What follows belongs to an exercise in optimizing a design on an open flow for small area; a production flow would make more cautious choices.
Only simulation tests tie the RTL to the original design; equivalence was not proved.
Some runs may be left out. An edit can pass the tests and still lose a function that they never use.
Power figures rest on the tool's default switching activity, not on a simulated workload.

--- run.sh ---
#!/bin/bash
# synth_recipe.tcl (not shown) runs the flow's synth.tcl, then flattens the netlist and writes it again
# the make line also repeats each setting of config.mk as NAME=value (left out here)
make -C /OpenROAD-flow-scripts/flow DESIGN_CONFIG=/design/flow/config.mk WORK_HOME=/design/flow/orfs CLKGATE_MAP_FILE= SYNTH_SCRIPT=/design/flow/synth_recipe.tcl finish
--- design.v ---
`timescale 1ns / 1ps
module argminmax4(
    input wire signed [31:0] q0, q1, q2, q3,
    output wire [1:0] amax, amin
    );
    wire l01 = q0 < q1, l02 = q0 < q2, l03 = q0 < q3;
    wire l12 = q1 < q2, l13 = q1 < q3, l23 = q2 < q3;
    wire g01 = q0 > q1, g02 = q0 > q2, g03 = q0 > q3;
    wire g12 = q1 > q2, g13 = q1 > q3, g23 = q2 > q3;
    wire mx1 =  l01 & ~l12 & ~l13;
    wire mx2 =  l02 &  l12 & ~l23;
    wire mx3 =  l03 &  l13 &  l23;
    assign amax = {mx2 | mx3, mx1 | mx3};
    wire mn1 =  g01 & ~g12 & ~g13;
    wire mn2 =  g02 &  g12 & ~g23;
    wire mn3 =  g03 &  g13 &  g23;
    assign amin = {mn2 | mn3, mn1 | mn3};
endmodule
`timescale 1ns / 1ps
module PG(
    input wire clk, rst,
    input wire [31:0] Q0_A, Q1_A, Q2_A, Q3_A,
    input wire [31:0] Q0_B, Q1_B, Q2_B, Q3_B,
    input wire [1:0] Arand_A, Arand_B,
    input wire Asel_A, Asel_B,
    input wire learning,
    output wire [1:0] Amax_A, Amax_B,
    output wire [1:0] Amin_A, Amin_B,
    output wire [1:0] A_A, A_B
    );
    wire [1:0] amax_A, amin_A, amax_B, amin_B;
    argminmax4 amm0(.q0(Q0_A), .q1(Q1_A), .q2(Q2_A), .q3(Q3_A), .amax(amax_A), .amin(amin_A));
    argminmax4 amm1(.q0(Q0_B), .q1(Q1_B), .q2(Q2_B), .q3(Q3_B), .amax(amax_B), .amin(amin_B));
    reg [1:0] Amax_reg_A, Amin_reg_A, Agreed_A, Arand_reg_A;
    reg [1:0] Amax_reg_B, Amin_reg_B, Agreed_B, Arand_reg_B;
    reg Asel_reg_A, Asel_reg_B;
    always @(posedge clk) begin
        if (rst) begin
            Amax_reg_A <= 2'd0;
            Amin_reg_A <= 2'd0;
            Agreed_A   <= 2'd0;
            Amax_reg_B <= 2'd0;
            Amin_reg_B <= 2'd0;
            Agreed_B   <= 2'd0;
        end else begin
            Amax_reg_A <= amax_A;
            Amin_reg_A <= amin_A;
            Agreed_A   <= Amax_reg_A;
            Amax_reg_B <= amax_B;
            Amin_reg_B <= amin_B;
            Agreed_B   <= Amax_reg_B;
        end
        Asel_reg_A  <= Asel_A;
        Asel_reg_B  <= Asel_B;
        Arand_reg_A <= Arand_A;
        Arand_reg_B <= Arand_B;
    end
    assign Amax_A = Amax_reg_A;
    assign Amin_A = Amin_reg_A;
    assign Amax_B = Amax_reg_B;
    assign Amin_B = Amin_reg_B;
    assign A_A = (Asel_reg_A & learning) ? Agreed_A : Arand_reg_A;
    assign A_B = (Asel_reg_B & learning) ? Agreed_B : Arand_reg_B;
endmodule
--- constraint.sdc ---
create_clock -name core_clock -period 9.0 [get_ports {clk}]
set_input_delay 1.8000 -clock core_clock [delete_from_list [all_inputs] [get_ports {clk}]]
set_output_delay 1.8000 -clock core_clock [all_outputs]
set_load 0.01 [all_outputs]
--- config.mk ---
export PLATFORM = sky130hd
export DESIGN_NAME = PG
export DESIGN_NICKNAME = PG
export VERILOG_FILES = /design/flow/design.v
export SDC_FILE = /design/flow/constraint.sdc
export NUM_CORES = 4
export LEC_CHECK = 0
export CAP_MARGIN = 20
export CORE_MARGIN = 2
export CORE_UTILIZATION = 40
export SLEW_MARGIN = 20
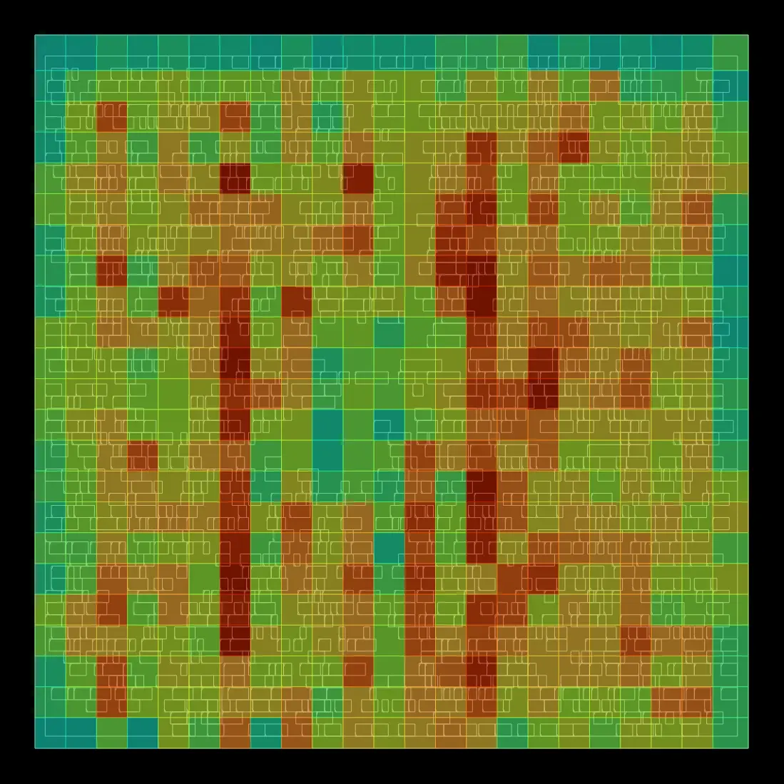
Figure 1: run 1, routing congestion map.
Routed WL per cell: 18.41 microns
share of the core filled with cells: 54.84%

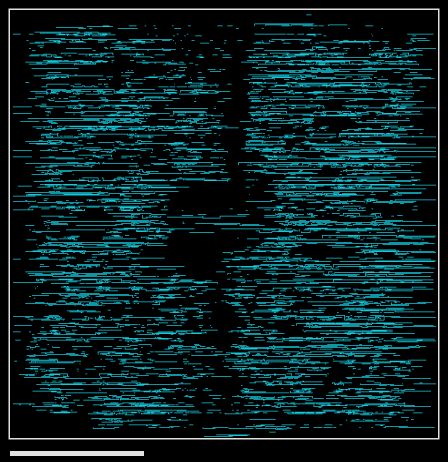
Figure 2: run 1, M1 wires.
Bar = 50 microns.
nets with wire on the layer: 2007
longest straight run: 68.1 microns
total detailed-routing wirelength: 33.73 mm
met1 Usage GRT: 33.14%
via count: 10150

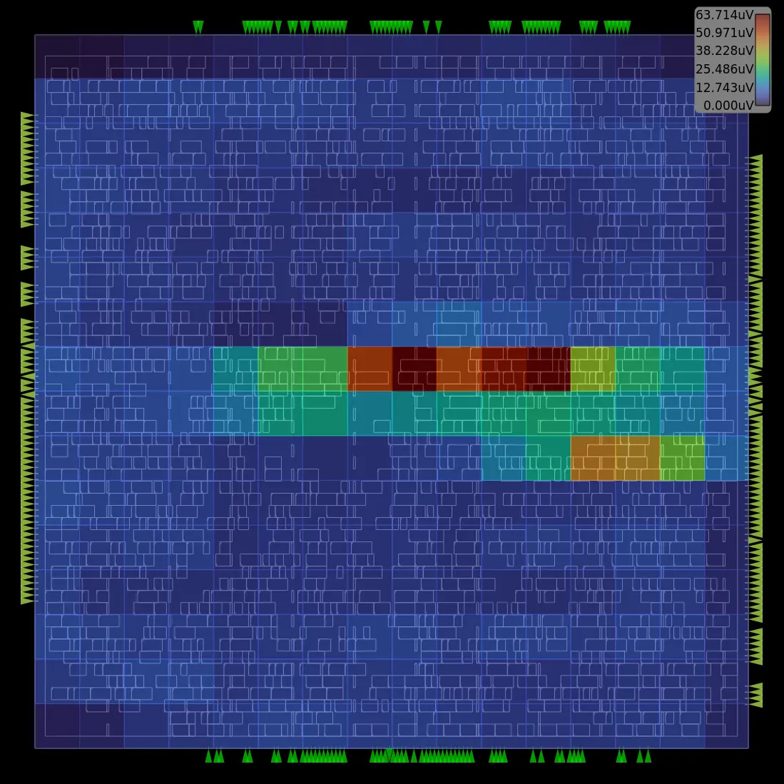
Figure 3: run 1, IR drop over the die.
switching component of the power: 0.0003297 W
internal power: 0.0004419 W
P per Cell Area: 59.59 mW/mm^2
total power: 0.0007716 W

==> qor.txt, run 1 <==
===========================================================================================
Result of the run                                                              finished clean
Vias per cell                                                                         5.541
Worst slew slack as a fraction of its limit                                          39.92%
Number of global-route vias before repair                                             10110
Clock skew                                                                      0.006560 ns
Clock buffer count from CTS                                                               3
Post-synthesis async set-or-reset flop share                                             0%
Library cell with the highest instance count after synthesis                           ha_1
Data arrival time at the worst-slack endpoint                                       3.17 ns
Cells along the critical path                                                  clkdlybuf4s50_1 -> nand2_1 -> mux2_2 -> clkdlybuf4s50_1
CTS Hold Bufs                                                                             0
Total track usage                                                                    25.75%
Setup Slack @ Placement                                                            4.042 ns
R2R cell count                                                                            1
Crit Path Category                                                             primary input to primary output
Worst Setup Slack, final                                                           4.033 ns
Weighted congestion at the end of routability-driven global placement                0.9316
Nets                                                                                   2163
Pin slew with the least headroom to its limit                                     0.8785 ns
Most Frequent Cell on Critical Path                                            clkdlybuf4s50_1
Post-CTS Setup Inserts                                                                    0
Buffers and inverters on the worst path                                                   2
Filler Cells Inserted                                                                  2306
Leading post-synthesis cells by cell area                                      ha_1, inv_1, a21oi_1
DIE AREA                                                                       0.02552 sq mm
Largest stage delay on the critical path                                            0.48 ns
Synth Register Bits                                                                      18
First-pass GRT wire length                                                         53.27 mm
Placed wire-length estimate                                                        30.72 mm
Beginning of the worst hold path                                               Amax_reg_A[0]$_SDFF_PP0_
Type of the worst min-delay path                                               flip-flop to flip-flop
Area of the placeable core                                                     0.02361 sq mm
Final cycle utilization of the critical path                                         55.19%
Worst path depth                                                                          4
Destination of the critical timing path                                              A_A[0]
Die span in y                                                                  159.8 microns
Cell area after synthesis                                                      0.009703 sq mm
Reg-to-reg critical path endpoint                                              Agreed_B[0]$_SDFF_PP0_
Total nets after synthesis                                                             1883
Largest area contributor in the netlist                                                ha_1
Area growth, synth to finish                                                         33.46%
Final hold vios                                                                           0
Max Fclk                                                                         0.2013 GHz
Primary flip-flop cell chosen by synthesis mapping                                  dfxtp_1
Number of setup violations in the final report                                            0
Hold WS                                                                           0.4613 ns
Bufs on Longest Clock Path                                                                2
Worst R2R Setup Slack                                                               8.39 ns
Layout cell share with drive strength beyond 1                                       1.190%
Cells resized by post-CTS repair                                                          0
Master of the slowest instance on the critical path                            clkdlybuf4s50_1
CTS root buf                                                                      clkbuf_16
Clk slew on worst S/H paths                                                         0.05 ns
Die W                                                                          159.8 microns
Initial standard-cell utilization of the core                                        41.09%
Count of buffers inserted at the top-level ports                                        276
Setup repair after global routing missed its margin                                      no
Clk latency of the worst-skew pair                                                  0.26 ns
Count of flip-flops with a built-in enable after synthesis                                0
Total negative slack                                                                   0 ns
Worst reg2reg path startpoint                                                  Amax_reg_B[0]$_SDFF_PP0_
Number of cells on the worst hold path                                                    1
Worst setup path start                                                             learning
Worst Setup End Kind                                                           primary output
Required time reported for the critical path endpoint                               7.20 ns
Category of cells accounting for the largest share of critical-path delay      buffers and inverters
Max FO, Critical Path                                                                     2
Number of iterations in the first detailed-routing pass                                   5
Number of design-rule violations left by the first detailed-router iteration            520
Leading cell types by count after synthesis                                    ha_1, inv_1, a21oi_1
Category of the worst setup path launch point                                  primary input
Maximum number of pins on one net before global-route repair                             16
Cells after synthesis                                                                  1234
Area share of the leading cell type in the synthesized netlist                       49.52%
Average cell area after synthesis                                               7.863 sq um
IR Drop Worst-Case VDD                                                         0.00005771 V
Static leakage power                                                               6.638 nW
Warning count from the yosys run                                                          1
Fin crit period                                                                    4.967 ns
Antenna violations before repair                                                          2
Grt total ovfl                                                                            0
Post-route ant nets                                                                       0
Count of pins on the block boundary                                                     277
Pins over their slew limit                                                                0
Clock H-tree levels                                                                       1
CTS tree                                                                              built
Final routed DRC violation total                                                          0
Sequential element share of the synthesized area                                     3.714%
Worst Hold Endpoint                                                            Agreed_A[0]$_SDFF_PP0_
Inserted Diodes                                                                           0
Num Clock Sinks                                                                          18
Number of maximum-capacitance constraint violations                                       0
Count of different cell masters after synthesis                                          70
Floorplan row count                                                                      56
===========================================================================================
## run 1: through the flow
stage          utilization (%)  instances  area, sq um
2_1_floorplan                -       1234         9703
3_3_place_gp             54.47       1828        12860
3_5_place_dp             54.47       1828        12860
4_1_cts                  54.84       1832        12950
5_1_grt                  54.84       1832        12950
6_report                 54.84       1832        12950
## run 1: report_power, final
group	internal, W	leakage, nW	switching (W)
clock network	0.0000678	0.0442	0.0000338
logic	0.000288	6.44	0.000292
registers	0.0000864	0.149	0.00000378
total	0.000442	6.64	0.000330
## run 1: flip-flops by register name (all words and copies together), names as in the netlist
signal,flops
Agreed_A,2
Agreed_B,2
Amax_reg_A,2
Amax_reg_B,2
Amin_reg_A,2
Amin_reg_B,2
Arand_reg_A,2
Arand_reg_B,2
Asel_reg_A,1
Asel_reg_B,1
## run 1: kinds of logic (layout without fill, tap and decap cells)
kind of cell	Yosys count	after routing	share of synthesized area (%)
AOI/OAI and AO/OA	323	323	21.28
DFF	18	18	3.714
adders and majority gates	384	384	49.52
buffers and inverters	210	489	8.124
muxes	8	8	0.9026
and+or+nand+nor	291	291	16.47
## run 1: routing by layer
layer / up-vias / global-route usage [%] / wire, microns
li1: 5193 / - / -
met1: 4592 / 33.14 / 15150
met2: 318 / 45.75 / 15860
met3: 44 / 3.922 / 2034
met4: 4 / 4.587 / 661
met5: - / 0 / 26
## run 1: layout make-up
class / instances / area (sq um) / share of cell area (%)
timing repair buffer: 276 / 2763 / 21.33
sequential: 18 / 360.3 / 2.783
inverter: 209 / 784.5 / 6.058
clock buffer: 4 / 88.84 / 0.6860
tap: 319 / 399.1 / 3.082
multi-input combinational: 1006 / 8554 / 66.06
## run 1: placed cells by master (no fill, tap or decap), types with 3 or more instances in the layout
cell,instances
nor3_1,11
a21o_1,50
nand3_1,32
clkdlybuf4s50_1,276
or4_1,4
a221o_1,3
o21a_1,5
a21boi_1,3
clkbuf_16,3
o31ai_1,3
a21oi_1,136
inv_1,209
nor4_1,15
a311oi_1,3
o21ai_1,3
dfxtp_1,18
ha_1,384
a221oi_1,6
a2111oi_0,4
a21boi_0,3
o211ai_1,15
a31oi_1,6
nand2_1,65
o22ai_1,4
nor2b_1,15
nor2_1,28
nand2b_1,12
mux2_2,5
o21bai_1,3
o41ai_1,3
and4_1,8
and3_1,5
nand4_1,82
a22o_1,4
o21ai_0,33
a211oi_1,13
## Run 2: files that changed since run 1, shown whole
removed: run.sh
==> design.v <==
`timescale 1ns / 1ps
module cmp3_32(
    input wire [31:0] a, b,
    output wire lt, gt
    );
    wire [31:0] x = {~a[31], a[30:0]};
    wire [31:0] y = {~b[31], b[30:0]};
    wire [31:0] l0 = ~x & y;
    wire [31:0] e0 = ~(x ^ y);
    wire [15:0] l1, e1;
    wire [7:0]  l2, e2;
    wire [3:0]  l3, e3;
    wire [1:0]  l4, e4;
    genvar k;
    generate
        for (k = 0; k < 16; k = k + 1) begin : s1
            assign l1[k] = l0[2*k+1] | (e0[2*k+1] & l0[2*k]);
            assign e1[k] = e0[2*k+1] & e0[2*k];
        end
        for (k = 0; k < 8; k = k + 1) begin : s2
            assign l2[k] = l1[2*k+1] | (e1[2*k+1] & l1[2*k]);
            assign e2[k] = e1[2*k+1] & e1[2*k];
        end
        for (k = 0; k < 4; k = k + 1) begin : s3
            assign l3[k] = l2[2*k+1] | (e2[2*k+1] & l2[2*k]);
            assign e3[k] = e2[2*k+1] & e2[2*k];
        end
        for (k = 0; k < 2; k = k + 1) begin : s4
            assign l4[k] = l3[2*k+1] | (e3[2*k+1] & l3[2*k]);
            assign e4[k] = e3[2*k+1] & e3[2*k];
        end
    endgenerate
    assign lt = l4[1] | (e4[1] & l4[0]);
    assign gt = ~lt & ~(e4[1] & e4[0]);
endmodule
module argminmax4(
    input wire [31:0] q0, q1, q2, q3,
    output wire [1:0] amax, amin
    );
    wire l01, l02, l03, l12, l13, l23;
    wire g01, g02, g03, g12, g13, g23;
    cmp3_32 c01(.a(q0), .b(q1), .lt(l01), .gt(g01));
    cmp3_32 c02(.a(q0), .b(q2), .lt(l02), .gt(g02));
    cmp3_32 c03(.a(q0), .b(q3), .lt(l03), .gt(g03));
    cmp3_32 c12(.a(q1), .b(q2), .lt(l12), .gt(g12));
    cmp3_32 c13(.a(q1), .b(q3), .lt(l13), .gt(g13));
    cmp3_32 c23(.a(q2), .b(q3), .lt(l23), .gt(g23));
    wire mx1 =  l01 & ~l12 & ~l13;
    wire mx2 =  l02 &  l12 & ~l23;
    wire mx3 =  l03 &  l13 &  l23;
    assign amax = {mx2 | mx3, mx1 | mx3};
    wire mn1 =  g01 & ~g12 & ~g13;
    wire mn2 =  g02 &  g12 & ~g23;
    wire mn3 =  g03 &  g13 &  g23;
    assign amin = {mn2 | mn3, mn1 | mn3};
endmodule
`timescale 1ns / 1ps
module PG(
    input wire clk, rst,
    input wire [31:0] Q0_A, Q1_A, Q2_A, Q3_A,
    input wire [31:0] Q0_B, Q1_B, Q2_B, Q3_B,
    input wire [1:0] Arand_A, Arand_B,
    input wire Asel_A, Asel_B,
    input wire learning,
    output wire [1:0] Amax_A, Amax_B,
    output wire [1:0] Amin_A, Amin_B,
    output wire [1:0] A_A, A_B
    );
    wire [1:0] amax_A, amin_A, amax_B, amin_B;
    argminmax4 amm0(.q0(Q0_A), .q1(Q1_A), .q2(Q2_A), .q3(Q3_A), .amax(amax_A), .amin(amin_A));
    argminmax4 amm1(.q0(Q0_B), .q1(Q1_B), .q2(Q2_B), .q3(Q3_B), .amax(amax_B), .amin(amin_B));
    reg [1:0] Amax_reg_A, Amin_reg_A, Agreed_A, Arand_reg_A;
    reg [1:0] Amax_reg_B, Amin_reg_B, Agreed_B, Arand_reg_B;
    reg Asel_reg_A, Asel_reg_B;
    always @(posedge clk) begin
        if (rst) begin
            Amax_reg_A <= 2'd0;
            Amin_reg_A <= 2'd0;
            Agreed_A   <= 2'd0;
            Amax_reg_B <= 2'd0;
            Amin_reg_B <= 2'd0;
            Agreed_B   <= 2'd0;
        end else begin
            Amax_reg_A <= amax_A;
            Amin_reg_A <= amin_A;
            Agreed_A   <= Amax_reg_A;
            Amax_reg_B <= amax_B;
            Amin_reg_B <= amin_B;
            Agreed_B   <= Amax_reg_B;
        end
        Asel_reg_A  <= Asel_A;
        Asel_reg_B  <= Asel_B;
        Arand_reg_A <= Arand_A;
        Arand_reg_B <= Arand_B;
    end
    assign Amax_A = Amax_reg_A;
    assign Amin_A = Amin_reg_A;
    assign Amax_B = Amax_reg_B;
    assign Amin_B = Amin_reg_B;
    assign A_A = (Asel_reg_A & learning) ? Agreed_A : Arand_reg_A;
    assign A_B = (Asel_reg_B & learning) ? Agreed_B : Arand_reg_B;
endmodule
==> flow/run.sh <==
#!/bin/bash
# Own layout flow. The standard synthesis runs first, unchanged. Then remap.tcl synthesizes the
# same RTL again with an area-oriented ABC script (the comparator module on its own), keeping the
# standard synthesis's register names and cells; its netlist replaces the standard one and the
# standard layout runs on it, with sky130_fd_sc_hd__buf_1 as the port buffers.
set -euo pipefail
W=$(pwd)
R=$W/orfs/results/$FLOW_PLATFORM/PG/base
export LIB=$FLOW_HOME/platforms/$FLOW_PLATFORM/lib/sky130_fd_sc_hd__tt_025C_1v80.lib
export DEEPSYN_T=${DEEPSYN_T:-60}
export DONT_USE_CELLS=$(sed -n '/^export DONT_USE_CELLS/,/^[^ ]/p' $FLOW_HOME/platforms/$FLOW_PLATFORM/config.mk | grep -o 'sky130_fd_sc_hd__[a-z0-9_]*' | tr '\n' ' ')

bash standard.sh synth > std_synth.log 2>&1
cp $R/1_2_yosys.v std_1_2_yosys.v

yosys -c flow/remap.tcl > remap.log 2>&1

grep -o 'sky130_fd_sc_hd__df[a-z0-9_]* [^ ]*' std_1_2_yosys.v | sort > regs_std.txt
grep -o 'sky130_fd_sc_hd__df[a-z0-9_]* [^ ]*' remap.v | sort > regs_remap.txt
if ! diff regs_std.txt regs_remap.txt > regs_diff.txt; then
  echo "register mismatch with the standard synthesis" >&2
  cat regs_diff.txt >&2
  exit 1
fi

cp remap.v $R/1_2_yosys.v
rm -f $R/1_synth.odb $R/1_synth.sdc
export BUFFER_PORTS_ARGS="-buffer_cell sky130_fd_sc_hd__buf_1"
bash standard.sh finish > layout.log 2>&1
==> flow/remap.tcl <==
# Area-oriented synthesis of design.v: the same coarse synthesis as the standard flow, then the
# comparator module optimised on its own with ABC's deepsyn and mapped with amap.
set lib $::env(LIB)
set dont_use {}
foreach c $::env(DONT_USE_CELLS) { lappend dont_use -dont_use $c }
yosys read_liberty -lib $lib
yosys read_verilog -defer $::env(FLOW_DESIGN)
yosys hierarchy -check -top $::env(FLOW_TOP)
yosys setattr -mod -set keep_hierarchy 1 argminmax4
yosys synth -top $::env(FLOW_TOP) -flatten -nofsm -noshare
yosys rename -wire
yosys opt -purge
yosys dfflibmap -liberty $lib {*}$dont_use
yosys opt
yosys setundef -zero
yosys abc -script "+strash;&get -n;&deepsyn -T $::env(DEEPSYN_T);&put;amap;topo;stime -p" -liberty $lib {*}$dont_use
# left out here: clear keep_hierarchy, flatten
yosys splitnets
yosys opt_clean -purge
yosys hilomap -singleton -hicell sky130_fd_sc_hd__conb_1 HI -locell sky130_fd_sc_hd__conb_1 LO
yosys insbuf -buf sky130_fd_sc_hd__buf_4 A X
yosys stat -liberty $lib
yosys check -assert -mapped
yosys write_verilog -noattr -nohex -nodec remap.v
==> standard.sh <==
#!/bin/bash
# synth_recipe.tcl (not shown) runs the flow's synth.tcl, then flattens the netlist and writes it again
# the make line also repeats each setting of config.mk as NAME=value (left out here)
make -C /OpenROAD-flow-scripts/flow DESIGN_CONFIG=/design/flow/config.mk WORK_HOME=/design/flow/orfs CLKGATE_MAP_FILE= SYNTH_SCRIPT=/design/flow/synth_recipe.tcl "${@:-finish}"
==> qor.txt, run 2 <==
===========================================================================================
Cells resized by post-CTS repair                                                          0   unchanged
Largest stage delay on the critical path                                            0.30 ns   -0.18 ns
Clk latency of the worst-skew pair                                                  0.24 ns   -0.02 ns
Number of setup violations in the final report                                            0   unchanged
Vias per cell                                                                         6.622   +20%
Data arrival time at the worst-slack endpoint                                       4.97 ns   +1.80 ns
Area growth, synth to finish                                                         23.66%
CTS root buf                                                                      clkbuf_16
Die W                                                                          122.8 microns   -23%
Clock buffer count from CTS                                                               3   unchanged
CTS Hold Bufs                                                                             0   unchanged
Static leakage power                                                               2.044 nW   -69%
Total nets after synthesis                                                             1173   -38%
Fin crit period                                                                    4.797 ns   -0.1704 ns
Beginning of the worst hold path                                               Amax_reg_A[1]$_SDFF_PP0_
Post-route ant nets                                                                       0   unchanged
IR Drop Worst-Case VDD                                                         0.00005120 V   -11%
Number of maximum-capacitance constraint violations                                       0   unchanged
Routed WL per cell                                                             18.99 microns   +3.1%
Worst setup path start                                                              Q0_A[1]
Weighted congestion at the end of routability-driven global placement                 1.029   +10%
Clock skew                                                                     0.0004928 ns   -0.006068 ns
Grt total ovfl                                                                            0   unchanged
Max Fclk                                                                         0.2085 GHz   +3.6%
Cells after synthesis                                                                   908   -26%
Inserted Diodes                                                                           0   unchanged
Warning count from the yosys run                                                          1   unchanged
Number of global-route vias before repair                                              8102   -20%
Final hold vios                                                                           0   unchanged
Maximum number of pins on one net before global-route repair                             13   -3
Most common library cell in the layout ignoring fill and taps                         buf_1
Bufs on Longest Clock Path                                                                2   unchanged
Pin slew with the least headroom to its limit                                     0.6671 ns   -0.2114 ns
Die span in y                                                                  122.8 microns   -23%
DIE AREA                                                                       0.01509 sq mm   -41%
Antenna violations before repair                                                          0   -2
Via count                                                                              9052   -11%
Result of the run                                                              finished clean
Num Clock Sinks                                                                          18   unchanged
Commonest cells after routing, fill and taps aside                             buf_1, clkinv_1, o22ai_1
P per Cell Area                                                                79.49 mW/mm^2   +33%
Average cell area after synthesis                                               6.220 sq um   -21%
Layout cell share with drive strength beyond 1                                      0.2527%   -0.94 points
Post-route cell area                                                           0.006984 sq mm   -46%
Max FO, Critical Path                                                                     5   +3
Worst reg2reg path startpoint                                                  Amax_reg_A[0]$_SDFF_PP0_
Cells along the critical path                                                  buf_1 -> clkinv_1 -> o22ai_1 -> nand2b_1 -> o221ai_1 -> nand2b_1 -> o221ai_1 -> nand2b_1 -> o221ai_1 -> a222oi_1 -> nor2_1 -> a211o_1 -> nand2_1 -> o221a_1 -> or2_0 -> o211ai_1 -> and2_0 -> a221oi_1 -> o21ai_0 -> o21ai_0 -> nor2b_1
Nets                                                                                   1454   -33%
Total track usage                                                                    32.55%   +6.8 points
Total detailed-routing wirelength                                                  25.96 mm   -23%
Type of the worst min-delay path                                               flip-flop to flip-flop
First-pass GRT wire length                                                         40.06 mm   -25%
Clock H-tree levels                                                                       1   unchanged
Placed wire-length estimate                                                        22.40 mm   -27%
Final routed DRC violation total                                                          0   unchanged
Final cycle utilization of the critical path                                         53.30%   -1.9 points
Cell Area, Placed                                                              0.006909 sq mm   -46%
Category of the worst setup path launch point                                  primary input
Count of pins on the block boundary                                                     277   unchanged
Crit Path Category                                                             primary input to flip-flop
Number of design-rule violations left by the first detailed-router iteration           1319   +150%
Number of iterations in the first detailed-routing pass                                   7   +2
Required time reported for the critical path endpoint                               9.18 ns   +1.98 ns
Clk slew on worst S/H paths                                                         0.05 ns   about the same
Number of cells on the worst hold path                                                    1   unchanged
Count of buffers inserted at the top-level ports                                        276   unchanged
===========================================================================================
[run 2: where the power goes]
group | total (W) | switching (W) | internal [W]
combinational | 0.000382 | 0.000238 | 0.000143
clock | 0.0000841 | 0.0000259 | 0.0000582
sequential | 0.0000894 | 0.00000254 | 0.0000869
total | 0.000555 | 0.000267 | 0.000289
[run 2: per-stage QoR]
| stage | setup slack, ns | std cells | hold WS, ns | util (%) | total power, W |
|---|---|---|---|---|---|
| after global placement | 4.164 | 1364 | 0.4469 | 49.97 | 0.0004639 |
| final | 4.203 | 1367 | 0.4644 | 50.51 | 0.0005552 |
| after floorplan | 4.767 | 908 | 0.4882 | - | 0.0003040 |
| after global routing | 3.901 | 1367 | 0.4866 | 50.51 | 0.0005969 |
| after detailed placement | 4.077 | 1364 | 0.4622 | 49.97 | 0.0004588 |
| after CTS | 4.300 | 1367 | 0.4691 | 50.51 | 0.0005459 |
[run 2: final cells by class]
type | instances | area, sq um | area share (%)
Multi-Input combinational cell | 650 | 4387 | 62.81
Inverter | 240 | 900.9 | 12.90
Sequential cell | 18 | 360.3 | 5.159
Clock buffer | 3 | 75.07 | 1.075
Tap cell | 180 | 225.2 | 3.225
Timing Repair Buffer | 276 | 1036 | 14.83
[run 2: per-layer routing]
layer / track usage [%] / wire length (microns) / part of all wire, % / vias up
met5: 0 / 0 / 0 / -
met4: 9.914 / 911 / 3.5 / 0
met3: 5.158 / 2987 / 12 / 79
met2: 49.86 / 10970 / 42 / 647
met1: 46.46 / 11090 / 43 / 4078
li1: - / - / - / 4248
[run 2: worst paths after layout]
path / end / slack (ns)
max: Amin_reg_A[0]$_SDFF_PP0_ / 4.20
min: Agreed_A[1]$_SDFF_PP0_ / 0.46
max reg2reg: Agreed_A[0]$_SDFF_PP0_ / 8.41
min reg2reg: Agreed_A[1]$_SDFF_PP0_ / 0.46
[run 2: critical path, delay by kind of cell]
kind / cells / cell delay (ns)
buffers and inverters: 2 / 0.32
AOI/OAI and AO/OA: 11 / 1.92
and+or+nand+nor: 8 / 0.92
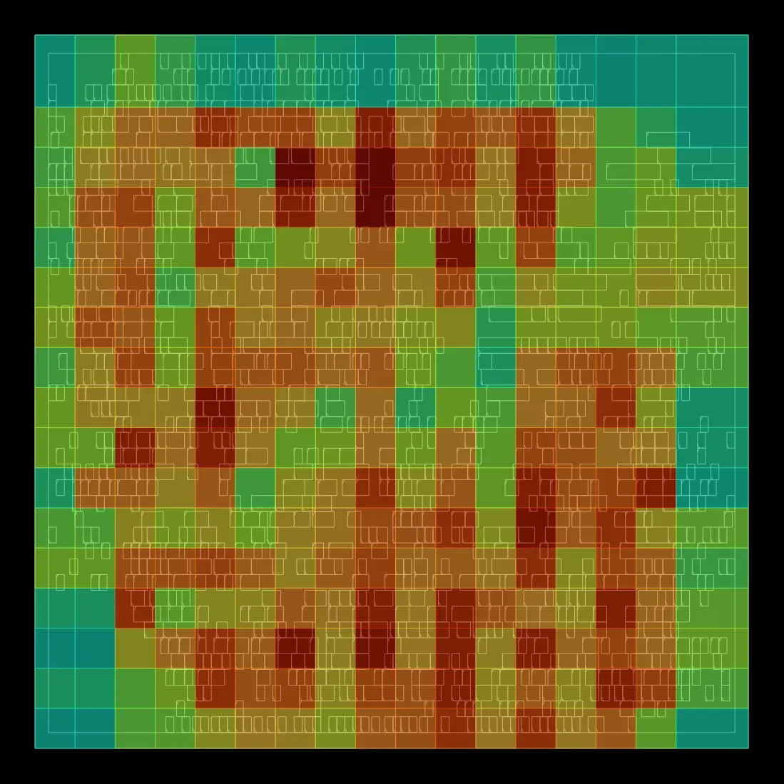
Figure 4: run 2, routing congestion map.
global-route track usage on met3: 5.158%
most congested layer reported by global routing: met2

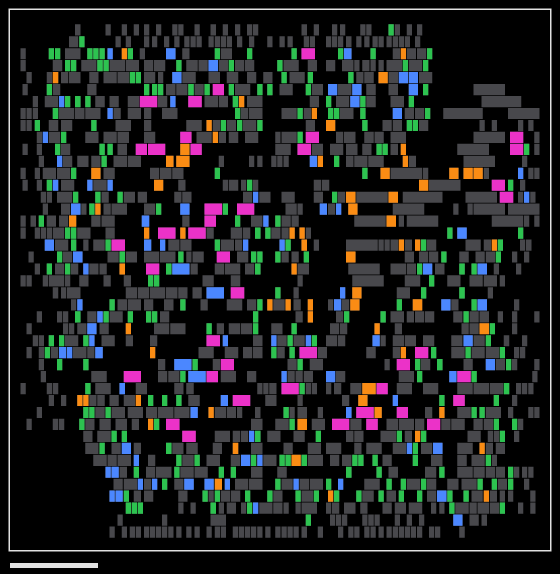
Figure 5: run 2, selected gate families.
Bar = 20 microns.
| family | colour | cells |
|---|---|---|
| NAND gates | blue | 90 |
| AND-OR and OR-AND gates | magenta | 42 |
| NOR gates | orange | 68 |
| inverters | green | 240 |

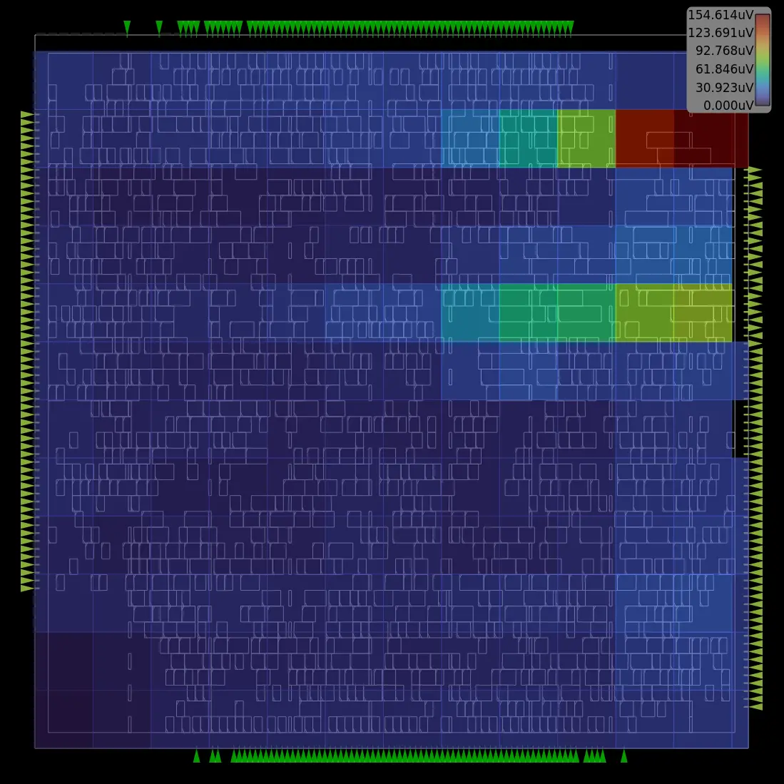
Figure 6: run 2, IR drop over the die.
internal power: 0.0002885 W
total power: 0.0005552 W
switching component of the power: 0.0002666 W

--- run 3 (diff from run 2) ---
==> flow/run.sh (replaced) <==
#!/bin/bash
# Own layout flow. The standard synthesis runs first, unchanged. Then remap.tcl synthesizes the
# same RTL again with an area-oriented ABC script (the comparator module on its own, with deepsyn
# from a few random seeds in parallel; the smallest result is kept), keeping the standard
# synthesis's register names and cells. Its netlist replaces the standard one and the standard
# layout runs on it, with sky130_fd_sc_hd__buf_1 as the port buffers.
set -euo pipefail
W=$(pwd)
R=$W/orfs/results/$FLOW_PLATFORM/PG/base
export LIB=$FLOW_HOME/platforms/$FLOW_PLATFORM/lib/sky130_fd_sc_hd__tt_025C_1v80.lib
export DEEPSYN_T=${DEEPSYN_T:-90}
export DONT_USE_CELLS=$(sed -n '/^export DONT_USE_CELLS/,/^[^ ]/p' $FLOW_HOME/platforms/$FLOW_PLATFORM/config.mk | grep -o 'sky130_fd_sc_hd__[a-z0-9_]*' | tr '\n' ' ')

bash standard.sh synth > std_synth.log 2>&1
cp $R/1_2_yosys.v std_1_2_yosys.v

pids=()
for s in 1 2 3 4; do
  DEEPSYN_S=$s REMAP_OUT=remap_$s.v yosys -c flow/remap.tcl > remap_$s.log 2>&1 &
  pids+=($!)
done
for p in "${pids[@]}"; do wait $p; done
best=
best_area=
for s in 1 2 3 4; do
  a=$(grep "Chip area for module '\\\\PG'" remap_$s.log | tail -1 | awk '{print $NF}')
  echo "seed $s area $a" >> remap_choice.log
  if [[ -z "$best" ]] || awk -v a="$a" -v b="$best_area" 'BEGIN{exit !(a < b)}'; then
    best=$s; best_area=$a
  fi
done
echo "kept seed $best" >> remap_choice.log
cp remap_$best.v remap.v

grep -o 'sky130_fd_sc_hd__df[a-z0-9_]* [^ ]*' std_1_2_yosys.v | sort > regs_std.txt
grep -o 'sky130_fd_sc_hd__df[a-z0-9_]* [^ ]*' remap.v | sort > regs_remap.txt
if ! diff regs_std.txt regs_remap.txt > regs_diff.txt; then
  echo "register mismatch with the standard synthesis" >&2
  cat regs_diff.txt >&2
  exit 1
fi

cp remap.v $R/1_2_yosys.v
rm -f $R/1_synth.odb $R/1_synth.sdc
export BUFFER_PORTS_ARGS="-buffer_cell sky130_fd_sc_hd__buf_1"
bash standard.sh finish > layout.log 2>&1
--- a/flow/remap.tcl
+++ b/flow/remap.tcl
@@ -14,5 +14,6 @@
 yosys opt
 yosys setundef -zero
-yosys abc -script "+strash;&get -n;&deepsyn -T $::env(DEEPSYN_T);&put;amap;topo;stime -p" -liberty $lib {*}$dont_use
+yosys abc -script "+strash;&get -n;&deepsyn -T $::env(DEEPSYN_T) -S $::env(DEEPSYN_S);&put;amap;topo;stime -p" -liberty $lib {*}$dont_use argminmax4
+yosys abc -script "+strash;dch;amap;topo;stime -p" -liberty $lib {*}$dont_use $::env(FLOW_TOP)
 # left out here: clear keep_hierarchy, flatten
 yosys splitnets
@@ -22,3 +23,3 @@
 yosys stat -liberty $lib
 yosys check -assert -mapped
-yosys write_verilog -noattr -nohex -nodec remap.v
+yosys write_verilog -noattr -nohex -nodec $::env(REMAP_OUT)
--- a/config.mk
+++ b/config.mk
@@ -9,3 +9,4 @@
 export CORE_MARGIN = 2
 export CORE_UTILIZATION = 40
+export CTS_BUF_LIST = sky130_fd_sc_hd__clkbuf_4
 export SLEW_MARGIN = 20
==> qor.txt, run 3 <==
===========================================================================================
Buffers and inverters on the worst path                                                   5   +3
IR Drop Worst-Case VDD                                                         0.00003315 V   -35%
Pin slew with the least headroom to its limit                                     0.8638 ns   +0.1967 ns
Worst Setup End Kind                                                              flip-flop
Layout cell share with drive strength beyond 1                                      0.4303%   +0.18 points
Data arrival time at the worst-slack endpoint                                       4.51 ns   -0.46 ns
Fin crit period                                                                    4.337 ns   -0.4598 ns
Placed wire-length estimate                                                        23.60 mm   +5.3%
Final routed DRC violation total                                                          0   unchanged
Area used by multi-input combinational logic                                   0.004194 sq mm   -4.4%
Sequential cell area                                                            360.3 sq um   unchanged
Inserted Diodes                                                                           0   unchanged
Crit Path Category                                                             primary input to flip-flop
Number of iterations in the first detailed-routing pass                                  13   +6
Clk slew on worst S/H paths                                                         0.10 ns   +0.05 ns
Grt total ovfl                                                                            0   unchanged
CTS Hold Bufs                                                                             0   unchanged
CTS tree                                                                              built
Cells along the critical path                                                  buf_1 -> clkinv_1 -> o22ai_1 -> clkinv_1 -> a222oi_1 -> o21ai_0 -> a222oi_1 -> o221ai_1 -> a222oi_1 -> clkinv_1 -> a31oi_1 -> clkinv_1 -> a31o_1 -> nor2b_1
Area of the placeable core                                                     0.01335 sq mm
Setup repair after global routing missed its margin                                      no
Clock H-tree levels                                                                       1   unchanged
Final cycle utilization of the critical path                                         48.19%   -5.1 points
Number of global-route vias before repair                                              8184   +1.0%
Max Fclk                                                                         0.2306 GHz   +11%
CTS root buf                                                                       clkbuf_4
Post-route cell area                                                           0.006790 sq mm   -2.8%
Max FO, Critical Path                                                                     4   -1
Post-route ant nets                                                                       0   unchanged
Weighted congestion at the end of routability-driven global placement                 1.039   +0.97%
Category of the worst setup path launch point                                  primary input
Required time reported for the critical path endpoint                               9.17 ns   about the same
Count of buffers inserted at the top-level ports                                        276   unchanged
Filler Cells Inserted                                                                  1507
Clock skew                                                                      0.006685 ns   +0.006192 ns
DIE AREA                                                                       0.01469 sq mm   -2.7%
Die W                                                                          121.2 microns   -1.3%
P per Cell Area                                                                75.41 mW/mm^2   -5.1%
Number of setup violations in the final report                                            0   unchanged
Final hold vios                                                                           0   unchanged
Antenna violations before repair                                                          0   unchanged
Master of the slowest instance on the critical path                                a222oi_1
Vias per cell                                                                         6.804   +2.8%
Cell area after synthesis                                                      0.005493 sq mm
Cells after synthesis                                                                   880   -3.1%
Average cell area after synthesis                                               6.242 sq um   +0.35%
First-pass GRT wire length                                                         42.56 mm   +6.2%
Category of cells accounting for the largest share of critical-path delay      compound AO/OA/AOI/OAI gates
Clock buffer count from CTS                                                               3   unchanged
Nets                                                                                   1428   -1.8%
Largest stage delay on the critical path                                            0.39 ns   +0.09 ns
Clk latency of the worst-skew pair                                                  0.29 ns   +0.05 ns
Total negative slack                                                                   0 ns
Total nets after synthesis                                                             1145   -2.4%
Count of pins on the block boundary                                                     277   unchanged
Static leakage power                                                               1.936 nW   -5.3%
Most Frequent Cell on Critical Path                                                clkinv_1
Maximum number of pins on one net before global-route repair                             13   unchanged
Die span in y                                                                  121.2 microns   -1.3%
Type of the worst min-delay path                                               flip-flop to flip-flop
Area growth, synth to finish                                                         23.62%   about the same
Worst slew slack as a fraction of its limit                                          41.60%
Number of design-rule violations left by the first detailed-router iteration           1466   +11%
Num Clock Sinks                                                                          18   unchanged
Result of the run                                                              finished clean
Cell Area, Placed                                                              0.006764 sq mm   -2.1%
Initial standard-cell utilization of the core                                        41.15%
Commonest cells after routing, fill and taps aside                             buf_1, clkinv_1, o22ai_1
Number of maximum-capacitance constraint violations                                       0   unchanged
Cells resized by post-CTS repair                                                          0   unchanged
Bufs on Longest Clock Path                                                                2   unchanged
Post-CTS Setup Inserts                                                                    0
Floorplan row count                                                                      42
Pins over their slew limit                                                                0
Warning count from the yosys run                                                          1   unchanged
===========================================================================================
==> run 3: layout make-up <==
| class | instances | share of cell area (%) |
|---|---|---|
| tap | 176 | 3.243 |
| inverter | 250 | 13.82 |
| clock inverter | 1 | 0.05528 |
| timing repair buffer | 278 | 15.48 |
| sequential | 18 | 5.307 |
| multi-input combinational | 612 | 61.77 |
| clock buffer | 3 | 0.3317 |
==> run 3: per-stage QoR <==
step                      cells  power [W]  hold slack [ns]  setup slack (ns)  utilization (%)
final                      1338  0.0005121           0.4899             4.663            50.87
after global routing       1338  0.0005514           0.5057             4.344            50.87
after CTS                  1338  0.0005003           0.4990             4.705            50.87
after detailed placement   1334  0.0004577           0.4832             4.391            50.67
after global placement     1334  0.0004646           0.4748             4.392            50.67
after floorplan             880  0.0002974           0.4882             4.990                -
==> run 3: power by group <==
| group | internal (W) | switching, W | leakage, nW |
|---|---|---|---|
| Clock | 0.0000161 | 0.0000236 | 0.0154 |
| Combinational | 0.000139 | 0.000243 | 1.77 |
| Sequential | 0.0000867 | 0.00000429 | 0.150 |
==> run 3: metal layers <==
layer | global-route usage (%) | vias to the layer above | part of all wire, %
met3 | 8.177 | 56 | 14
met1 | 50.88 | 4122 | 43
li1 | - | 4195 | -
met4 | 5.244 | 0 | 1.7
met2 | 54.63 | 731 | 42
met5 | 0 | - | 0
==> run 3: final timing paths <==
| path | startpoint | end | slack (ns) | cells after the start |
|---|---|---|---|---|
| setup / recovery | Q1_B[11] | Amin_reg_B[0]$_SDFF_PP0_ | 4.66 | 14 |
| hold / removal | Amax_reg_A[0]$_SDFF_PP0_ | Agreed_A[0]$_SDFF_PP0_ | 0.49 | 1 |
| setup reg to reg | Amax_reg_B[1]$_SDFF_PP0_ | Agreed_B[1]$_SDFF_PP0_ | 8.38 | 1 |
| hold reg to reg | Amax_reg_A[0]$_SDFF_PP0_ | Agreed_A[0]$_SDFF_PP0_ | 0.49 | 1 |
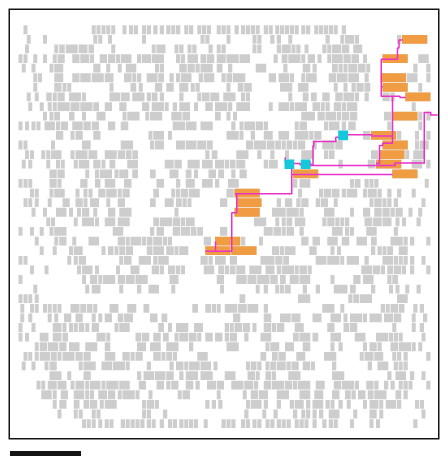
Figure 7: run 3, clock distribution.
Bar = 20 microns.
[clock wires] magenta | length: 229 microns
[cells driving clock nets] cyan | count: 3
[flip-flops] orange | count: 18
routed clock nets: 4

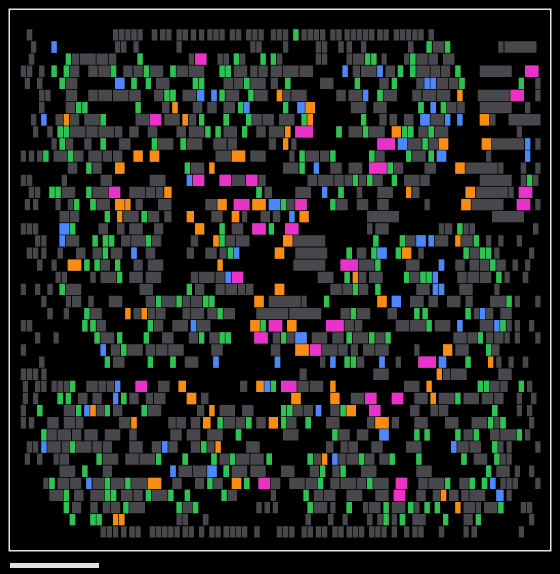
Figure 8: run 3, selected gate families.
Bar = 20 microns.
| family | colour | cells | most used |
|---|---|---|---|
| NAND gates | blue | 64 | nand2_1 |
| inverters | green | 250 | clkinv_1 |
| NOR gates | orange | 74 | nor2_1 |
| AND-OR and OR-AND gates | magenta | 32 | o21a_1 |
proportion of cell area occupied by multi-input gates: 61.77%
most common library cell in the layout ignoring fill and taps: buf_1

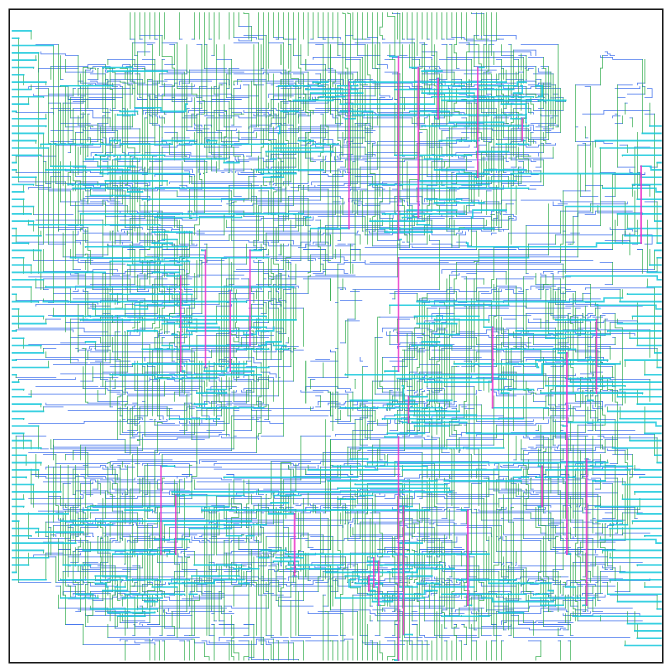
Figure 9: run 3, metal layers overlaid.
| layer | colour | wire length |
|---|---|---|
| met3 | cyan | 3760 microns |
| met4 | magenta | 472 microns |
| met2 | green | 11600 microns |
| met1 | blue | 11800 microns |
total detailed-routing wirelength: 27.56 mm
Routed WL per cell: 20.60 microns
via count: 9104
total track usage: 35.35%

--- run 4 (diff from run 3) ---
--- a/flow/run.sh
+++ b/flow/run.sh
@@ -2,5 +2,5 @@
 # Own layout flow. The standard synthesis runs first, unchanged. Then remap.tcl synthesizes the
 # same RTL again with an area-oriented ABC script (the comparator module on its own, with deepsyn
-# from a few random seeds in parallel; the smallest result is kept), keeping the standard
+# from eight random seeds, four at a time; the smallest result is kept), keeping the standard
 # synthesis's register names and cells. Its netlist replaces the standard one and the standard
 # layout runs on it, with sky130_fd_sc_hd__buf_1 as the port buffers.
@@ -9,5 +9,5 @@
 R=$W/orfs/results/$FLOW_PLATFORM/PG/base
 export LIB=$FLOW_HOME/platforms/$FLOW_PLATFORM/lib/sky130_fd_sc_hd__tt_025C_1v80.lib
-export DEEPSYN_T=${DEEPSYN_T:-90}
+export DEEPSYN_T=${DEEPSYN_T:-45}
 export DONT_USE_CELLS=$(sed -n '/^export DONT_USE_CELLS/,/^[^ ]/p' $FLOW_HOME/platforms/$FLOW_PLATFORM/config.mk | grep -o 'sky130_fd_sc_hd__[a-z0-9_]*' | tr '\n' ' ')
 
@@ -15,13 +15,16 @@
 cp $R/1_2_yosys.v std_1_2_yosys.v
 
-pids=()
-for s in 1 2 3 4; do
-  DEEPSYN_S=$s REMAP_OUT=remap_$s.v yosys -c flow/remap.tcl > remap_$s.log 2>&1 &
-  pids+=($!)
+SEEDS="1 2 3 4 5 6 7 8"
+for round in "1 2 3 4" "5 6 7 8"; do
+  pids=()
+  for s in $round; do
+    DEEPSYN_S=$s REMAP_OUT=remap_$s.v yosys -c flow/remap.tcl > remap_$s.log 2>&1 &
+    pids+=($!)
+  done
+  for p in "${pids[@]}"; do wait $p; done
 done
-for p in "${pids[@]}"; do wait $p; done
 best=
 best_area=
-for s in 1 2 3 4; do
+for s in $SEEDS; do
   a=$(grep "Chip area for module '\\\\PG'" remap_$s.log | tail -1 | awk '{print $NF}')
   echo "seed $s area $a" >> remap_choice.log
==> qor.txt, run 4 <==
====================================================================================
Die span in y                                                           121.2 microns   unchanged
Required time reported for the critical path endpoint                        9.22 ns   +0.05 ns
CTS Hold Bufs                                                                      0   unchanged
Post-route ant nets                                                                0   unchanged
Hold WS                                                                    0.5192 ns   +0.02923 ns
First-pass GRT wire length                                                  41.29 mm   -3.0%
Setup repair after global routing missed its margin                               no
Area of the placeable core                                              0.01335 sq mm   unchanged
Fin crit period                                                             4.490 ns   +0.1529 ns
Result of the run                                                       finished clean
Post-CTS Setup Inserts                                                             0   unchanged
Number of setup violations in the final report                                     0   unchanged
# placed instances                                                              1326   -0.60%
Crit Path Category                                                      primary input to flip-flop
Worst Hold Endpoint                                                     Agreed_A[0]$_SDFF_PP0_
Number of maximum-capacitance constraint violations                                0   unchanged
Worst reg2reg path startpoint                                           Amax_reg_B[0]$_SDFF_PP0_
Number of iterations in the first detailed-routing pass                            9   -4
Most common library cell in the layout ignoring fill and taps                  buf_1
Layout cell share with drive strength beyond 1                               0.2600%   -0.17 points
Bufs on Longest Clock Path                                                         2   unchanged
Area growth, synth to finish                                                  23.35%
Worst R2R Setup Slack                                                        8.38 ns   about the same
Count of pins on the block boundary                                              277   unchanged
Initial standard-cell utilization of the core                                 41.15%   unchanged
Vias per cell                                                                  6.832   +0.41%
Data arrival time at the worst-slack endpoint                                4.71 ns   +0.20 ns
Clock buffer count from CTS                                                        3   unchanged
Die W                                                                   121.2 microns   unchanged
Number of cells on the worst hold path                                             1   unchanged
Max FO, Critical Path                                                              4   unchanged
Number of global-route vias before repair                                       8259   +0.92%
IR Drop Worst-Case VDD                                                  0.00003235 V   -2.4%
DIE AREA                                                                0.01469 sq mm   unchanged
Count of buffers inserted at the top-level ports                                 276   unchanged
Clk slew on worst S/H paths                                                  0.09 ns   about the same
Warning count from the yosys run                                                   1   unchanged
Average cell area after synthesis                                        6.285 sq um   +0.69%
Reg-to-reg critical path endpoint                                       Agreed_B[0]$_SDFF_PP0_
Num Clock Sinks                                                                   18   unchanged
Beginning of the worst hold path                                        Amax_reg_A[0]$_SDFF_PP0_
Worst Setup End Kind                                                       flip-flop
Weighted congestion at the end of routability-driven global placement          1.039   about the same
Maximum number of pins on one net before global-route repair                      13   unchanged
Pin slew with the least headroom to its limit                              0.7125 ns   -0.1512 ns
Final routed DRC violation total                                                   0   unchanged
Antenna violations before repair                                                   0   unchanged
Placed wire-length estimate                                                 23.39 mm   -0.89%
Cell area after synthesis                                               0.005493 sq mm   unchanged
Cells resized by post-CTS repair                                                   0   unchanged
CTS root buf                                                                clkbuf_4
Total negative slack                                                            0 ns   unchanged
Floorplan row count                                                               42   unchanged
Routed WL per cell                                                      20.45 microns   -0.73%
====================================================================================
run 4: changes by cell type in the layout (fill, tap and decap cells not counted), moves of 8 or more:
cell and delta:
a21oi_1 -16, o22ai_1 +14, or4_1 +14, o21a_1 -12, nor4_1 -10, a222oi_1 -8
a22oi_1 +8
run 4: worst max path at each step:
| stage | start | end | slack [ns] | depth (start not counted) |
|---|---|---|---|---|
| floorplan | learning | A_A[0] | 4.99 | 3 |
| global placement | Q1_B[22] | Amin_reg_B[0]$_SDFF_PP0_ | 4.21 | 12 |
| detailed placement | Q1_B[22] | Amin_reg_B[0]$_SDFF_PP0_ | 4.32 | 12 |
| CTS | Q1_B[22] | Amin_reg_B[0]$_SDFF_PP0_ | 4.61 | 12 |
| global route | Q1_B[22] | Amin_reg_B[0]$_SDFF_PP0_ | 4.27 | 12 |
| finish | Q3_B[21] | Amax_reg_B[0]$_SDFF_PP0_ | 4.51 | 12 |
run 4: worst max-delay path: stages:
cell,delay (ns)
buf_1,0.16
clkinv_1,0.14
a22oi_1,0.31
o221ai_1,0.18
nor4_1,0.45
o221ai_1,0.35
or4_1,0.50
nor2_1,0.15
nor2_1,0.07
or3b_1,0.39
o21ai_0,0.08
nor2b_1,0.13
run 4: per-layer routing:
layer / routed length, microns / GRT usage (%) / vias to the layer above
li1: - / - / 4174
met1: 10880 / 46.19 / 4135
met2: 11830 / 55.37 / 719
met3: 3749 / 8.083 / 59
met4: 737 / 9.698 / 0
met5: 0 / 0 / -
run 4: where the power goes:
group          leakage (nW)  total (W)  internal (W)  switching, W
logic                  1.77   0.000376      0.000137      0.000240
registers             0.150  0.0000909     0.0000866    0.00000431
clock network        0.0154  0.0000379     0.0000161     0.0000218
total                  1.94   0.000505      0.000239      0.000266
run 4: layout make-up:
cell class	instances	area (sq um)
Fill cell	1465	6573
Tap cell	176	220.2
Clock inverter	1	3.754
Multi-Input combinational cell	610	4209
Clock buffer	3	22.52
Sequential cell	18	360.3
Timing Repair Buffer	276	1036
Inverter	246	923.4
run 4: stage by stage:
step / setup WS, ns / instance area, sq um / util, %
detailed placement: 4.321 / 6749 / 50.56
finish: 4.510 / 6775 / 50.76
global placement: 4.215 / 6749 / 50.56
global route: 4.268 / 6775 / 50.76
floorplan: 4.990 / 5493 / -
CTS: 4.611 / 6775 / 50.76
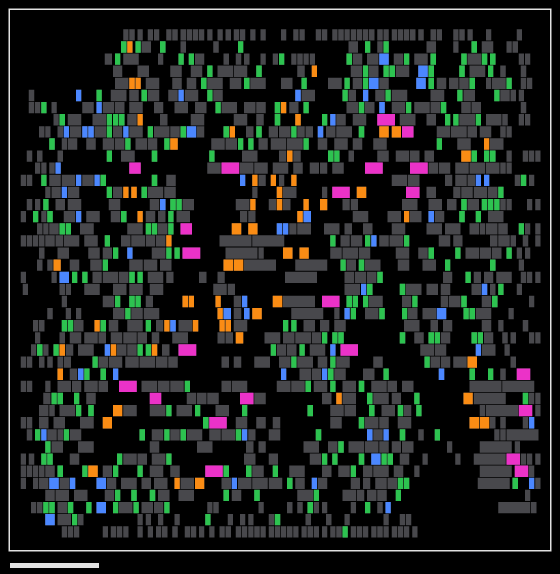
Figure 10: run 4, selected gate families.
Bar = 20 microns.
| family | colour | cells | most used |
|---|---|---|---|
| NOR gates | orange | 62 | nor2_1 |
| inverters | green | 246 | clkinv_1 |
| NAND gates | blue | 64 | nand2_1 |
| AND-OR and OR-AND gates | magenta | 22 | o221a_1 |
final non-filler cell total: 1330
proportion of cell area occupied by multi-input gates: 62.12%

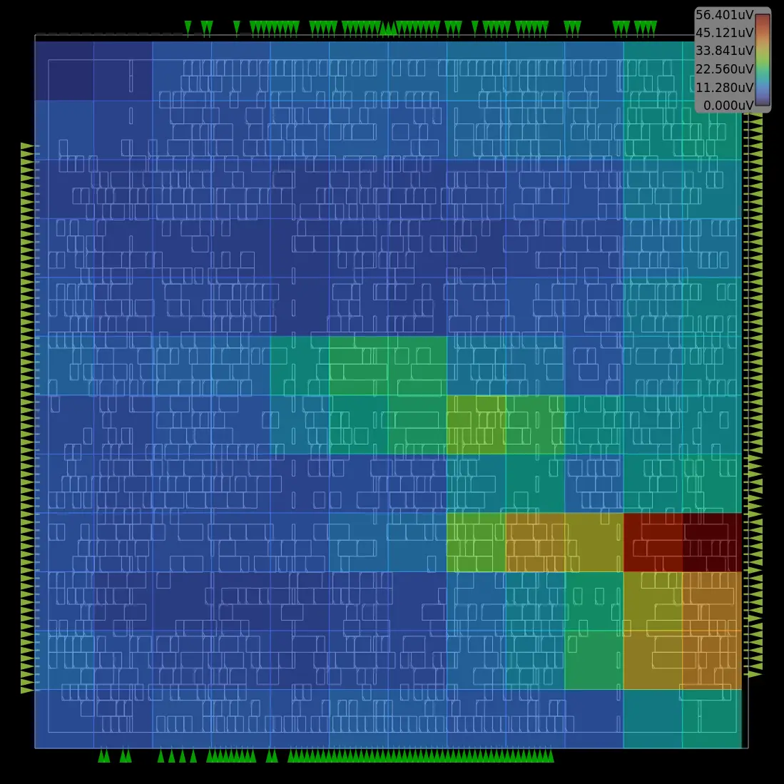
Figure 11: run 4, IR drop over the die.
switching component of the power: 0.0002657 W
total power: 0.0005050 W
P per Cell Area: 74.54 mW/mm^2
internal power: 0.0002394 W

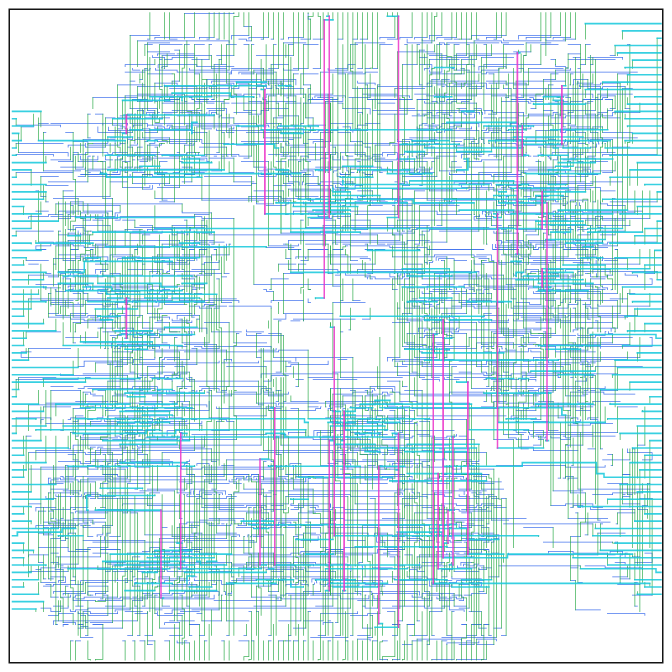
Figure 12: run 4, metal layers overlaid.
| layer | colour | wire length |
|---|---|---|
| met4 | magenta | 738 microns |
| met3 | cyan | 3750 microns |
| met2 | green | 11800 microns |
| met1 | blue | 10900 microns |
total detailed-routing wirelength: 27.20 mm
total track usage: 34.53%
via count: 9087

--- run 5 (diff from run 4) ---
--- a/flow/run.sh
+++ b/flow/run.sh
@@ -2,5 +2,5 @@
 # Own layout flow. The standard synthesis runs first, unchanged. Then remap.tcl synthesizes the
 # same RTL again with an area-oriented ABC script (the comparator module on its own, with deepsyn
-# from eight random seeds, four at a time; the smallest result is kept), keeping the standard
+# from four random seeds, each from the RTL as written and after a dc2 rewrite, four jobs at a time; the smallest result is kept), keeping the standard
 # synthesis's register names and cells. Its netlist replaces the standard one and the standard
 # layout runs on it, with sky130_fd_sc_hd__buf_1 as the port buffers.
@@ -15,9 +15,11 @@
 cp $R/1_2_yosys.v std_1_2_yosys.v
 
+# jobs 1-4 start deepsyn from the RTL's own structure, jobs 5-8 after a dc2 rewrite of it
 SEEDS="1 2 3 4 5 6 7 8"
 for round in "1 2 3 4" "5 6 7 8"; do
   pids=()
   for s in $round; do
-    DEEPSYN_S=$s REMAP_OUT=remap_$s.v yosys -c flow/remap.tcl > remap_$s.log 2>&1 &
+    if (( s <= 4 )); then pre=strash; else pre=dc2; fi
+    PRE_OPT=$pre DEEPSYN_S=$(( (s - 1) % 4 + 1 )) REMAP_OUT=remap_$s.v yosys -c flow/remap.tcl > remap_$s.log 2>&1 &
     pids+=($!)
   done
--- a/flow/remap.tcl
+++ b/flow/remap.tcl
@@ -14,5 +14,5 @@
 yosys opt
 yosys setundef -zero
-yosys abc -script "+strash;&get -n;&deepsyn -T $::env(DEEPSYN_T) -S $::env(DEEPSYN_S);&put;amap;topo;stime -p" -liberty $lib {*}$dont_use argminmax4
+yosys abc -script "+strash;$::env(PRE_OPT);&get -n;&deepsyn -T $::env(DEEPSYN_T) -S $::env(DEEPSYN_S);&put;amap;topo;stime -p" -liberty $lib {*}$dont_use argminmax4
 yosys abc -script "+strash;dch;amap;topo;stime -p" -liberty $lib {*}$dont_use $::env(FLOW_TOP)
 # left out here: clear keep_hierarchy, flatten
==> qor.txt, run 5 <==
===========================================================================================
Die span in y                                                                  121.2 microns   unchanged
Post-route ant nets                                                                       0   unchanged
Via count                                                                              9087   unchanged
Antenna violations before repair                                                          0   unchanged
Detailed-routed wire length on met2                                                11.83 mm   unchanged
Num Clock Sinks                                                                          18   unchanged
Layout cell share with drive strength beyond 1                                      0.2600%   unchanged
Number of iterations in the first detailed-routing pass                                   9   unchanged
Total detailed-routing wirelength                                                  27.20 mm   unchanged
Maximum number of pins on one net before global-route repair                             13   unchanged
Metal3 WL                                                                          3.749 mm   unchanged
Average cell area after synthesis                                               6.285 sq um   unchanged
Clk slew on worst S/H paths                                                         0.09 ns   about the same
Clock H-tree levels                                                                       1
Final cycle utilization of the critical path                                         49.89%
Result of the run                                                              finished clean
Category of the worst setup path launch point                                  primary input
Area growth, synth to finish                                                         23.35%   unchanged
Buffers and inverters on the worst path                                                   2   unchanged
Inserted Diodes                                                                           0
Filler Cells Inserted                                                                  1465   unchanged
Initial standard-cell utilization of the core                                        41.15%   unchanged
Total nets after synthesis                                                             1139
Vias per cell                                                                         6.832   unchanged
Final hold vios                                                                           0
IR Drop Worst-Case VDD                                                         0.00003235 V   unchanged
Area of the placeable core                                                     0.01335 sq mm   unchanged
Count of buffers inserted at the top-level ports                                        276   unchanged
Floorplan row count                                                                      42   unchanged
Max FO, Critical Path                                                                     4   unchanged
CTS root buf                                                                       clkbuf_4
Post-route cell area                                                           0.006775 sq mm   unchanged
Max Fclk                                                                         0.2227 GHz
Final routed DRC violation total                                                          0   unchanged
Cell area after synthesis                                                      0.005493 sq mm   unchanged
Data arrival time at the worst-slack endpoint                                       4.71 ns   about the same
Nets                                                                                   1420
Count of pins on the block boundary                                                     277   unchanged
Placed wire-length estimate                                                        23.39 mm   unchanged
Warning count from the yosys run                                                          1   unchanged
Type of the worst min-delay path                                               flip-flop to flip-flop
Cells resized by post-CTS repair                                                          0   unchanged
Number of design-rule violations left by the first detailed-router iteration           1411
Cells along the critical path                                                  buf_1 -> clkinv_1 -> a22oi_1 -> o221ai_1 -> nor4_1 -> o221ai_1 -> or4_1 -> nor2_1 -> nor2_1 -> or3b_1 -> o21ai_0 -> nor2b_1
P per Cell Area                                                                74.54 mW/mm^2   unchanged
Number of maximum-capacitance constraint violations                                       0   unchanged
DIE AREA                                                                       0.01469 sq mm   unchanged
Pin slew with the least headroom to its limit                                     0.7125 ns   unchanged
Setup repair after global routing missed its margin                                      no
Grt total ovfl                                                                            0
Worst slew slack as a fraction of its limit                                          52.06%
Most common library cell in the layout ignoring fill and taps                         buf_1
Number of global-route vias before repair                                              8259   unchanged
Cell Area, Placed                                                              0.006749 sq mm   unchanged
Clock buffer count from CTS                                                               3   unchanged
Crit Path Category                                                             primary input to flip-flop
Uppermost routed layer                                                                 met4
Number of setup violations in the final report                                            0   unchanged
Die W                                                                          121.2 microns   unchanged
Largest stage delay on the critical path                                            0.50 ns   about the same
CTS tree                                                                              built
Bufs on Longest Clock Path                                                                2   unchanged
Commonest cells after routing, fill and taps aside                             buf_1, clkinv_1, o22ai_1
Cells after synthesis                                                                   874
Static leakage power                                                               1.938 nW
Routed metal-1 wirelength                                                          10.88 mm   unchanged
First-pass GRT wire length                                                         41.29 mm   unchanged
Post-CTS Setup Inserts                                                                    0   unchanged
Fin crit period                                                                    4.490 ns   unchanged
Master of the slowest instance on the critical path                                   or4_1
Total track usage                                                                    34.53%   unchanged
Weighted congestion at the end of routability-driven global placement                 1.039   unchanged
Required time reported for the critical path endpoint                               9.22 ns   about the same
Category of cells accounting for the largest share of critical-path delay      simple AND/OR/NAND/NOR gates
CTS Hold Bufs                                                                             0   unchanged
Pins over their slew limit                                                                0
Total negative slack                                                                   0 ns   unchanged
Worst Setup End Kind                                                              flip-flop
===========================================================================================
[run 5: cell counts in the layout (fill, tap and decap cells not counted)]
No cell type changed its count.
[run 5: path summary, 6_finish.rpt]
| kind | depth (start not counted) | slack (ns) | startpoint | end |
|---|---|---|---|---|
| setup reg to reg | 1 | 8.38 | Amax_reg_B[0]$_SDFF_PP0_ | Agreed_B[0]$_SDFF_PP0_ |
| hold / removal | 1 | 0.52 | Amax_reg_A[0]$_SDFF_PP0_ | Agreed_A[0]$_SDFF_PP0_ |
| setup / recovery | 12 | 4.51 | Q3_B[21] | Amax_reg_B[0]$_SDFF_PP0_ |
| hold reg to reg | 1 | 0.52 | Amax_reg_A[0]$_SDFF_PP0_ | Agreed_A[0]$_SDFF_PP0_ |
[run 5: per-stage QoR]
| step | util (%) | hold WS [ns] | total power [W] | instances | worst slack [ns] |
|---|---|---|---|---|---|
| after floorplan | - | 0.4882 | 0.0002942 | 874 | 4.990 |
| after global placement | 50.56 | 0.5189 | 0.0004608 | 1326 | 4.215 |
| after detailed placement | 50.56 | 0.5151 | 0.0004540 | 1326 | 4.321 |
| after CTS | 50.76 | 0.5227 | 0.0004949 | 1330 | 4.611 |
| after global routing | 50.76 | 0.5369 | 0.0005435 | 1330 | 4.268 |
| final | 50.76 | 0.5192 | 0.0005050 | 1330 | 4.510 |
[run 5: final cells by class]
class	count	area [sq um]	area share [%]
sequential	18	360.3	5.319
clock buffer	3	22.52	0.3324
tap	176	220.2	3.250
timing repair buffer	276	1036	15.29
clock inverter	1	3.754	0.05540
inverter	246	923.4	13.63
multi-input combinational	610	4209	62.12
[run 5: report_power, final]
group	switching [W]	internal [W]
clock	0.0000218	0.0000161
combinational	0.000240	0.000137
sequential	0.00000431	0.0000866
total	0.000266	0.000239
[run 5: per-layer routing]
layer / track usage [%] / vias to the layer above
met5: 0 / -
met4: 9.698 / 0
li1: - / 4174
met1: 46.19 / 4135
met2: 55.37 / 719
met3: 8.083 / 59
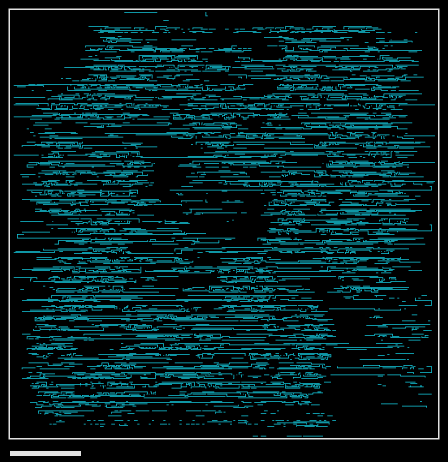
Figure 13: run 5, M1 wires.
Bar = 20 microns.
main direction: horizontal
wire length on this layer: 10900 microns
nets with wire on the layer: 1248
share of all routed wire: 40%
longest straight run: 48.8 microns
met1 Usage GRT: 46.19%

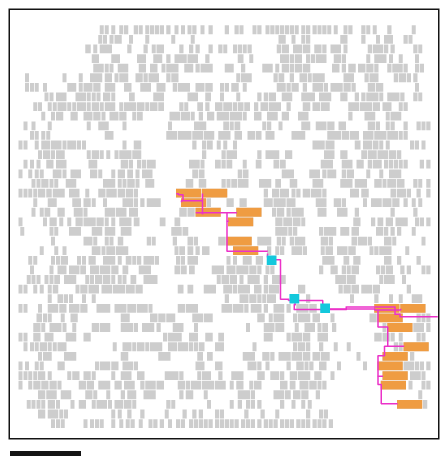
Figure 14: run 5, clock distribution.
Bar = 20 microns.
[clock wires] magenta | length: 194 microns
[flip-flops] orange | count: 18
[cells driving clock nets] cyan | count: 3
routed clock nets: 4
clk latency of the worst-skew pair: 0.28 ns
clock skew: 0.004919 ns

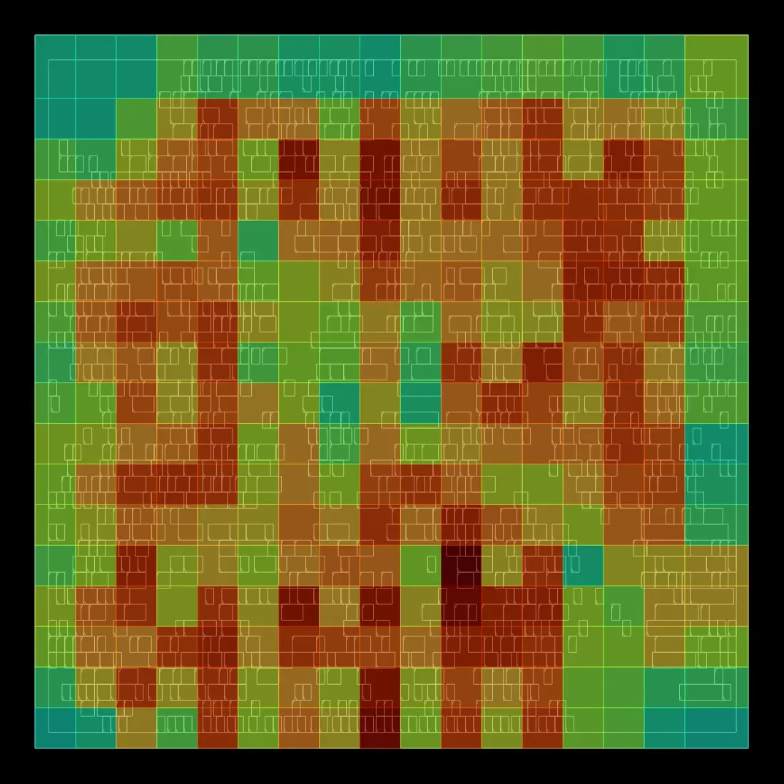
Figure 15: run 5, routing congestion map.
share of the core filled with cells: 50.76%
global-route track usage on met3: 8.083%
Routed WL per cell: 20.45 microns

==> run 6: too many edits to list; what changed since run 5 <==
design.v: 102 -> 1315 lines; modules unchanged: 1
  argminmax4: edited, 21 -> 1268 lines
  removed: cmp3_32
==> run.sh (new file) <==
#!/bin/bash
# synth_recipe.tcl (not shown) runs the flow's synth.tcl, then flattens the netlist and writes it again
# the make line also repeats each setting of config.mk as NAME=value (left out here)
make -C /OpenROAD-flow-scripts/flow DESIGN_CONFIG=/design/flow/config.mk WORK_HOME=/design/flow/orfs CLKGATE_MAP_FILE= SYNTH_SCRIPT=/design/flow/synth_recipe.tcl finish
--- a/config.mk
+++ b/config.mk
@@ -9,4 +9,3 @@
 export CORE_MARGIN = 2
 export CORE_UTILIZATION = 40
-export CTS_BUF_LIST = sky130_fd_sc_hd__clkbuf_4
 export SLEW_MARGIN = 20
removed: flow/run.sh
removed: flow/remap.tcl
removed: standard.sh
==> qor.txt, run 6 <==
========================================================================================
Result of the run                                                           finished clean
Weighted congestion at the end of routability-driven global placement              1.004   -3.4%
Master of the slowest instance on the critical path                         clkdlybuf4s50_1
Pins over their slew limit                                                             0   unchanged
DIE AREA                                                                    0.01878 sq mm   +28%
Total detailed-routing wirelength                                               32.23 mm   +18%
Number of maximum-capacitance constraint violations                                    0   unchanged
Static leakage power                                                            3.998 nW   +110%
Final hold vios                                                                        0   unchanged
Grt total ovfl                                                                         0   unchanged
Largest stage delay on the critical path                                         0.47 ns   -0.03 ns
Average cell area after synthesis                                            6.573 sq um   +4.6%
Number of iterations in the first detailed-routing pass                                8   -1
Clock buffer count from CTS                                                            3   unchanged
Warning count from the yosys run                                                       1   unchanged
Cells resized by post-CTS repair                                                       0   unchanged
Worst slew slack as a fraction of its limit                                       35.43%   -17 points
Cells after synthesis                                                               1077   +23%
Max FO, Critical Path                                                                  2   -2
Count of buffers inserted at the top-level ports                                     276   unchanged
Type of the worst min-delay path                                            flip-flop to flip-flop
Cells along the critical path                                               clkdlybuf4s50_1 -> nand2_1 -> mux2_2 -> clkdlybuf4s50_1
Count of pins on the block boundary                                                  277   unchanged
Area of the placeable core                                                  0.01730 sq mm   +30%
Layout cell share with drive strength beyond 1                                    1.771%   +1.5 points
Cell Area, Placed                                                           0.01012 sq mm   +50%
Clk slew on worst S/H paths                                                      0.05 ns   -0.04 ns
Floorplan row count                                                                   48   +14%
Category of cells accounting for the largest share of critical-path delay   buffers and inverters
Required time reported for the critical path endpoint                            7.20 ns   -2.02 ns
Via count                                                                           9893   +8.9%
Bufs on Longest Clock Path                                                             2   unchanged
Most Frequent Cell on Critical Path                                         clkdlybuf4s50_1
Category of the worst setup path launch point                               primary input
Count of different cell masters after synthesis                                       74
Post-route cell area                                                        0.01020 sq mm   +51%
CTS tree                                                                           built
IR Drop Worst-Case VDD                                                      0.00007778 V   +140%
Setup repair after global routing missed its margin                                   no
Nets                                                                                1624   +14%
Commonest cells after routing, fill and taps aside                          clkdlybuf4s50_1, inv_1, nand2b_1
Vias per cell                                                                      6.261   -8.4%
Post-route ant nets                                                                    0   unchanged
Pin slew with the least headroom to its limit                                  0.9441 ns   +0.2315 ns
Crit Path Category                                                          primary input to primary output
Maximum number of pins on one net before global-route repair                          14   +1
Final cycle utilization of the critical path                                      54.97%   +5.1 points
Clock H-tree levels                                                                    1   unchanged
Initial standard-cell utilization of the core                                     40.93%   -0.22 points
Data arrival time at the worst-slack endpoint                                    3.15 ns   -1.56 ns
P per Cell Area                                                             66.63 mW/mm^2   -11%
Worst Setup End Kind                                                        primary output
CTS root buf                                                                   clkbuf_16
Placed wire-length estimate                                                     27.75 mm   +19%
First-pass GRT wire length                                                      49.22 mm   +19%
Buffers and inverters on the worst path                                                2   unchanged
Clk latency of the worst-skew pair                                               0.24 ns   -0.04 ns
Total nets after synthesis                                                          1344   +18%
Final routed DRC violation total                                                       0   unchanged
Die span in y                                                               137.0 microns   +13%
Inserted Diodes                                                                        0   unchanged
Num Clock Sinks                                                                       18   unchanged
Number of global-route vias before repair                                           9191   +11%
========================================================================================
[run 6: cell types whose count changed in the layout (fill, tap and decap cells not counted), moves of 85 or more]
cell             delta
buf_1             -276
nand2b_1          +111
inv_1             +179
nor2b_1            +85
clkdlybuf4s50_1   +276
clkinv_1          -247
[run 6: cell type report]
type,instances,area [sq um],area share (%)
flip-flops and latches,18,360.3,3.533
multi-input cells,872,6017,59.00
clock buffers,3,75.07,0.7361
repair buffers,277,2770,27.16
inverters,185,694.4,6.809
well taps,225,281.5,2.760
[run 6: report_power, final]
part | internal (W) | switching, W | leakage [nW]
clock network | 0.0000583 | 0.0000270 | 0.0370
registers | 0.0000876 | 0.00000577 | 0.150
logic | 0.000246 | 0.000255 | 3.81
total | 0.000392 | 0.000287 | 4.00
[run 6: worst paths after layout]
kind                            start                endpoint  slack [ns]  cells past startpoint
max                          learning                  A_B[0]        4.05                      4
min          Amax_reg_B[1]$_SDFF_PP0_  Agreed_B[1]$_SDFF_PP0_        0.52                      1
max reg2reg  Amax_reg_A[1]$_SDFF_PP0_  Agreed_A[1]$_SDFF_PP0_        8.38                      1
min reg2reg  Amax_reg_B[1]$_SDFF_PP0_  Agreed_B[1]$_SDFF_PP0_        0.52                      1
[run 6: cells by family (layout without fill, tap and decap cells)]
| logic type | count (synthesis) | count (layout) | synth area share (%) |
|---|---|---|---|
| and+or+nand+nor | 404 | 404 | 32.57 |
| adders and majority gates | 89 | 89 | 12.73 |
| buffers and inverters | 187 | 465 | 9.915 |
| muxes | 4 | 4 | 0.6362 |
| AOI/OAI and AO/OA | 375 | 375 | 39.06 |
| DFF | 18 | 18 | 5.090 |
[run 6: layer usage]
metal  wire, microns  share of wire (%)  global-route usage [%]
met1           14690                 46                   49.02
met5               0                  0                       0
met2           13830                 43                   51.46
met3            3174                9.8                   3.556
met4             537                1.7                   4.754
[run 6: metrics by stage]
stage / worst slack [ns] / instances / total power, W
4_1_cts: 4.046 / 1580 / 0.0006709
6_report: 4.053 / 1580 / 0.0006796
3_3_place_gp: 4.074 / 1577 / 0.0005844
5_1_grt: 3.982 / 1580 / 0.0007217
2_1_floorplan: 4.806 / 1077 / 0.0003246
3_5_place_dp: 4.037 / 1577 / 0.0005826
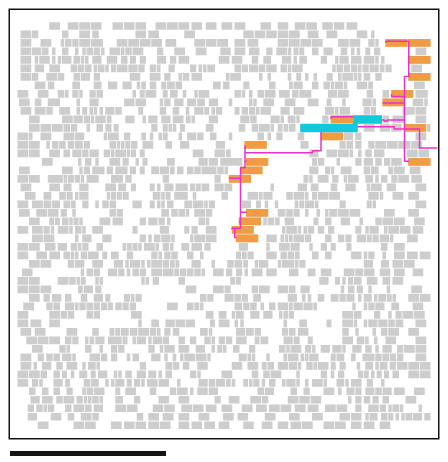
Figure 16: run 6, clock distribution.
Bar = 50 microns.
[cells driving clock nets] cyan | count: 3
[flip-flops] orange | count: 18
[clock wires] magenta | length: 219 microns
routed clock nets: 4
clock group total power: 0.0000853 W
clock share of power: 12.5%
clock skew: 0.001328 ns

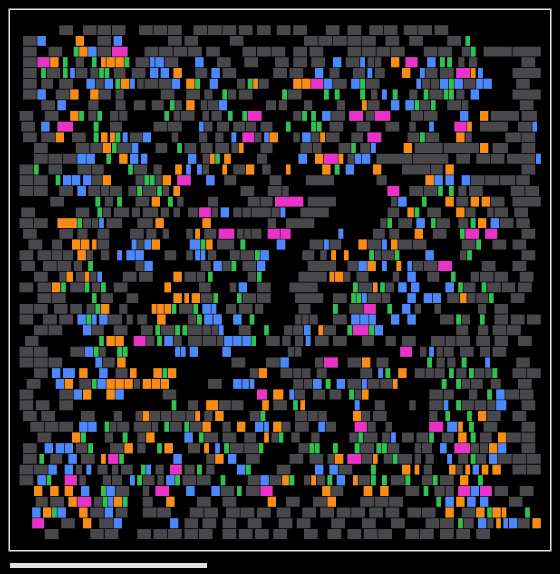
Figure 17: run 6, selected gate families.
Bar = 50 microns.
| family | colour | cells | most used | where |
|---|---|---|---|---|
| inverters | green | 185 | inv_1 | widely spread |
| NOR gates | orange | 168 | nor2b_1 | widely spread |
| AND-OR and OR-AND gates | magenta | 42 | a221o_1 | widely spread |
| NAND gates | blue | 205 | nand2b_1 | widely spread |
proportion of cell area occupied by multi-input gates: 59.00%
most common library cell in the layout ignoring fill and taps: clkdlybuf4s50_1
final non-filler cell total: 1580

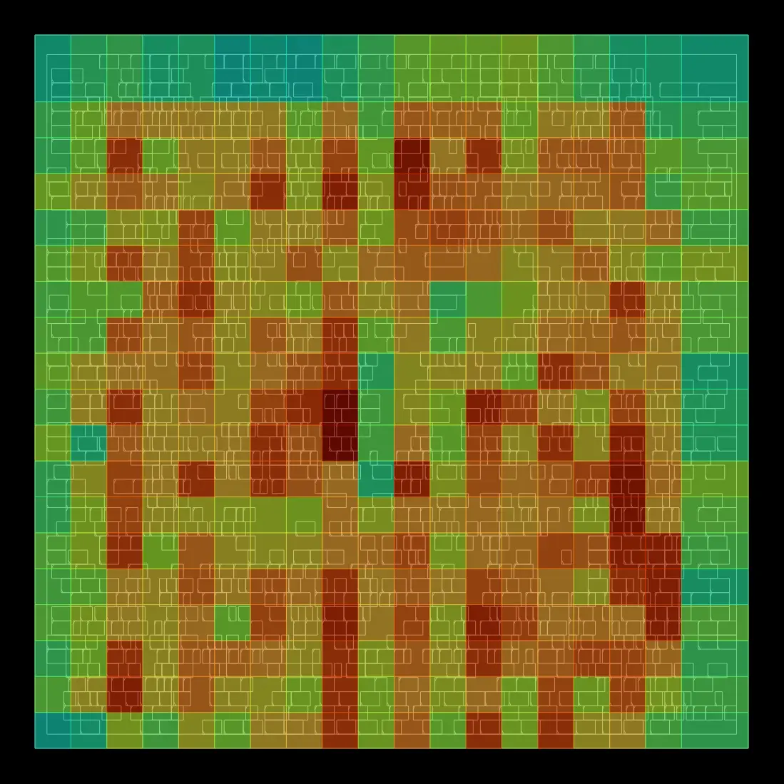
Figure 18: run 6, routing congestion map.
total track usage: 32.87%
met2 demand-to-capacity share in global routing: 51.46%
met1 Usage GRT: 49.02%
share of the core filled with cells: 58.96%
Routed WL per cell: 20.40 microns

[port drivers added, routing unchanged]
Ports are ideal in the flow. The routed layouts listed here were re-timed in OpenROAD.
Step 1 sets driving cells, clkbuf_16 on the clock port and buf_2 on the other inputs (assumed; they add their load-dependent delay and slew).
Step 2, shift: input delay + t, output delay - t, t = (earliest + latest rising clock arrival at the registers) / 2. This alone moves slack from input paths to output paths.
Three values: ideal, step 1, step 2; two values: the first two.
| run | t (ns) | setup slack, ns | clock arrival spread, ns | slew at the worst register clock pin (ns) |
|---|---|---|---|---|
| run 1 | 0.289 | 4.033 / 4.005 / 4.005 | 0.008 / 0.008 | 0.06 / 0.06 |
| run 2 | 0.269 | 4.203 / 4.200 / 3.931 | 0.002 / 0.002 | 0.05 / 0.05 |
| run 3 | 0.308 | 4.663 / 4.662 / 4.354 | 0.007 / 0.008 | 0.10 / 0.10 |
| run 4 | 0.302 | 4.510 / 4.506 / 4.204 | 0.005 / 0.005 | 0.09 / 0.09 |
| run 5 | 0.302 | 4.510 / 4.506 / 4.204 | 0.005 / 0.005 | 0.09 / 0.09 |
| run 6 | 0.269 | 4.053 / 4.029 / 4.029 | 0.003 / 0.002 | 0.05 / 0.05 |
After both steps setup and hold are still met in every run listed. For run 3, which loses most, drivers alone change the setup slack by -0.001 ns; drivers and shift together by -0.309 ns.
